Context: an optimization exercise on an open-source flow, tuned for small area, a short achievable clock period and few clock cycles. The choices shown serve that exercise and are no tape-out recipe.
The RTL was checked by simulation tests, not by an equivalence proof against the original design.
The series may have gaps, and a smaller design here may also do less where the tests do not look.

**Run 1: met1 routing**

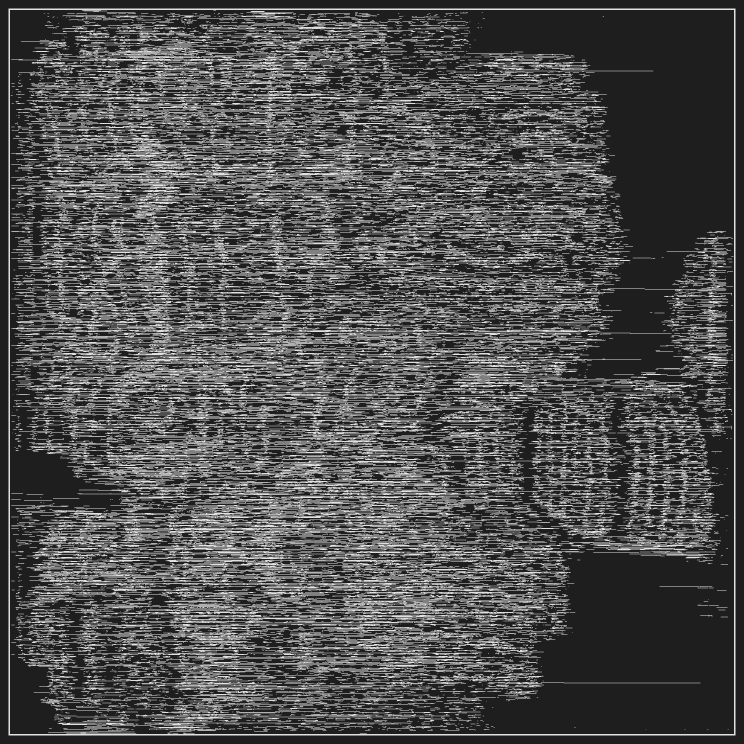
**Run 1: CTS result over the die**

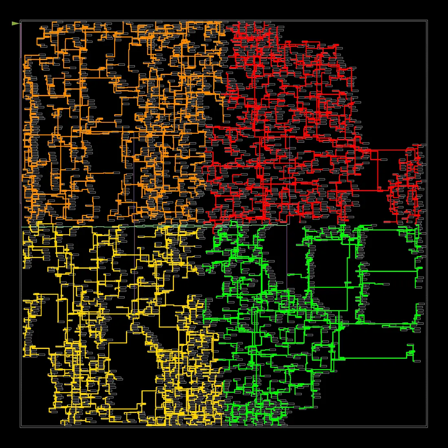
**Run 1: zoomed window**

Bar = 5 µm. Region (159, 159) to (179, 179) µm. Cells in grey, sequential cells in the stronger grey; small squares are vias.
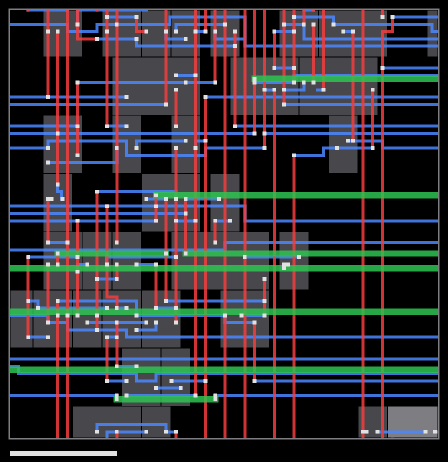
**Run 1: routed clock nets over the placement**

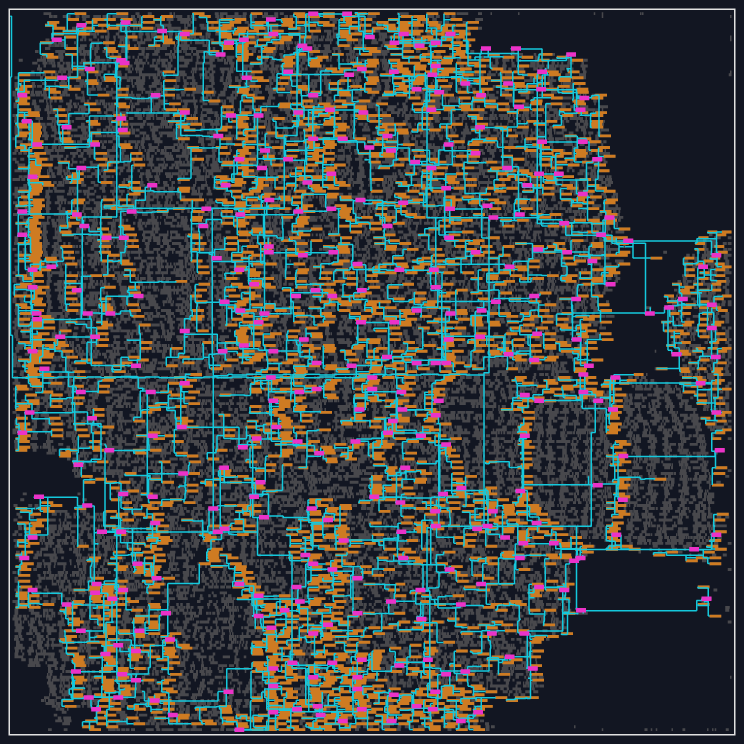
===== config.mk =====
export PLATFORM = sky130hd
export DESIGN_NAME = rasterizer
export DESIGN_NICKNAME = rasterizer
export VERILOG_FILES = /design/flow/design.v
export SDC_FILE = /design/flow/constraint.sdc
export NUM_CORES = 8
export LEC_CHECK = 0
export CAP_MARGIN = 20
export CORE_MARGIN = 2
export CORE_UTILIZATION = 45
export PLACE_DENSITY = 0.6
export SLEW_MARGIN = 20

===== constraint.sdc =====
create_clock -name core_clock -period 55.0 [get_ports {clk}]
set_input_delay 11.0000 -clock core_clock [delete_from_list [all_inputs] [get_ports {clk}]]
set_output_delay 11.0000 -clock core_clock [all_outputs]
set_load 0.01 [all_outputs]

===== design.v =====
module rasterizer #(
    parameter COORD_W = 12,       
    parameter ATTR_W = 24,        
    parameter NUM_ATTR = 2,       
    parameter SUBPIX_BITS = 4     
) (
    input logic clk,
    input logic rst_n,
    input logic prim_valid,
    output logic prim_ready,
    input logic [COORD_W-1:0] v0_x, v0_y,   
    input logic [COORD_W-1:0] v1_x, v1_y,   
    input logic [COORD_W-1:0] v2_x, v2_y,   
    input logic [COORD_W-1:0] v0_z, v0_w,   
    input logic [COORD_W-1:0] v1_z, v1_w,
    input logic [COORD_W-1:0] v2_z, v2_w,
    input logic [NUM_ATTR*ATTR_W-1:0] v0_attr,
    input logic [NUM_ATTR*ATTR_W-1:0] v1_attr,
    input logic [NUM_ATTR*ATTR_W-1:0] v2_attr,
    output logic frag_valid,
    input logic frag_ready,
    output logic [COORD_W-1:0] frag_x, frag_y,
    output logic [COORD_W-1:0] frag_z,
    output logic [NUM_ATTR*ATTR_W-1:0] frag_attr,
    input logic [COORD_W-1:0] vp_x, vp_y, vp_w, vp_h,
    input logic [COORD_W-1:0] sc_x, sc_y, sc_w, sc_h,
    output logic [31:0] perf_prims_in,
    output logic [31:0] perf_frags_out,
    output logic [31:0] perf_pixels_covered
);
    function automatic [2:0] bdec(input [2:0] b);
        case (b)
            3'b001, 3'b010: bdec = 3'b001;
            3'b011:         bdec = 3'b010;
            3'b100:         bdec = 3'b110;
            3'b101, 3'b110: bdec = 3'b101;
            default:        bdec = 3'b000;
        endcase
    endfunction
    function automatic [25:0] bt26(input [2:0] d, input [25:0] m);
        logic [25:0] mag;
        mag = d[1] ? {m[24:0], 1'b0} : (d[0] ? m : 26'd0);
        bt26 = d[2] ? ~mag : mag;
    endfunction
    function automatic [23:0] bt24(input [2:0] d, input [23:0] m);
        logic [23:0] mag;
        mag = d[1] ? {m[22:0], 1'b0} : (d[0] ? m : 24'd0);
        bt24 = d[2] ? ~mag : mag;
    endfunction
    function automatic [2:0] nd13(input [12:0] v);
        logic [2:0] n;
        n = 3'd7;
        for (int k = 6; k >= 1; k--) begin
            if ((v[12:0] >> (2*k-1)) == 13'd0 || (v[12:0] >> (2*k-1)) == (13'h1fff >> (2*k-1)))
                n = 3'(k);
        end
        nd13 = n;
    endfunction
    function automatic [3:0] nd26(input [25:0] v);
        logic [3:0] n;
        n = 4'd13;
        for (int k = 12; k >= 1; k--) begin
            if ((v >> (2*k-1)) == 26'd0 || (v >> (2*k-1)) == (26'h3ffffff >> (2*k-1)))
                n = 4'(k);
        end
        nd26 = n;
    endfunction
    function automatic [2:0] max3(input [2:0] a, input [2:0] b, input [2:0] c);
        logic [2:0] m;
        m = (a > b) ? a : b;
        max3 = (m > c) ? m : c;
    endfunction
    logic l_full;
    logic [2:0][11:0] lx, ly, lz, lw;
    logic [2:0][1:0][23:0] lA;
    logic s1_last;
    assign prim_ready = ~l_full | s1_last;
    always_ff @(posedge clk) begin
        if (prim_ready) begin
            lx <= {v2_x, v1_x, v0_x};
            ly <= {v2_y, v1_y, v0_y};
            lz <= {v2_z, v1_z, v0_z};
            lw <= {v2_w, v1_w, v0_w};
            lA <= {v2_attr, v1_attr, v0_attr};
        end
    end
    always_ff @(posedge clk or negedge rst_n) begin
        if (!rst_n) begin
            l_full <= 1'b0;
            perf_prims_in <= '0;
        end else if (prim_ready) begin
            l_full <= prim_valid;
            if (prim_valid) perf_prims_in <= perf_prims_in + 32'd1;
        end
    end
    logic g_full;
    logic [2:0] s1_cnt;
    wire s1_go = l_full & ~g_full;
    assign s1_last = s1_go & (s1_cnt == 3'd6);
    wire s1_first = (s1_cnt == 3'd0);
    wire [2:0] s1_j = 3'd6 - s1_cnt;
    logic [2:0][12:0] la, lb;
    always_comb begin
        la[0] = {1'b0, ly[1]} - {1'b0, ly[2]};
        la[1] = {1'b0, ly[2]} - {1'b0, ly[0]};
        la[2] = {1'b0, ly[0]} - {1'b0, ly[1]};
        lb[0] = {1'b0, lx[2]} - {1'b0, lx[1]};
        lb[1] = {1'b0, lx[0]} - {1'b0, lx[2]};
        lb[2] = {1'b0, lx[1]} - {1'b0, lx[0]};
    end
    logic [2:0][23:0] gz;           
    logic [2:0][1:0][25:0] ga;      
    logic [25:0] gS;                
    logic [2:0][14:0] s1_wx;
    logic [2:0][2:0] s1_d;
    logic [14:0] s1_b2x, s1_b1x;
    logic [2:0] s1_d2, s1_d1, s1_d1n;
    always_comb begin
        for (int k = 0; k < 3; k++) begin
            s1_wx[k] = {2'b00, lw[k], 1'b0};
            s1_d[k] = bdec(s1_wx[k][2*s1_j +: 3]);
        end
        s1_b2x = {lb[2][12], lb[2], 1'b0};
        s1_b1x = {lb[1][12], lb[1], 1'b0};
        s1_d2 = bdec(s1_b2x[2*s1_j +: 3]);
        s1_d1 = bdec(s1_b1x[2*s1_j +: 3]);
        s1_d1n = {~s1_d1[2] & (s1_d1[1] | s1_d1[0]), s1_d1[1], s1_d1[0]};
    end
    always_ff @(posedge clk) begin
        if (s1_go) begin
            for (int k = 0; k < 3; k++) begin
                gz[k] <= (s1_first ? 24'd0 : {gz[k][21:0], 2'b00}) +
                         bt24(s1_d[k], {12'd0, lz[k]}) + {23'd0, s1_d[k][2]};
                for (int i = 0; i < 2; i++)
                    ga[k][i] <= (s1_first ? 26'd0 : {ga[k][i][23:0], 2'b00}) +
                                bt26(s1_d[k], {2'b00, lA[k][i]}) + {25'd0, s1_d[k][2]};
            end
            gS <= (s1_first ? 26'd0 : {gS[23:0], 2'b00}) +
                  bt26(s1_d2, {{13{la[1][12]}}, la[1]}) + {25'd0, s1_d2[2]} +
                  bt26(s1_d1n, {{13{la[2][12]}}, la[2]}) + {25'd0, s1_d1n[2]};
        end
    end
    always_ff @(posedge clk or negedge rst_n) begin
        if (!rst_n) s1_cnt <= 3'd0;
        else if (s1_go) s1_cnt <= s1_last ? 3'd0 : s1_cnt + 3'd1;
    end
    logic [2:0][12:0] g_a, g_b;
    logic [2:0][11:0] g_w;
    logic [2:0][1:0][1:0] g_a3;
    logic [1:0] g_t;
    logic [11:0] g_xt, g_yt, g_minx, g_maxx, g_miny, g_maxy;
    logic g_extok, g_empty;
    logic [1:0] c_t;
    logic [11:0] c_xt, c_yt, c_mnx, c_mxx, c_mny, c_mxy;
    logic [11:0] c_minx, c_maxx, c_miny, c_maxy, c_sxe, c_sye, c_dx, c_dy;
    logic [23:0] k0, k1, k2;
    always_comb begin
        k0 = {ly[0], lx[0]};
        k1 = {ly[1], lx[1]};
        k2 = {ly[2], lx[2]};
        if (k0 <= k1) c_t = (k0 <= k2) ? 2'd0 : 2'd2;
        else          c_t = (k1 <= k2) ? 2'd1 : 2'd2;
        c_xt = lx[c_t];
        c_yt = ly[c_t];
        c_mnx = (lx[0] < lx[1]) ? ((lx[0] < lx[2]) ? lx[0] : lx[2]) : ((lx[1] < lx[2]) ? lx[1] : lx[2]);
        c_mny = (ly[0] < ly[1]) ? ((ly[0] < ly[2]) ? ly[0] : ly[2]) : ((ly[1] < ly[2]) ? ly[1] : ly[2]);
        c_mxx = (lx[0] > lx[1]) ? ((lx[0] > lx[2]) ? lx[0] : lx[2]) : ((lx[1] > lx[2]) ? lx[1] : lx[2]);
        c_mxy = (ly[0] > ly[1]) ? ((ly[0] > ly[2]) ? ly[0] : ly[2]) : ((ly[1] > ly[2]) ? ly[1] : ly[2]);
        c_sxe = sc_x + sc_w;
        c_sye = sc_y + sc_h;
        c_minx = (c_mnx < sc_x) ? sc_x : c_mnx;
        c_miny = (c_mny < sc_y) ? sc_y : c_mny;
        c_maxx = (c_mxx > c_sxe) ? c_sxe : c_mxx;
        c_maxy = (c_mxy > c_sye) ? c_sye : c_mxy;
        c_dx = c_mxx - c_mnx;
        c_dy = c_mxy - c_mny;
    end
    always_ff @(posedge clk) begin
        if (s1_go && s1_first) begin
            g_a <= la;
            g_b <= lb;
            g_w <= lw;
            for (int k = 0; k < 3; k++)
                for (int i = 0; i < 2; i++)
                    g_a3[k][i] <= lA[k][i][1:0];
            g_t <= c_t;
            g_xt <= c_xt;
            g_yt <= c_yt;
            g_minx <= c_minx;
            g_maxx <= c_maxx;
            g_miny <= c_miny;
            g_maxy <= c_maxy;
            g_extok <= ~c_dx[11] & ~c_dy[11];
            g_empty <= (c_minx > c_maxx) | (c_miny > c_maxy);
        end
    end
    localparam [1:0] BK_FREE = 2'd0, BK_FULL = 2'd1, BK_TUSE = 2'd2, BK_TDONE = 2'd3;
    localparam [1:0] M_SKIP = 2'd0, M_FAST = 2'd1, M_SLOW = 2'd2;
    logic [1:0][1:0] bk_st;
    logic wsel, start_full;
    logic [4:0] s2_cnt;
    wire s2_go = g_full & (bk_st[wsel] == BK_FREE) & ~start_full;
    logic [1:0][2:0][12:0] bk_ex, bk_ey;
    logic [1:0][2:0][25:0] bk_Bx, bk_By;
    logic [1:0][23:0] bk_Zx, bk_Zy;
    logic [1:0][1:0][25:0] bk_Lx, bk_Ly;
    logic [1:0][23:0] bk_S;
    logic [1:0][11:0] bk_minx, bk_maxx, bk_maxy;
    logic [1:0][2:0][1:0][1:0] bk_a3;
    logic [1:0][1:0] bk_mode;
    logic [25:0] st_B;
    logic [23:0] st_Z;
    logic [1:0][25:0] st_L;
    logic [1:0] st_t;
    logic [11:0] st_xt, st_yt, st_miny, st_tgt;
    logic [2:0][25:0] xy_B;
    logic [23:0] xy_Z;
    logic [1:0][25:0] xy_L;
    wire s2_neg = gS[25];
    wire s2_zero = (gS == 26'd0);
    wire s2_skip = g_empty | (g_extok & s2_neg);
    wire s2_fast = ~g_empty & g_extok & ~s2_neg & ~s2_zero;
    wire [2:0] s2_nx = max3(nd13(g_a[0]), nd13(g_a[1]), nd13(g_a[2]));
    wire [2:0] s2_ny = max3(nd13(g_b[0]), nd13(g_b[1]), nd13(g_b[2]));
    wire [3:0] s2_nxy = {1'b0, s2_nx} + {1'b0, s2_ny};
    wire [3:0] s2_ns = nd26(gS);
    wire [3:0] s2_tot = s2_skip ? 4'd1 : ((s2_nxy > s2_ns) ? s2_nxy : s2_ns);
    wire s2_last = s2_go & (s2_cnt == {1'b0, s2_tot - 4'd1});
    wire s2_phx = (s2_cnt < {2'b00, s2_nx});
    wire s2_xend = (s2_cnt == {2'b00, s2_nx - 3'd1});
    wire s2_yend = (s2_cnt == {1'b0, s2_nxy - 4'd1});
    logic [2:0][25:0] xyn_B;
    logic [23:0] xyn_Z;
    logic [1:0][25:0] xyn_L;
    logic [3:0] xy_j;
    logic xy_first;
    logic [2:0][2:0] xy_d;
    logic [2:0][14:0] xy_mx;
    always_comb begin
        xy_j = s2_phx ? ({1'b0, s2_nx} - 4'd1 - s2_cnt[3:0]) : (s2_nxy - 4'd1 - s2_cnt[3:0]);
        xy_first = (s2_cnt == 5'd0) | (s2_cnt == {2'b00, s2_nx});
        for (int k = 0; k < 3; k++) begin
            xy_mx[k] = s2_phx ? {g_a[k][12], g_a[k], 1'b0} : {g_b[k][12], g_b[k], 1'b0};
            xy_d[k] = bdec(xy_mx[k][2*xy_j[2:0] +: 3]);
            xyn_B[k] = (xy_first ? 26'd0 : {xy_B[k][23:0], 2'b00}) +
                       bt26(xy_d[k], {14'd0, g_w[k]}) + {25'd0, xy_d[k][2]};
        end
        xyn_Z = (xy_first ? 24'd0 : {xy_Z[21:0], 2'b00}) +
                bt24(xy_d[0], gz[0]) + bt24(xy_d[1], gz[1]) + bt24(xy_d[2], gz[2]) +
                {23'd0, xy_d[0][2]} + {23'd0, xy_d[1][2]} + {23'd0, xy_d[2][2]};
        for (int i = 0; i < 2; i++)
            xyn_L[i] = (xy_first ? 26'd0 : {xy_L[i][23:0], 2'b00}) +
                       bt26(xy_d[0], ga[0][i]) + bt26(xy_d[1], ga[1][i]) + bt26(xy_d[2], ga[2][i]) +
                       {25'd0, xy_d[0][2]} + {25'd0, xy_d[1][2]} + {25'd0, xy_d[2][2]};
    end
    logic [25:0] stn_B;
    logic [23:0] stn_Z;
    logic [1:0][25:0] stn_L;
    wire s2_sact = (s2_cnt < {1'b0, s2_ns});
    logic [3:0] st_j;
    logic [26:0] st_sx;
    logic [2:0] st_d;
    logic st_first;
    always_comb begin
        st_j = s2_ns - 4'd1 - s2_cnt[3:0];
        st_sx = {gS, 1'b0};
        st_d = bdec(st_sx[2*st_j +: 3]);
        st_first = (s2_cnt == 5'd0);
        stn_B = (st_first ? 26'd0 : {st_B[23:0], 2'b00}) + bt26(st_d, {14'd0, g_w[g_t]}) + {25'd0, st_d[2]};
        stn_Z = (st_first ? 24'd0 : {st_Z[21:0], 2'b00}) + bt24(st_d, gz[g_t]) + {23'd0, st_d[2]};
        for (int i = 0; i < 2; i++)
            stn_L[i] = (st_first ? 26'd0 : {st_L[i][23:0], 2'b00}) + bt26(st_d, ga[g_t][i]) + {25'd0, st_d[2]};
    end
    always_ff @(posedge clk) begin
        if (s2_go) begin
            xy_B <= xyn_B;
            xy_Z <= xyn_Z;
            xy_L <= xyn_L;
            if (s2_xend) begin
                bk_Bx[wsel] <= xyn_B;
                bk_Zx[wsel] <= xyn_Z;
                bk_Lx[wsel] <= xyn_L;
            end
            if (s2_yend) begin
                bk_By[wsel] <= xyn_B;
                bk_Zy[wsel] <= xyn_Z;
                bk_Ly[wsel] <= xyn_L;
            end
            if (s2_sact) begin
                st_B <= stn_B;
                st_Z <= stn_Z;
                st_L <= stn_L;
            end
            if (s2_last) begin
                bk_ex[wsel] <= g_a;
                bk_ey[wsel] <= g_b;
                bk_S[wsel] <= gS[23:0];
                bk_minx[wsel] <= g_minx;
                bk_maxx[wsel] <= g_maxx;
                bk_maxy[wsel] <= g_maxy;
                bk_a3[wsel] <= g_a3;
                bk_mode[wsel] <= s2_skip ? M_SKIP : (s2_fast ? M_FAST : M_SLOW);
                st_t <= g_t;
                st_xt <= g_xt;
                st_yt <= g_yt;
                st_miny <= g_miny;
                st_tgt <= ~s2_fast ? g_minx :
                          (g_xt < g_minx) ? g_minx : ((g_xt > g_maxx) ? g_maxx : g_xt);
            end
        end
    end
    logic t_act, t_rows, tsel;
    logic [1:0] t_dir;                  
    logic [11:0] t_x, t_y, t_miny, t_tgt;
    logic [2:0][23:0] t_e;
    logic [2:0][25:0] t_B;
    logic [23:0] t_Z;
    logic [1:0][25:0] t_L;
    logic e_act, e_tag;
    logic e_free;
    wire e_adv;
    wire [2:0][12:0] tp_ex = bk_ex[tsel];
    wire [2:0][12:0] tp_ey = bk_ey[tsel];
    wire [11:0] tp_minx = bk_minx[tsel];
    wire [11:0] tp_maxx = bk_maxx[tsel];
    wire [11:0] tp_maxy = bk_maxy[tsel];
    wire tp_slow = (bk_mode[tsel] == M_SLOW);
    logic [2:0][23:0] t_exs, t_eys;
    always_comb begin
        for (int k = 0; k < 3; k++) begin
            t_exs[k] = {{11{tp_ex[k][12]}}, tp_ex[k]};
            t_eys[k] = {{11{tp_ey[k][12]}}, tp_ey[k]};
        end
    end
    logic t_cov0, t_covL, t_needR, t_needL, t_needX;
    logic [2:0][23:0] el;
    always_comb begin
        t_cov0 = ~(t_e[0][23] | t_e[1][23] | t_e[2][23]);
        for (int k = 0; k < 3; k++) el[k] = t_e[k] - t_exs[k];
        t_covL = (t_x != tp_minx) & ~(el[0][23] | el[1][23] | el[2][23]);
        t_needR = 1'b0; t_needL = 1'b0; t_needX = 1'b0;
        for (int k = 0; k < 3; k++) begin
            if (t_e[k][23]) begin
                if (tp_ex[k][12]) t_needL = 1'b1;
                else if (tp_ex[k] != 13'd0) t_needR = 1'b1;
                else t_needX = 1'b1;
            end
        end
    end
    wire t_at_tgt = (t_y == t_miny) & (t_x == t_tgt);
    wire t_in_rows = t_rows | t_at_tgt;
    wire t_last_row = (t_y == tp_maxy);
    wire t_found = t_in_rows & (tp_slow | (t_cov0 & ~t_covL));
    wire t_offer = t_act & t_found;
    wire t_take = t_offer & e_adv & e_free;
    wire t_empty = t_needX | (t_needR & t_needL) |
                   (t_needR & ((t_x == tp_maxx) | (t_dir == 2'd2))) |
                   (t_needL & ((t_x == tp_minx) | (t_dir == 2'd1)));
    localparam [2:0] OP_HOLD = 3'd0, OP_DX = 3'd1, OP_NDX = 3'd2, OP_DY = 3'd3;
    logic [2:0] t_op;
    logic [1:0] t_dir_n;
    logic t_fin;
    always_comb begin
        t_op = OP_HOLD;
        t_dir_n = t_dir;
        t_fin = 1'b0;
        if (t_act) begin
            if (!t_in_rows) begin
                if (t_y != t_miny) t_op = OP_DY;
                else if (t_x < t_tgt) t_op = OP_DX;
                else t_op = OP_NDX;
            end else if (t_found) begin
                if (t_take) begin
                    if (t_last_row) t_fin = 1'b1;
                    else begin t_op = OP_DY; t_dir_n = 2'd0; end
                end
            end else if (t_cov0) begin
                t_op = OP_NDX; t_dir_n = 2'd2;
            end else if (t_empty) begin
                if (t_last_row) t_fin = 1'b1;
                else begin t_op = OP_DY; t_dir_n = 2'd0; end
            end else if (t_needR) begin
                t_op = OP_DX; t_dir_n = 2'd1;
            end else begin
                t_op = OP_NDX; t_dir_n = 2'd2;
            end
        end
    end
    wire t_ldsel = t_act ? ~tsel : tsel;
    wire t_ld = (~t_act | t_fin) & start_full & (bk_st[t_ldsel] == BK_FULL);
    wire t_ld_skip = (bk_mode[t_ldsel] == M_SKIP);
    logic [2:0][23:0] t_en;
    logic [2:0][25:0] t_Bn;
    logic [23:0] t_Zn;
    logic [1:0][25:0] t_Ln;
    wire t_inv = (t_op == OP_NDX);
    wire t_useY = (t_op == OP_DY);
    logic [2:0][23:0] t_de;
    logic [2:0][25:0] t_db;
    logic [23:0] t_dz;
    logic [1:0][25:0] t_dl;
    always_comb begin
        for (int k = 0; k < 3; k++) begin
            t_de[k] = t_useY ? t_eys[k] : t_exs[k];
            t_db[k] = t_useY ? bk_By[tsel][k] : bk_Bx[tsel][k];
            t_en[k] = t_e[k] + (t_inv ? ~t_de[k] : t_de[k]) + {23'd0, t_inv};
            t_Bn[k] = t_B[k] + (t_inv ? ~t_db[k] : t_db[k]) + {25'd0, t_inv};
        end
        t_dz = t_useY ? bk_Zy[tsel] : bk_Zx[tsel];
        t_Zn = t_Z + (t_inv ? ~t_dz : t_dz) + {23'd0, t_inv};
        for (int i = 0; i < 2; i++) begin
            t_dl[i] = t_useY ? bk_Ly[tsel][i] : bk_Lx[tsel][i];
            t_Ln[i] = t_L[i] + (t_inv ? ~t_dl[i] : t_dl[i]) + {25'd0, t_inv};
        end
    end
    always_ff @(posedge clk) begin
        if (t_ld && !t_ld_skip) begin
            t_x <= st_xt;
            t_y <= st_yt;
            t_miny <= st_miny;
            t_tgt <= st_tgt;
            for (int k = 0; k < 3; k++) begin
                t_e[k] <= (st_t == 2'(k)) ? bk_S[t_ldsel] : 24'd0;
                t_B[k] <= (st_t == 2'(k)) ? st_B : 26'd0;
            end
            t_Z <= st_Z;
            t_L <= st_L;
        end else if (t_op != OP_HOLD) begin
            t_e <= t_en;
            t_B <= t_Bn;
            t_Z <= t_Zn;
            t_L <= t_Ln;
            if (t_op == OP_DX) t_x <= t_x + 12'd1;
            if (t_op == OP_NDX) t_x <= t_x - 12'd1;
            if (t_op == OP_DY) t_y <= t_y + 12'd1;
        end
    end
    always_ff @(posedge clk or negedge rst_n) begin
        if (!rst_n) begin
            t_act <= 1'b0;
            t_rows <= 1'b0;
            t_dir <= 2'd0;
            tsel <= 1'b0;
        end else begin
            if (t_ld) begin
                t_act <= ~t_ld_skip;
                t_rows <= 1'b0;
                t_dir <= 2'd0;
                tsel <= t_ld_skip ? ~t_ldsel : t_ldsel;
            end else if (t_fin) begin
                t_act <= 1'b0;
                tsel <= ~tsel;
            end else begin
                if (t_in_rows) t_rows <= 1'b1;
                t_dir <= t_dir_n;
            end
        end
    end
    always_ff @(posedge clk or negedge rst_n) begin
        if (!rst_n) begin
            g_full <= 1'b0;
            s2_cnt <= 5'd0;
            wsel <= 1'b0;
            start_full <= 1'b0;
            bk_st <= '0;
        end else begin
            if (s1_last) g_full <= 1'b1;
            else if (s2_last) g_full <= 1'b0;
            if (s2_go) s2_cnt <= s2_last ? 5'd0 : s2_cnt + 5'd1;
            if (s2_last) wsel <= ~wsel;
            if (s2_last) start_full <= 1'b1;
            else if (t_ld) start_full <= 1'b0;
            for (int b = 0; b < 2; b++) begin
                if (s2_last && wsel == 1'(b)) bk_st[b] <= BK_FULL;
                else if (t_ld && t_ldsel == 1'(b)) bk_st[b] <= t_ld_skip ? BK_FREE : BK_TUSE;
                else if (t_fin && tsel == 1'(b)) bk_st[b] <= BK_TDONE;
                else if (bk_st[b] == BK_TDONE && !(e_act && e_tag == 1'(b))) bk_st[b] <= BK_FREE;
            end
        end
    end
    logic [11:0] e_x, e_y;
    logic [2:0][23:0] e_e;
    logic [2:0][25:0] e_B;
    logic [23:0] e_Z;
    logic [1:0][25:0] e_L;
    logic skid_v;
    assign e_adv = ~skid_v;
    wire [11:0] ep_maxx = bk_maxx[e_tag];
    wire ep_slow = (bk_mode[e_tag] == M_SLOW);
    logic [2:0][23:0] e_en;
    logic [2:0][25:0] e_Bn;
    logic [23:0] e_Zn;
    logic [1:0][25:0] e_Ln;
    logic e_cov, e_covN, e_cont, e_emit;
    logic [1:0][9:0] e_attr;
    logic [1:0][1:0] e_corr;
    always_comb begin
        for (int k = 0; k < 3; k++) begin
            e_en[k] = e_e[k] + {{11{bk_ex[e_tag][k][12]}}, bk_ex[e_tag][k]};
            e_Bn[k] = e_B[k] + bk_Bx[e_tag][k];
        end
        e_Zn = e_Z + bk_Zx[e_tag];
        for (int i = 0; i < 2; i++) e_Ln[i] = e_L[i] + bk_Lx[e_tag][i];
        e_cov = ~(e_e[0][23] | e_e[1][23] | e_e[2][23]);
        e_covN = ~(e_en[0][23] | e_en[1][23] | e_en[2][23]);
        e_cont = e_act & (e_x != ep_maxx) & (ep_slow | e_covN);
        e_emit = e_act & e_cov;
        e_free = ~e_cont;
        for (int i = 0; i < 2; i++) begin
            e_corr[i] = 2'(bk_a3[e_tag][0][i] * e_B[0][25:24]) +
                        2'(bk_a3[e_tag][1][i] * e_B[1][25:24]) +
                        2'(bk_a3[e_tag][2][i] * e_B[2][25:24]);
            e_attr[i] = {e_L[i][25:24] - e_corr[i], e_L[i][23:16]};
        end
    end
    always_ff @(posedge clk) begin
        if (e_adv) begin
            if (e_cont) begin
                e_x <= e_x + 12'd1;
                e_e <= e_en;
                e_B <= e_Bn;
                e_Z <= e_Zn;
                e_L <= e_Ln;
            end else if (t_offer) begin
                e_x <= t_x;
                e_y <= t_y;
                e_e <= t_e;
                e_B <= t_B;
                e_Z <= t_Z;
                e_L <= t_L;
            end
        end
    end
    always_ff @(posedge clk or negedge rst_n) begin
        if (!rst_n) begin
            e_act <= 1'b0;
            e_tag <= 1'b0;
            perf_pixels_covered <= '0;
        end else if (e_adv) begin
            if (!e_cont) begin
                e_act <= t_offer;
                if (t_offer) e_tag <= tsel;
            end
            if (e_emit) perf_pixels_covered <= perf_pixels_covered + 32'd1;
        end
    end
    localparam int P1 = 12;
    localparam int P2 = 6;
    logic d0_v, d1_v, d2_v;
    logic [11:0] d0_x, d0_y, d1_x, d1_y, d2_x, d2_y;
    logic [1:0][9:0] d0_a, d1_a, d2_a;
    logic [23:0] d0_R, d0_S, d1_R, d1_S, d2_R, d2_S;
    logic [11:0] d2_q;
    wire [23:0] rr [0:24];
    wire [23:0] qq;
    genvar gi;
    generate
        for (gi = 23; gi >= 0; gi--) begin : divrow
            localparam int W = 24 - gi;
            wire [23:0] rin = (gi == 23) ? d0_R : ((gi == P1 - 1) ? d1_R : ((gi == P2 - 1) ? d2_R : rr[gi + 1]));
            wire [23:0] sv = (gi >= P1) ? d0_S : ((gi >= P2) ? d1_S : d2_S);
            wire [W:0] df = {1'b0, rin[23:gi]} - {1'b0, sv[W-1:0]};
            wire big;
            wire q;
            if (gi == 0) begin : nb
                assign big = 1'b0;
            end else begin : hb
                assign big = |sv[23:W];
            end
            assign q = ~big & ~df[W];
            if (gi == 0) begin : r0
                assign rr[gi] = q ? df[W-1:0] : rin;
            end else begin : rn
                assign rr[gi] = q ? {df[W-1:0], rin[gi-1:0]} : rin;
            end
            assign qq[gi] = q;
        end
    endgenerate
    always_ff @(posedge clk) begin
        if (e_adv) begin
            d0_x <= e_x;
            d0_y <= e_y;
            d0_a <= e_attr;
            d0_R <= e_Z;
            d0_S <= bk_S[e_tag];
            d1_x <= d0_x;
            d1_y <= d0_y;
            d1_a <= d0_a;
            d1_R <= rr[P1];
            d1_S <= d0_S;
            d2_x <= d1_x;
            d2_y <= d1_y;
            d2_a <= d1_a;
            d2_R <= rr[P2];
            d2_S <= d1_S;
            d2_q <= qq[11:0];
        end
    end
    always_ff @(posedge clk or negedge rst_n) begin
        if (!rst_n) begin
            d0_v <= 1'b0;
            d1_v <= 1'b0;
            d2_v <= 1'b0;
        end else if (e_adv) begin
            d0_v <= e_emit;
            d1_v <= d0_v;
            d2_v <= d1_v;
        end
    end
    wire [11:0] dq = {d2_q[11:P2], qq[P2-1:0]};
    wire [11:0] dz = (d2_S == 24'd0) ? 12'd0 : dq;
    logic [11:0] sk_x, sk_y, sk_z;
    logic [1:0][9:0] sk_a;
    logic [1:0][9:0] o_a;
    wire push = d2_v & e_adv;
    wire out_rdy = ~frag_valid | frag_ready;
    always_ff @(posedge clk) begin
        if (out_rdy) begin
            if (skid_v) begin
                frag_x <= sk_x; frag_y <= sk_y; frag_z <= sk_z; o_a <= sk_a;
            end else begin
                frag_x <= d2_x; frag_y <= d2_y; frag_z <= dz; o_a <= d2_a;
            end
        end else if (push) begin
            sk_x <= d2_x; sk_y <= d2_y; sk_z <= dz; sk_a <= d2_a;
        end
    end
    always_ff @(posedge clk or negedge rst_n) begin
        if (!rst_n) begin
            frag_valid <= 1'b0;
            skid_v <= 1'b0;
            perf_frags_out <= '0;
        end else begin
            if (out_rdy) begin
                frag_valid <= skid_v | push;
                skid_v <= 1'b0;
            end else if (push) begin
                skid_v <= 1'b1;
            end
            if (frag_valid && frag_ready) perf_frags_out <= perf_frags_out + 32'd1;
        end
    end
    assign frag_attr = {14'd0, o_a[1], 14'd0, o_a[0]};
endmodule

===== run.sh =====
#!/bin/bash
# synth_recipe.tcl (not shown) runs the flow's synth.tcl, then flattens the netlist and writes it again
# the make line also repeats each setting of config.mk as NAME=value (left out here)
make -C /OpenROAD-flow-scripts/flow DESIGN_CONFIG=/design/flow/config.mk WORK_HOME=/design/flow/orfs CLKGATE_MAP_FILE= SYNTH_SCRIPT=/design/flow/synth_recipe.tcl finish

==> metrics.yaml, run 1 <==
port_buffers: 493
yosys-top-cells-count: "2876 x edfxtp_1, 1616 x ha_1, 1459 x xnor2_1"
fin_ws_ns: 30.54
met1Wirelength_um: 273800
yosysMostFrequentCell: "edfxtp_1"
clkTransAtPathRegs_ns: 0.06
yosys_warnings: 1
min_to: "d2_x[11]"
netlist.area_leader.share: 0.4242
hp-start: "d1_x[11]"
dp_slack_ns: 30.61
muxShareOfSynthArea: 0.07155
fmax_mhz: 40.89
synth-xor-area-share: 0.08450
drive_gt1_frac: 0.08317
wire_per_inst_um: 22.72
worst_ep_required_time_ns: 55.70
post_cts_buffers: 0
slew_violations: 0
ff_latch_area_um2: 89480
clkCellAreaFrac: 0.05277
diodes: 10
synth-compound-area-share: 0.1387
max_slew_margin: 0.2085
pin_count: 570
crit_buf_inv: 7
seq_area_frac_synth: 0.4395
status: "timing/DRC/antenna clean"
synth_adder_area_share: 0.1213
setup_violations: 0
synth-edff-count: 2876
post-route-util: 0.5042
cp-start-kind: "flip-flop"
cpMaxStageDelayCell: "o41ai_1"
taps: 5976
global_route.usage.total: 0.2468
syn_avg_cell_area_um2: 10.72
hold_depth: 0
critPathKind: "flip-flop to flip-flop"
fp.dieArea_um2: 457800
syn_area_um2: 203600
first_iter_violations: 13150
first_global_vias: 141600
finalCriticalPeriod_ns: 24.46
via_per_inst: 5.733
multi_input_area_share: 0.4708
dp_hpwl_um: 432500
inverters: 1250
max_stage_delay_ns: 0.65
clock_buffers: 415
Testbench counts for the RTL of run 1, summed over its fixed seeds: cycles 6,159.
Back to the opening pictures, 'met1 routing':
The longest straight run is 142 µm. 20579 nets have wire on it.

Back to the opening pictures, 'CTS result over the die':
clock sinks: 3000
total CTS buffers: 355
htree depth: 5
FF+latch count: 3000
Clock Root Buffer: clkbuf_16

Back to the opening pictures, 'zoomed window':
Key: blue = met1; green = met3; red = met2
Sequential cells in the window: 0. 32 logic cells have their middle in the window. Most frequent: inv_1 (6), nor2_1 (5).

Back to the opening pictures, 'routed clock nets over the placement':
Key: orange = flip-flops [count 3000]; magenta = cells driving clock nets [count 355]; cyan = clock wires [length 43.5 mm]
There are 356 routed clock nets. Position of the flops: widely spread.

## Run 2: what changed since run 1
--- a/design.v
+++ b/design.v
@@ -74,8 +74,10 @@
     logic [2:0][11:0] lx, ly, lz, lw;
     logic [2:0][1:0][23:0] lA;
+    logic [11:0] lsx, lsy, lsw, lsh;
     logic s1_last;
-    assign prim_ready = ~l_full | s1_last;
+    logic pr_q;
+    assign prim_ready = pr_q;
     always_ff @(posedge clk) begin
-        if (prim_ready) begin
+        if (pr_q) begin
             lx <= {v2_x, v1_x, v0_x};
             ly <= {v2_y, v1_y, v0_y};
@@ -83,4 +85,8 @@
             lw <= {v2_w, v1_w, v0_w};
             lA <= {v2_attr, v1_attr, v0_attr};
+            lsx <= sc_x;
+            lsy <= sc_y;
+            lsw <= sc_w;
+            lsh <= sc_h;
         end
     end
@@ -89,5 +95,5 @@
             l_full <= 1'b0;
             perf_prims_in <= '0;
-        end else if (prim_ready) begin
+        end else if (pr_q) begin
             l_full <= prim_valid;
             if (prim_valid) perf_prims_in <= perf_prims_in + 32'd1;
@@ -127,4 +133,7 @@
         s1_d1n = {~s1_d1[2] & (s1_d1[1] | s1_d1[0]), s1_d1[1], s1_d1[0]};
     end
+    wire [25:0] gS_n = (s1_first ? 26'd0 : {gS[23:0], 2'b00}) +
+                       bt26(s1_d2, {{13{la[1][12]}}, la[1]}) + {25'd0, s1_d2[2]} +
+                       bt26(s1_d1n, {{13{la[2][12]}}, la[2]}) + {25'd0, s1_d1n[2]};
     always_ff @(posedge clk) begin
         if (s1_go) begin
@@ -136,9 +145,11 @@
                                 bt26(s1_d[k], {2'b00, lA[k][i]}) + {25'd0, s1_d[k][2]};
             end
-            gS <= (s1_first ? 26'd0 : {gS[23:0], 2'b00}) +
-                  bt26(s1_d2, {{13{la[1][12]}}, la[1]}) + {25'd0, s1_d2[2]} +
-                  bt26(s1_d1n, {{13{la[2][12]}}, la[2]}) + {25'd0, s1_d1n[2]};
+            gS <= gS_n;
         end
     end
+    wire l_full_n = pr_q ? prim_valid : l_full;
+    wire g_full_n = s1_last | (g_full & ~s2_last);
+    wire [2:0] s1_cnt_n = s1_go ? (s1_last ? 3'd0 : s1_cnt + 3'd1) : s1_cnt;
+    wire pr_n = ~l_full_n | (~g_full_n & (s1_cnt_n == 3'd6));
     always_ff @(posedge clk or negedge rst_n) begin
         if (!rst_n) s1_cnt <= 3'd0;
@@ -151,4 +162,7 @@
     logic [11:0] g_xt, g_yt, g_minx, g_maxx, g_miny, g_maxy;
     logic g_extok, g_empty;
+    logic [2:0] g_nx, g_ny;
+    logic [3:0] g_nxy, g_ns, g_tot;
+    logic g_skip, g_fast;
     logic [1:0] c_t;
     logic [11:0] c_xt, c_yt, c_mnx, c_mxx, c_mny, c_mxy;
@@ -167,8 +181,8 @@
         c_mxx = (lx[0] > lx[1]) ? ((lx[0] > lx[2]) ? lx[0] : lx[2]) : ((lx[1] > lx[2]) ? lx[1] : lx[2]);
         c_mxy = (ly[0] > ly[1]) ? ((ly[0] > ly[2]) ? ly[0] : ly[2]) : ((ly[1] > ly[2]) ? ly[1] : ly[2]);
-        c_sxe = sc_x + sc_w;
-        c_sye = sc_y + sc_h;
-        c_minx = (c_mnx < sc_x) ? sc_x : c_mnx;
-        c_miny = (c_mny < sc_y) ? sc_y : c_mny;
+        c_sxe = lsx + lsw;
+        c_sye = lsy + lsh;
+        c_minx = (c_mnx < lsx) ? lsx : c_mnx;
+        c_miny = (c_mny < lsy) ? lsy : c_mny;
         c_maxx = (c_mxx > c_sxe) ? c_sxe : c_mxx;
         c_maxy = (c_mxy > c_sye) ? c_sye : c_mxy;
@@ -193,6 +207,19 @@
             g_extok <= ~c_dx[11] & ~c_dy[11];
             g_empty <= (c_minx > c_maxx) | (c_miny > c_maxy);
+            g_nx <= c_nx;
+            g_ny <= c_ny;
+            g_nxy <= {1'b0, c_nx} + {1'b0, c_ny};
+        end
+        if (s1_last) begin
+            g_ns <= c_ns;
+            g_tot <= c_skip ? 4'd1 : ((g_nxy > c_ns) ? g_nxy : c_ns);
+            g_skip <= c_skip;
+            g_fast <= ~g_empty & g_extok & ~gS_n[25] & (gS_n != 26'd0);
         end
     end
+    wire [2:0] c_nx = max3(nd13(la[0]), nd13(la[1]), nd13(la[2]));
+    wire [2:0] c_ny = max3(nd13(lb[0]), nd13(lb[1]), nd13(lb[2]));
+    wire [3:0] c_ns = nd26(gS_n);
+    wire c_skip = g_empty | (g_extok & gS_n[25]);
     localparam [1:0] BK_FREE = 2'd0, BK_FULL = 2'd1, BK_TUSE = 2'd2, BK_TDONE = 2'd3;
     localparam [1:0] M_SKIP = 2'd0, M_FAST = 2'd1, M_SLOW = 2'd2;
@@ -201,8 +228,8 @@
     logic [4:0] s2_cnt;
     wire s2_go = g_full & (bk_st[wsel] == BK_FREE) & ~start_full;
-    logic [1:0][2:0][12:0] bk_ex, bk_ey;
-    logic [1:0][2:0][25:0] bk_Bx, bk_By;
-    logic [1:0][23:0] bk_Zx, bk_Zy;
-    logic [1:0][1:0][25:0] bk_Lx, bk_Ly;
+    logic [1:0][2:0][12:0] bk_ex;
+    logic [1:0][2:0][25:0] bk_Bx;
+    logic [1:0][23:0] bk_Zx;
+    logic [1:0][1:0][25:0] bk_Lx;
     logic [1:0][23:0] bk_S;
     logic [1:0][11:0] bk_minx, bk_maxx, bk_maxy;
@@ -214,20 +241,18 @@
     logic [1:0] st_t;
     logic [11:0] st_xt, st_yt, st_miny, st_tgt;
+    logic [2:0][12:0] st_ey;
     logic [2:0][25:0] xy_B;
     logic [23:0] xy_Z;
     logic [1:0][25:0] xy_L;
-    wire s2_neg = gS[25];
-    wire s2_zero = (gS == 26'd0);
-    wire s2_skip = g_empty | (g_extok & s2_neg);
-    wire s2_fast = ~g_empty & g_extok & ~s2_neg & ~s2_zero;
-    wire [2:0] s2_nx = max3(nd13(g_a[0]), nd13(g_a[1]), nd13(g_a[2]));
-    wire [2:0] s2_ny = max3(nd13(g_b[0]), nd13(g_b[1]), nd13(g_b[2]));
-    wire [3:0] s2_nxy = {1'b0, s2_nx} + {1'b0, s2_ny};
-    wire [3:0] s2_ns = nd26(gS);
-    wire [3:0] s2_tot = s2_skip ? 4'd1 : ((s2_nxy > s2_ns) ? s2_nxy : s2_ns);
+    wire s2_skip = g_skip;
+    wire s2_fast = g_fast;
+    wire [2:0] s2_nx = g_nx;
+    wire [2:0] s2_ny = g_ny;
+    wire [3:0] s2_nxy = g_nxy;
+    wire [3:0] s2_ns = g_ns;
+    wire [3:0] s2_tot = g_tot;
     wire s2_last = s2_go & (s2_cnt == {1'b0, s2_tot - 4'd1});
     wire s2_phx = (s2_cnt < {2'b00, s2_nx});
     wire s2_xend = (s2_cnt == {2'b00, s2_nx - 3'd1});
-    wire s2_yend = (s2_cnt == {1'b0, s2_nxy - 4'd1});
     logic [2:0][25:0] xyn_B;
     logic [23:0] xyn_Z;
@@ -274,7 +299,9 @@
     always_ff @(posedge clk) begin
         if (s2_go) begin
-            xy_B <= xyn_B;
-            xy_Z <= xyn_Z;
-            xy_L <= xyn_L;
+            if (s2_cnt < {1'b0, s2_nxy}) begin
+                xy_B <= xyn_B;
+                xy_Z <= xyn_Z;
+                xy_L <= xyn_L;
+            end
             if (s2_xend) begin
                 bk_Bx[wsel] <= xyn_B;
@@ -282,9 +309,4 @@
                 bk_Lx[wsel] <= xyn_L;
             end
-            if (s2_yend) begin
-                bk_By[wsel] <= xyn_B;
-                bk_Zy[wsel] <= xyn_Z;
-                bk_Ly[wsel] <= xyn_L;
-            end
             if (s2_sact) begin
                 st_B <= stn_B;
@@ -294,5 +316,5 @@
             if (s2_last) begin
                 bk_ex[wsel] <= g_a;
-                bk_ey[wsel] <= g_b;
+                st_ey <= g_b;
                 bk_S[wsel] <= gS[23:0];
                 bk_minx[wsel] <= g_minx;
@@ -321,5 +343,8 @@
     wire e_adv;
     wire [2:0][12:0] tp_ex = bk_ex[tsel];
-    wire [2:0][12:0] tp_ey = bk_ey[tsel];
+    logic [2:0][12:0] tp_ey;
+    logic [2:0][25:0] t_By;
+    logic [23:0] t_Zy;
+    logic [1:0][25:0] t_Ly;
     wire [11:0] tp_minx = bk_minx[tsel];
     wire [11:0] tp_maxx = bk_maxx[tsel];
@@ -403,12 +428,12 @@
         for (int k = 0; k < 3; k++) begin
             t_de[k] = t_useY ? t_eys[k] : t_exs[k];
-            t_db[k] = t_useY ? bk_By[tsel][k] : bk_Bx[tsel][k];
+            t_db[k] = t_useY ? t_By[k] : bk_Bx[tsel][k];
             t_en[k] = t_e[k] + (t_inv ? ~t_de[k] : t_de[k]) + {23'd0, t_inv};
             t_Bn[k] = t_B[k] + (t_inv ? ~t_db[k] : t_db[k]) + {25'd0, t_inv};
         end
-        t_dz = t_useY ? bk_Zy[tsel] : bk_Zx[tsel];
+        t_dz = t_useY ? t_Zy : bk_Zx[tsel];
         t_Zn = t_Z + (t_inv ? ~t_dz : t_dz) + {23'd0, t_inv};
         for (int i = 0; i < 2; i++) begin
-            t_dl[i] = t_useY ? bk_Ly[tsel][i] : bk_Lx[tsel][i];
+            t_dl[i] = t_useY ? t_Ly[i] : bk_Lx[tsel][i];
             t_Ln[i] = t_L[i] + (t_inv ? ~t_dl[i] : t_dl[i]) + {25'd0, t_inv};
         end
@@ -426,4 +451,8 @@
             t_Z <= st_Z;
             t_L <= st_L;
+            tp_ey <= st_ey;
+            t_By <= xy_B;
+            t_Zy <= xy_Z;
+            t_Ly <= xy_L;
         end else if (t_op != OP_HOLD) begin
             t_e <= t_en;
@@ -460,4 +489,5 @@
         if (!rst_n) begin
             g_full <= 1'b0;
+            pr_q <= 1'b1;
             s2_cnt <= 5'd0;
             wsel <= 1'b0;
@@ -467,4 +497,5 @@
             if (s1_last) g_full <= 1'b1;
             else if (s2_last) g_full <= 1'b0;
+            pr_q <= pr_n;
             if (s2_go) s2_cnt <= s2_last ? 5'd0 : s2_cnt + 5'd1;
             if (s2_last) wsel <= ~wsel;
@@ -545,19 +576,44 @@
         end
     end
-    localparam int P1 = 12;
-    localparam int P2 = 6;
-    logic d0_v, d1_v, d2_v;
-    logic [11:0] d0_x, d0_y, d1_x, d1_y, d2_x, d2_y;
-    logic [1:0][9:0] d0_a, d1_a, d2_a;
-    logic [23:0] d0_R, d0_S, d1_R, d1_S, d2_R, d2_S;
-    logic [11:0] d2_q;
+    localparam int NST = 6;
+    localparam int B1 = 17, B2 = 13, B3 = 10, B4 = 7, B5 = 4, B6 = 2;
+    logic [NST:1] dv;
+    logic [NST:1][11:0] dx, dy, dq;
+    logic [NST:1][1:0][9:0] da;
+    logic [NST:1][23:0] dR, dS;
     wire [23:0] rr [0:24];
     wire [23:0] qq;
+    wire [NST:0][23:0] stS;
+    assign stS[0] = bk_S[e_tag];
+    genvar gk;
+    generate
+        for (gk = 1; gk <= NST; gk++) begin : sts
+            assign stS[gk] = dS[gk];
+        end
+    endgenerate
+    function automatic int stage_of(input int r);
+        if (r >= B1) stage_of = 0;
+        else if (r >= B2) stage_of = 1;
+        else if (r >= B3) stage_of = 2;
+        else if (r >= B4) stage_of = 3;
+        else if (r >= B5) stage_of = 4;
+        else if (r >= B6) stage_of = 5;
+        else stage_of = 6;
+    endfunction
     genvar gi;
     generate
         for (gi = 23; gi >= 0; gi--) begin : divrow
             localparam int W = 24 - gi;
-            wire [23:0] rin = (gi == 23) ? d0_R : ((gi == P1 - 1) ? d1_R : ((gi == P2 - 1) ? d2_R : rr[gi + 1]));
-            wire [23:0] sv = (gi >= P1) ? d0_S : ((gi >= P2) ? d1_S : d2_S);
+            localparam int ST = stage_of(gi);
+            localparam bit FIRST = (gi == 23) || (stage_of(gi + 1) != ST);
+            wire [23:0] rin;
+            if (gi == 23) begin : ri0
+                assign rin = e_Z;
+            end else if (FIRST) begin : rir
+                assign rin = dR[ST];
+            end else begin : rip
+                assign rin = rr[gi + 1];
+            end
+            wire [23:0] sv = stS[ST];
             wire [W:0] df = {1'b0, rin[23:gi]} - {1'b0, sv[W-1:0]};
             wire big;
@@ -577,41 +633,45 @@
         end
     endgenerate
+    localparam logic [11:0] QM0 = 12'h000;
+    localparam logic [11:0] QM1 = 12'h000;
+    localparam logic [11:0] QM2 = 12'hc00;    
+    localparam logic [11:0] QM3 = 12'h380;    
+    localparam logic [11:0] QM4 = 12'h070;    
+    localparam logic [11:0] QM5 = 12'h00c;    
+    localparam logic [11:0] QM6 = 12'h003;    
     always_ff @(posedge clk) begin
         if (e_adv) begin
-            d0_x <= e_x;
-            d0_y <= e_y;
-            d0_a <= e_attr;
-            d0_R <= e_Z;
-            d0_S <= bk_S[e_tag];
-            d1_x <= d0_x;
-            d1_y <= d0_y;
-            d1_a <= d0_a;
-            d1_R <= rr[P1];
-            d1_S <= d0_S;
-            d2_x <= d1_x;
-            d2_y <= d1_y;
-            d2_a <= d1_a;
-            d2_R <= rr[P2];
-            d2_S <= d1_S;
-            d2_q <= qq[11:0];
+            dx[1] <= e_x;
+            dy[1] <= e_y;
+            da[1] <= e_attr;
+            dR[1] <= rr[B1];
+            dS[1] <= bk_S[e_tag];
+            dq[1] <= 12'd0;
+            dx[2] <= dx[1]; dy[2] <= dy[1]; da[2] <= da[1]; dS[2] <= dS[1];
+            dR[2] <= rr[B2]; dq[2] <= dq[1];
+            dx[3] <= dx[2]; dy[3] <= dy[2]; da[3] <= da[2]; dS[3] <= dS[2];
+            dR[3] <= rr[B3]; dq[3] <= dq[2] | (qq[11:0] & QM2);
+            dx[4] <= dx[3]; dy[4] <= dy[3]; da[4] <= da[3]; dS[4] <= dS[3];
+            dR[4] <= rr[B4]; dq[4] <= dq[3] | (qq[11:0] & QM3);
+            dx[5] <= dx[4]; dy[5] <= dy[4]; da[5] <= da[4]; dS[5] <= dS[4];
+            dR[5] <= rr[B5]; dq[5] <= dq[4] | (qq[11:0] & QM4);
+            dx[6] <= dx[5]; dy[6] <= dy[5]; da[6] <= da[5]; dS[6] <= dS[5];
+            dR[6] <= rr[B6]; dq[6] <= dq[5] | (qq[11:0] & QM5);
         end
     end
     always_ff @(posedge clk or negedge rst_n) begin
-        if (!rst_n) begin
-            d0_v <= 1'b0;
-            d1_v <= 1'b0;
-            d2_v <= 1'b0;
-        end else if (e_adv) begin
-            d0_v <= e_emit;
-            d1_v <= d0_v;
-            d2_v <= d1_v;
-        end
+        if (!rst_n) dv <= '0;
+        else if (e_adv) dv <= {dv[NST-1:1], e_emit};
     end
-    wire [11:0] dq = {d2_q[11:P2], qq[P2-1:0]};
-    wire [11:0] dz = (d2_S == 24'd0) ? 12'd0 : dq;
+    wire [11:0] dqf = dq[NST] | (qq[11:0] & QM6);
+    wire [11:0] dz = (dS[NST] == 24'd0) ? 12'd0 : dqf;
+    wire d_last_v = dv[NST];
+    wire [11:0] d_last_x = dx[NST];
+    wire [11:0] d_last_y = dy[NST];
+    wire [1:0][9:0] d_last_a = da[NST];
     logic [11:0] sk_x, sk_y, sk_z;
     logic [1:0][9:0] sk_a;
     logic [1:0][9:0] o_a;
-    wire push = d2_v & e_adv;
+    wire push = d_last_v & e_adv;
     wire out_rdy = ~frag_valid | frag_ready;
     always_ff @(posedge clk) begin
@@ -620,8 +680,8 @@
                 frag_x <= sk_x; frag_y <= sk_y; frag_z <= sk_z; o_a <= sk_a;
             end else begin
-                frag_x <= d2_x; frag_y <= d2_y; frag_z <= dz; o_a <= d2_a;
+                frag_x <= d_last_x; frag_y <= d_last_y; frag_z <= dz; o_a <= d_last_a;
             end
         end else if (push) begin
-            sk_x <= d2_x; sk_y <= d2_y; sk_z <= dz; sk_a <= d2_a;
+            sk_x <= d_last_x; sk_y <= d_last_y; sk_z <= dz; sk_a <= d_last_a;
         end
     end
==> run 2 against run 1 <==
Net effect: the layout now fails its checks (antenna rules); die area increased by 2.1%; register-to-register slack improved by 11 ns; utilization increased by 0.084 points; highest routed layer unchanged.
==> metrics.yaml, run 2 <==
status: "complete, but fails checks"  # was timing/DRC/antenna clean
so_faults: "antenna rules"
synth-xor-area-share: 0.07547  # was 0.08450
max_stage_delay_ns: 0.92  # was 0.65 ns
cts_max_level: 5  # unchanged
netlist.area_leader.share: 0.4469  # was 0.4242
worst_ep_required_time_ns: 44.00  # was 55.70 ns
met1Wirelength_um: 281600  # was 273800 µm
synth-compound-area-share: 0.1402  # was 0.1387
syn_area_um2: 207900  # was 203600 µm²
clkCellAreaFrac: 0.05194  # was 0.05277
fmax_mhz: 73.42  # was 40.89 MHz
yosys-top-cells-count: "3094 x edfxtp_1, 1614 x ha_1, 1332 x xnor2_1"  # was 2876 x edfxtp_1, 1616 x ha_1, 1459 x xnor2_1
ff_latch_area_um2: 96130  # was 89480 µm²
crit_buf_inv: 1  # was 7
pin_count: 570  # unchanged
ctsRootBufferMaster: "clkbuf_16"  # unchanged
via_per_inst: 5.749  # was 5.733
post_cts_buffers: 0  # unchanged
critPathKind: "flip-flop to primary output"  # was flip-flop to flip-flop
cpMaxStageDelayCell: "dfstp_4"  # was o41ai_1
setup_violations: 0  # unchanged
yosysMostFrequentCell: "edfxtp_1"  # unchanged
seq_area_frac_synth: 0.4623  # was 0.4395
clock_buffers: 458  # was 415
wire_per_inst_um: 22.98  # was 22.72 µm
dp_hpwl_um: 444000  # was 432500 µm
clkTransAtPathRegs_ns: 0.06  # about the same
ant_nets: 1  # was 0
slew_violations: 0  # unchanged
taps: 6149  # was 5976
muxShareOfSynthArea: 0.05646  # was 0.07155
global_route.usage.total: 0.2470  # was 0.2468
min_to: "t_Zy[22]"  # was d2_x[11]
fp.dieArea_um2: 467500  # was 457800 µm²
dp_slack_ns: 41.23  # was 30.61 ns
drive_gt1_frac: 0.07898  # was 0.08317
cp-start-kind: "flip-flop"  # unchanged
first_global_vias: 142000  # was 141600
port_buffers: 493  # unchanged
Testbench counts for the RTL of run 2, summed over its fixed seeds: cycles 6,183.
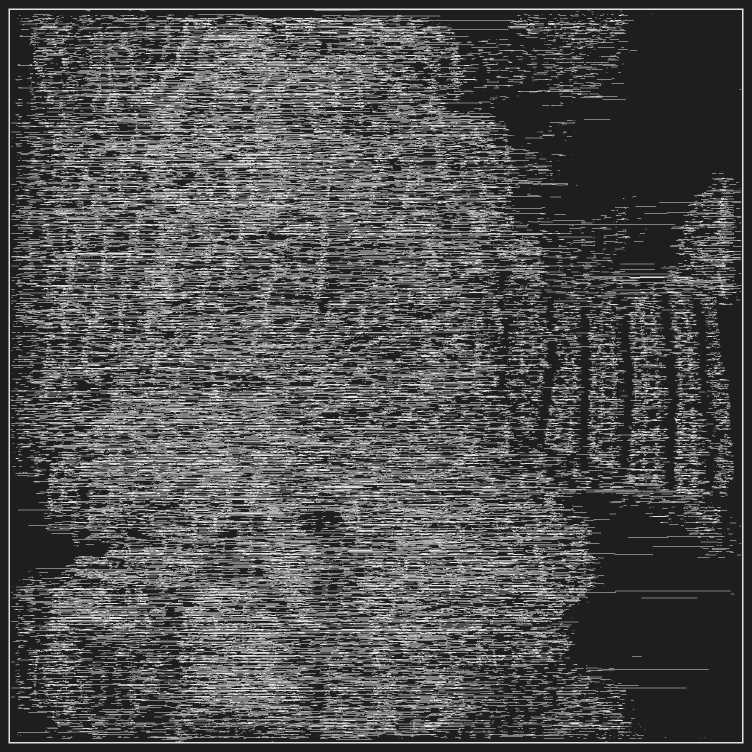
**Above:** run 2 (met1 routing).
The wires run mostly horizontal. The layer holds 47% of the routed length.

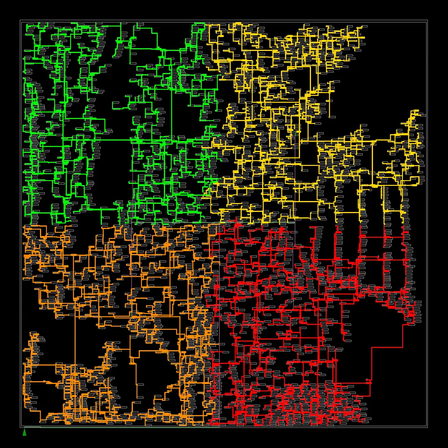
**Above:** run 2 (CTS result over the die).
FF+latch count: 3222
clock sinks: 3222
total CTS buffers: 370

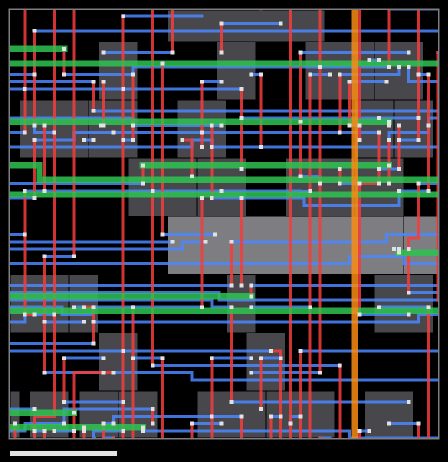
**Above:** run 2 (zoomed window).
Bar = 5 µm. Region (161, 161) to (181, 181) µm. Cells in grey, sequential cells in the stronger grey; small squares are vias.
Key: orange = met4; red = met2; blue = met1; green = met3
Sequential cells in the window: 1. Most frequent: a21oi_1 (9), xnor2_1 (6), o22ai_1 (4). 27 logic cells have their middle in the window. Netlist names of flops here include g_a (1).

**Run 2: routed clock nets over the placement**

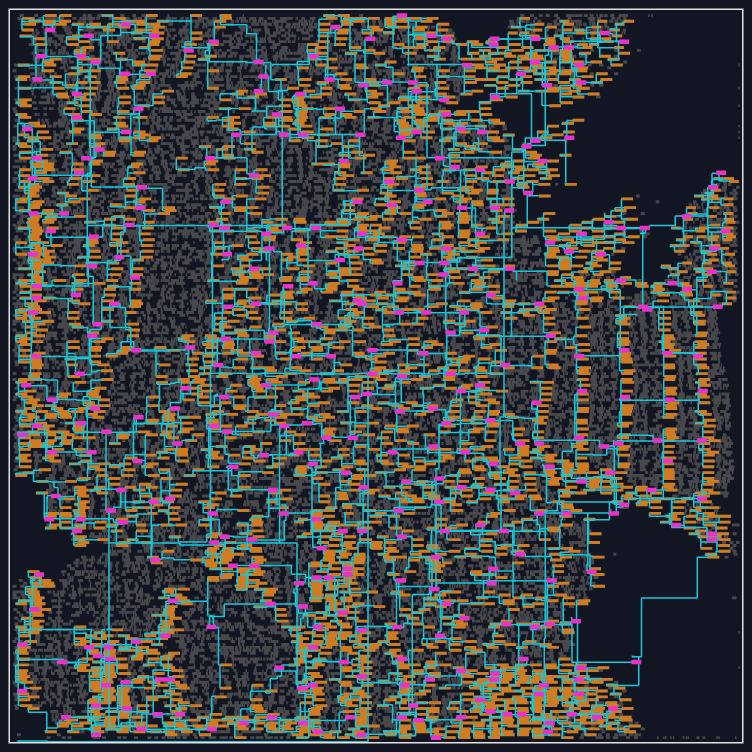

## Run 3: what changed since run 2
--- a/design.v
+++ b/design.v
@@ -76,6 +76,8 @@
     logic [11:0] lsx, lsy, lsw, lsh;
     logic s1_last;
-    logic pr_q;
-    assign prim_ready = pr_q;
+    logic npr_q;
+    wire pr_q = ~npr_q;
+    logic pr_port;
+    assign prim_ready = pr_port;
     always_ff @(posedge clk) begin
         if (pr_q) begin
@@ -215,5 +217,5 @@
             g_tot <= c_skip ? 4'd1 : ((g_nxy > c_ns) ? g_nxy : c_ns);
             g_skip <= c_skip;
-            g_fast <= ~g_empty & g_extok & ~gS_n[25] & (gS_n != 26'd0);
+            g_fast <= ~g_empty & g_extok & ~gS_n[25];
         end
     end
@@ -385,29 +387,32 @@
     logic [2:0] t_op;
     logic [1:0] t_dir_n;
-    logic t_fin;
+    logic t_move, t_fin;
     always_comb begin
         t_op = OP_HOLD;
         t_dir_n = t_dir;
+        t_move = 1'b0;
         t_fin = 1'b0;
-        if (t_act) begin
-            if (!t_in_rows) begin
-                if (t_y != t_miny) t_op = OP_DY;
-                else if (t_x < t_tgt) t_op = OP_DX;
-                else t_op = OP_NDX;
-            end else if (t_found) begin
-                if (t_take) begin
-                    if (t_last_row) t_fin = 1'b1;
-                    else begin t_op = OP_DY; t_dir_n = 2'd0; end
-                end
-            end else if (t_cov0) begin
-                t_op = OP_NDX; t_dir_n = 2'd2;
-            end else if (t_empty) begin
+        if (!t_in_rows) begin
+            if (t_y != t_miny) t_op = OP_DY;
+            else if (t_x < t_tgt) t_op = OP_DX;
+            else t_op = OP_NDX;
+            t_move = t_act;
+        end else if (t_found) begin
+            t_op = OP_DY;
+            if (t_take) begin
+                t_dir_n = 2'd0;
                 if (t_last_row) t_fin = 1'b1;
-                else begin t_op = OP_DY; t_dir_n = 2'd0; end
-            end else if (t_needR) begin
-                t_op = OP_DX; t_dir_n = 2'd1;
-            end else begin
-                t_op = OP_NDX; t_dir_n = 2'd2;
+                else t_move = 1'b1;
             end
+        end else if (t_cov0) begin
+            t_op = OP_NDX; t_dir_n = 2'd2; t_move = t_act;
+        end else if (t_empty) begin
+            t_op = OP_DY; t_dir_n = 2'd0;
+            if (t_last_row) t_fin = t_act;
+            else t_move = t_act;
+        end else if (t_needR) begin
+            t_op = OP_DX; t_dir_n = 2'd1; t_move = t_act;
+        end else begin
+            t_op = OP_NDX; t_dir_n = 2'd2; t_move = t_act;
         end
     end
@@ -455,5 +460,5 @@
             t_Zy <= xy_Z;
             t_Ly <= xy_L;
-        end else if (t_op != OP_HOLD) begin
+        end else if (t_move) begin
             t_e <= t_en;
             t_B <= t_Bn;
@@ -480,5 +485,5 @@
                 t_act <= 1'b0;
                 tsel <= ~tsel;
-            end else begin
+            end else if (t_act) begin
                 if (t_in_rows) t_rows <= 1'b1;
                 t_dir <= t_dir_n;
@@ -489,5 +494,6 @@
         if (!rst_n) begin
             g_full <= 1'b0;
-            pr_q <= 1'b1;
+            npr_q <= 1'b0;
+            pr_port <= 1'b1;
             s2_cnt <= 5'd0;
             wsel <= 1'b0;
@@ -497,5 +503,6 @@
             if (s1_last) g_full <= 1'b1;
             else if (s2_last) g_full <= 1'b0;
-            pr_q <= pr_n;
+            npr_q <= ~pr_n;
+            pr_port <= pr_n;
             if (s2_go) s2_cnt <= s2_last ? 5'd0 : s2_cnt + 5'd1;
             if (s2_last) wsel <= ~wsel;
@@ -576,6 +583,6 @@
         end
     end
-    localparam int NST = 6;
-    localparam int B1 = 17, B2 = 13, B3 = 10, B4 = 7, B5 = 4, B6 = 2;
+    localparam int NST = 7;
+    localparam int B1 = 18, B2 = 14, B3 = 11, B4 = 8, B5 = 6, B6 = 4, B7 = 2;
     logic [NST:1] dv;
     logic [NST:1][11:0] dx, dy, dq;
@@ -599,5 +606,6 @@
         else if (r >= B5) stage_of = 4;
         else if (r >= B6) stage_of = 5;
-        else stage_of = 6;
+        else if (r >= B7) stage_of = 6;
+        else stage_of = 7;
     endfunction
     genvar gi;
@@ -633,11 +641,10 @@
         end
     endgenerate
-    localparam logic [11:0] QM0 = 12'h000;
-    localparam logic [11:0] QM1 = 12'h000;
-    localparam logic [11:0] QM2 = 12'hc00;    
-    localparam logic [11:0] QM3 = 12'h380;    
-    localparam logic [11:0] QM4 = 12'h070;    
-    localparam logic [11:0] QM5 = 12'h00c;    
-    localparam logic [11:0] QM6 = 12'h003;    
+    localparam logic [11:0] QM2 = 12'h800;    
+    localparam logic [11:0] QM3 = 12'h700;    
+    localparam logic [11:0] QM4 = 12'h0c0;    
+    localparam logic [11:0] QM5 = 12'h030;    
+    localparam logic [11:0] QM6 = 12'h00c;    
+    localparam logic [11:0] QM7 = 12'h003;    
     always_ff @(posedge clk) begin
         if (e_adv) begin
@@ -658,4 +665,6 @@
             dx[6] <= dx[5]; dy[6] <= dy[5]; da[6] <= da[5]; dS[6] <= dS[5];
             dR[6] <= rr[B6]; dq[6] <= dq[5] | (qq[11:0] & QM5);
+            dx[7] <= dx[6]; dy[7] <= dy[6]; da[7] <= da[6]; dS[7] <= dS[6];
+            dR[7] <= rr[B7]; dq[7] <= dq[6] | (qq[11:0] & QM6);
         end
     end
@@ -664,5 +673,5 @@
         else if (e_adv) dv <= {dv[NST-1:1], e_emit};
     end
-    wire [11:0] dqf = dq[NST] | (qq[11:0] & QM6);
+    wire [11:0] dqf = dq[NST] | (qq[11:0] & QM7);
     wire [11:0] dz = (dS[NST] == 24'd0) ? 12'd0 : dqf;
     wire d_last_v = dv[NST];
==> flow/run.sh (new file) <==
#!/bin/bash
set -uo pipefail
export BUFFER_PORTS_ARGS="-buffer_cell sky130_fd_sc_hd__buf_4"
R=orfs/results/sky130hd/rasterizer/base

bash standard.sh > standard_flow.log 2>&1
st=$?

antenna_nets() {
    printf 'read_db %s\ncheck_antennas\n' "$R/6_final.odb" > check_antennas.tcl
    openroad -no_init -exit check_antennas.tcl > check_antennas.log 2>&1
    grep -c "Found [1-9][0-9]* net violations" check_antennas.log
}

for dens in 0.58 0.62 0.56; do
    if [[ $st -eq 0 && -f $R/6_final.odb ]] && [[ $(antenna_nets) -eq 0 ]]; then
        break
    fi
    echo "retrying place and route with PLACE_DENSITY=$dens" >> standard_flow_retry.log
    bash standard.sh clean_place clean_cts clean_route clean_finish >> standard_flow_retry.log 2>&1
    rm -f out/final.def
    bash standard.sh PLACE_DENSITY=$dens finish >> standard_flow_retry.log 2>&1
    st=$?
done
exit $st
==> standard.sh (new file) <==
#!/bin/bash
# synth_recipe.tcl (not shown) runs the flow's synth.tcl, then flattens the netlist and writes it again
# the make line also repeats each setting of config.mk as NAME=value (left out here)
make -C /OpenROAD-flow-scripts/flow DESIGN_CONFIG=/design/flow/config.mk WORK_HOME=/design/flow/orfs CLKGATE_MAP_FILE= SYNTH_SCRIPT=/design/flow/synth_recipe.tcl "${@:-finish}"
removed: run.sh
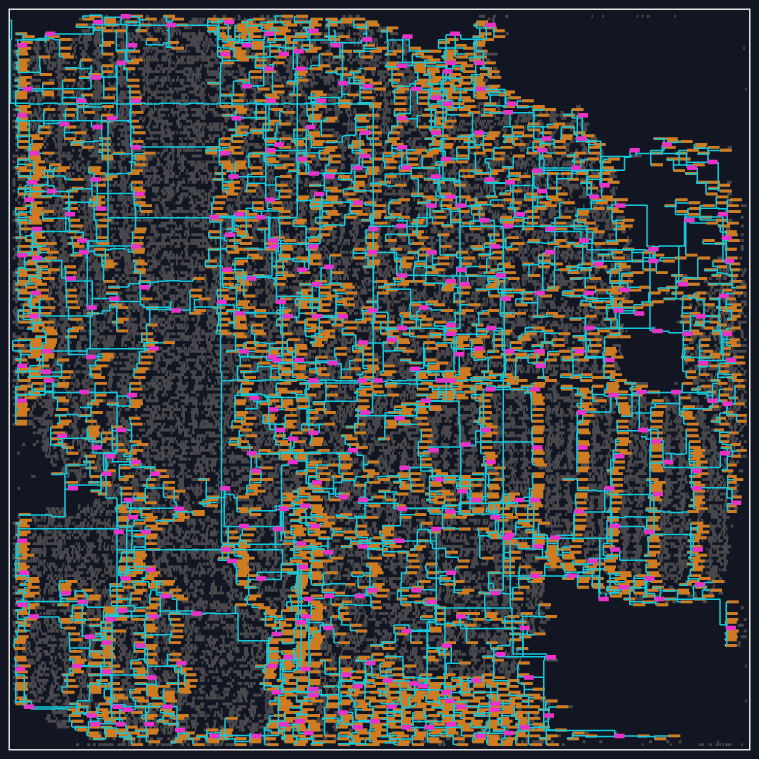
**Above:** run 3 (routed clock nets over the placement).
Key: magenta = cells driving clock nets [count 376]; cyan = clock wires [length 45.9 mm]; orange = flip-flops [count 3320]
Position of the flops: widely spread. There are 377 routed clock nets.

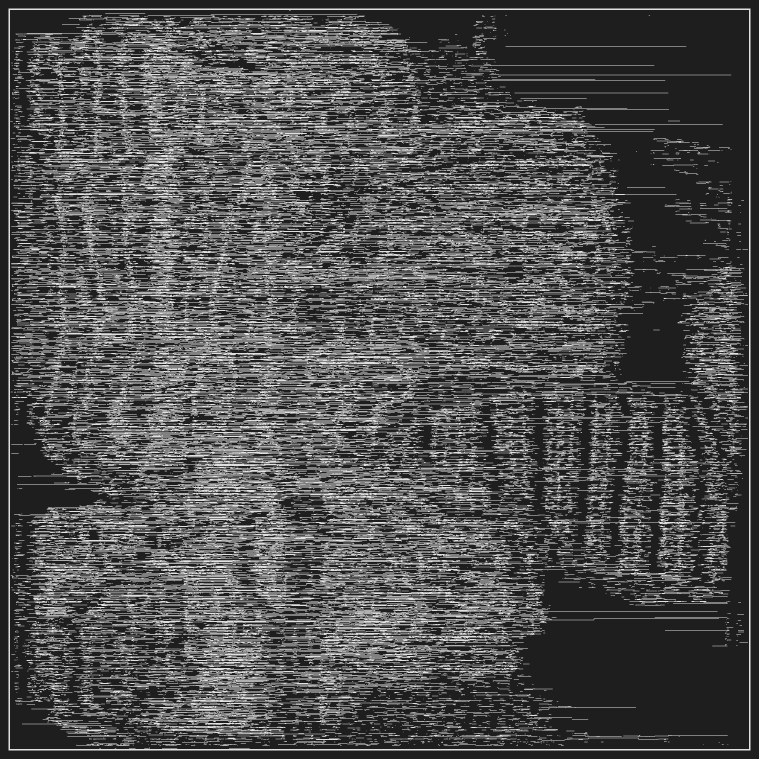
**Above:** run 3 (met1 routing).
21096 nets have wire on it. The wires run mostly horizontal. The longest straight run is 233 µm. The layer carries 283 mm of wire. The layer holds 47% of the routed length.

==> run 3 against run 2 <==
Net effect: the run now finishes clean; synthesized cell count up 2.4%; largest cell class unchanged; count of clock-buffer cells in the layout down 18; sequential share of layout area up 0.78 points; global-route usage down 0.21 points.
==> metrics.yaml, run 3 <==
largest_cell_class: "multi-input combinational cells"  # unchanged
fin_ws_ns: 42.30  # was 41.38 ns
clkTransAtPathRegs_ns: 0.06  # about the same
syn_avg_cell_area_um2: 10.84  # was 10.90 µm²
ant_nets: 0  # was 1
ys.flop_type: "edfxtp_1"  # unchanged
worst_ep_required_time_ns: 44.00  # about the same
pin_count: 570  # unchanged
dp_hpwl_um: 445700  # was 444000 µm
seq_area_frac_synth: 0.4679  # was 0.4623
first_global_vias: 143400  # was 142000
synth-xor-area-share: 0.07474  # was 0.07547
synth.area.top_cells: "edfxtp_1 45%, ha_1 9.6%, xnor2_1 5.9%"  # was edfxtp_1 45%, ha_1 9.7%, xnor2_1 5.6%
critPathCapture: "prim_ready"  # unchanged
cpMaxStageDelayCell: "dfstp_2"  # was dfstp_4
critPathKind: "flip-flop to primary output"  # unchanged
met1Wirelength_um: 283200  # was 281600 µm
synth-compound-area-share: 0.1355  # was 0.1402
place_inst: 25750  # was 25270
fp.dieArea_um2: 475900  # was 467500 µm²
max_slew_margin: 0.1786  # was 0.1402
seq_cells: 3320  # was 3222
cts_made_buffers: 376  # was 370
met1_usage: 0.3705  # was 0.3743
hp-start: "da[27]"  # was xy_Z[22]
startpoint: "pr_port"  # was pr_q
cp_cell_sequence: "buf_4"  # was clkdlybuf4s50_1
grt_max_degree: 200  # was 147
yosysMostFrequentCell: "edfxtp_1"  # unchanged
clock-sinks: 3320  # was 3222
cts_max_level: 5  # unchanged
worst_r2r_path_depth: 48  # was 56
syn_area_um2: 211700  # was 207900 µm²
synth-simple-area-share: 0.1140  # was 0.1115
crit_buf_inv: 1  # unchanged
cts_tree: "done"  # unchanged
port_buffers: 493  # unchanged
bufAreaShareNonClock: 0.02372  # was 0.02937
netlist.area_leader.share: 0.4525  # was 0.4469
post_cts_buffers: 0  # unchanged
r2r_start: "lx[1]"  # was dS[73]
slew_violations: 0  # unchanged
die_w_um: 689.9  # was 683.7 µm
synth-edff-count: 3190  # was 3094
status: "timing/DRC/antenna clean"  # was complete, but fails checks
dp_slack_ns: 41.63  # was 41.23 ns
ff_latch_area_um2: 99060  # was 96130 µm²
finalCriticalPeriod_ns: 12.70  # was 13.62 ns
final_cell_mix: "3190 x edfxtp_1, 1615 x ha_1, 1433 x xnor2_1, 1334 x a21oi_1, 1215 x nor2_1"  # was 3094 x edfxtp_1, 1612 x ha_1, 1330 x xnor2_1, 1321 x a21oi_1, 1246 x nor2_1
fin_skew_ns: 0.09259  # was 0.06788 ns
seq_share: 0.4214  # was 0.4137
crit_family: "flip-flops"  # unchanged
first_iter_violations: 14980  # was 14520
start_util: 0.4524  # was 0.4518
via_per_inst: 5.734  # was 5.749
rows: 251  # was 249
antenna_found_initial: 35  # was 33
setup_violations: 0  # unchanged
multi_input_area_share: 0.4504  # was 0.4524
wire_per_inst_um: 22.67  # was 22.98 µm
met3_usage: 0.03603  # was 0.04654
cp-start-kind: "flip-flop"  # unchanged
inverters: 1220  # was 1196
ctsRootBufferMaster: "clkbuf_16"  # unchanged
syn_to_final_growth_pct: 11.03  # was 11.77%
clock_buffers: 440  # was 458
hold_depth: 0  # unchanged
clkCellAreaFrac: 0.05163  # was 0.05194
fmax_mhz: 78.77  # was 73.42 MHz
min_to: "da[47]"  # was t_Zy[22]
die_y_um: 689.9  # was 683.7 µm
yosys-top-cells-count: "3190 x edfxtp_1, 1618 x ha_1, 1436 x xnor2_1"  # was 3094 x edfxtp_1, 1614 x ha_1, 1332 x xnor2_1
taps: 6198  # was 6149
max_stage_delay_ns: 0.57  # was 0.92 ns
top_layer: "met5"  # unchanged
yosys_warnings: 1  # unchanged
global_route.usage.total: 0.2449  # was 0.2470
nFillCells: 41860  # was 40940
muxShareOfSynthArea: 0.05592  # was 0.05646
drive_gt1_frac: 0.09794  # was 0.07898
diodes: 12  # was 11
synth_adder_area_share: 0.1168  # was 0.1187
post-route-util: 0.5023  # was 0.5050
Testbench counts for the RTL of run 3, summed over its fixed seeds: cycles 5,912.
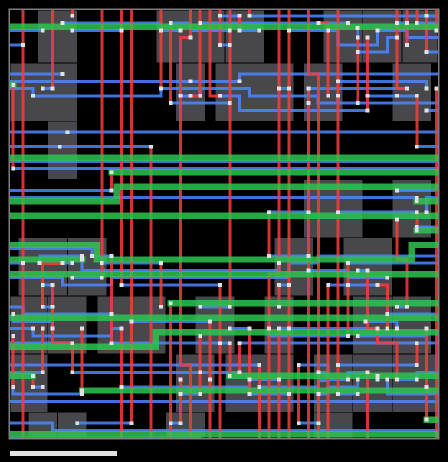
**Above:** run 3 (zoomed window).
Bar = 5 µm. Region (162, 162) to (182, 182) µm. Cells in grey, sequential cells in the stronger grey; small squares are vias.
Key: red = met2; green = met3; blue = met1
31 logic cells have their middle in the window. Most frequent: a21oi_1 (12), xor2_1 (4), nand3_1 (3). Sequential cells in the window: 0.

-- port drivers added, routing unchanged --
In the flow no input, the clock included, has a driving cell. The finished layouts below were timed again as built, in two steps.
Step 1 assumes that a clkbuf_16 drives the clock port and a buf_2 every other input.
Step 2 also shifts input and output timing later by t, the mid clock arrival at the registers, as if the neighbouring blocks saw the same clock.
a / b / c = ideal ports / drivers / drivers and shift; a / b = the first two.
| run | t, ns | setup WS [ns] | hold slack, ns |
|---|---|---|---|
| run 1 | 1.107 | 30.545 / 30.545 / 30.545 | 0.415 / 0.415 / 0.415 |
| run 2 | 1.092 | 41.379 / 41.266 / 41.245 | 0.410 / 0.410 / 0.410 |
| run 3 | 1.115 | 42.304 / 42.168 / 41.665 | 0.411 / 0.411 / 0.411 |
The setup slack of run 3, which loses most, moves by -0.136 ns with the drivers and by -0.639 ns with both steps.
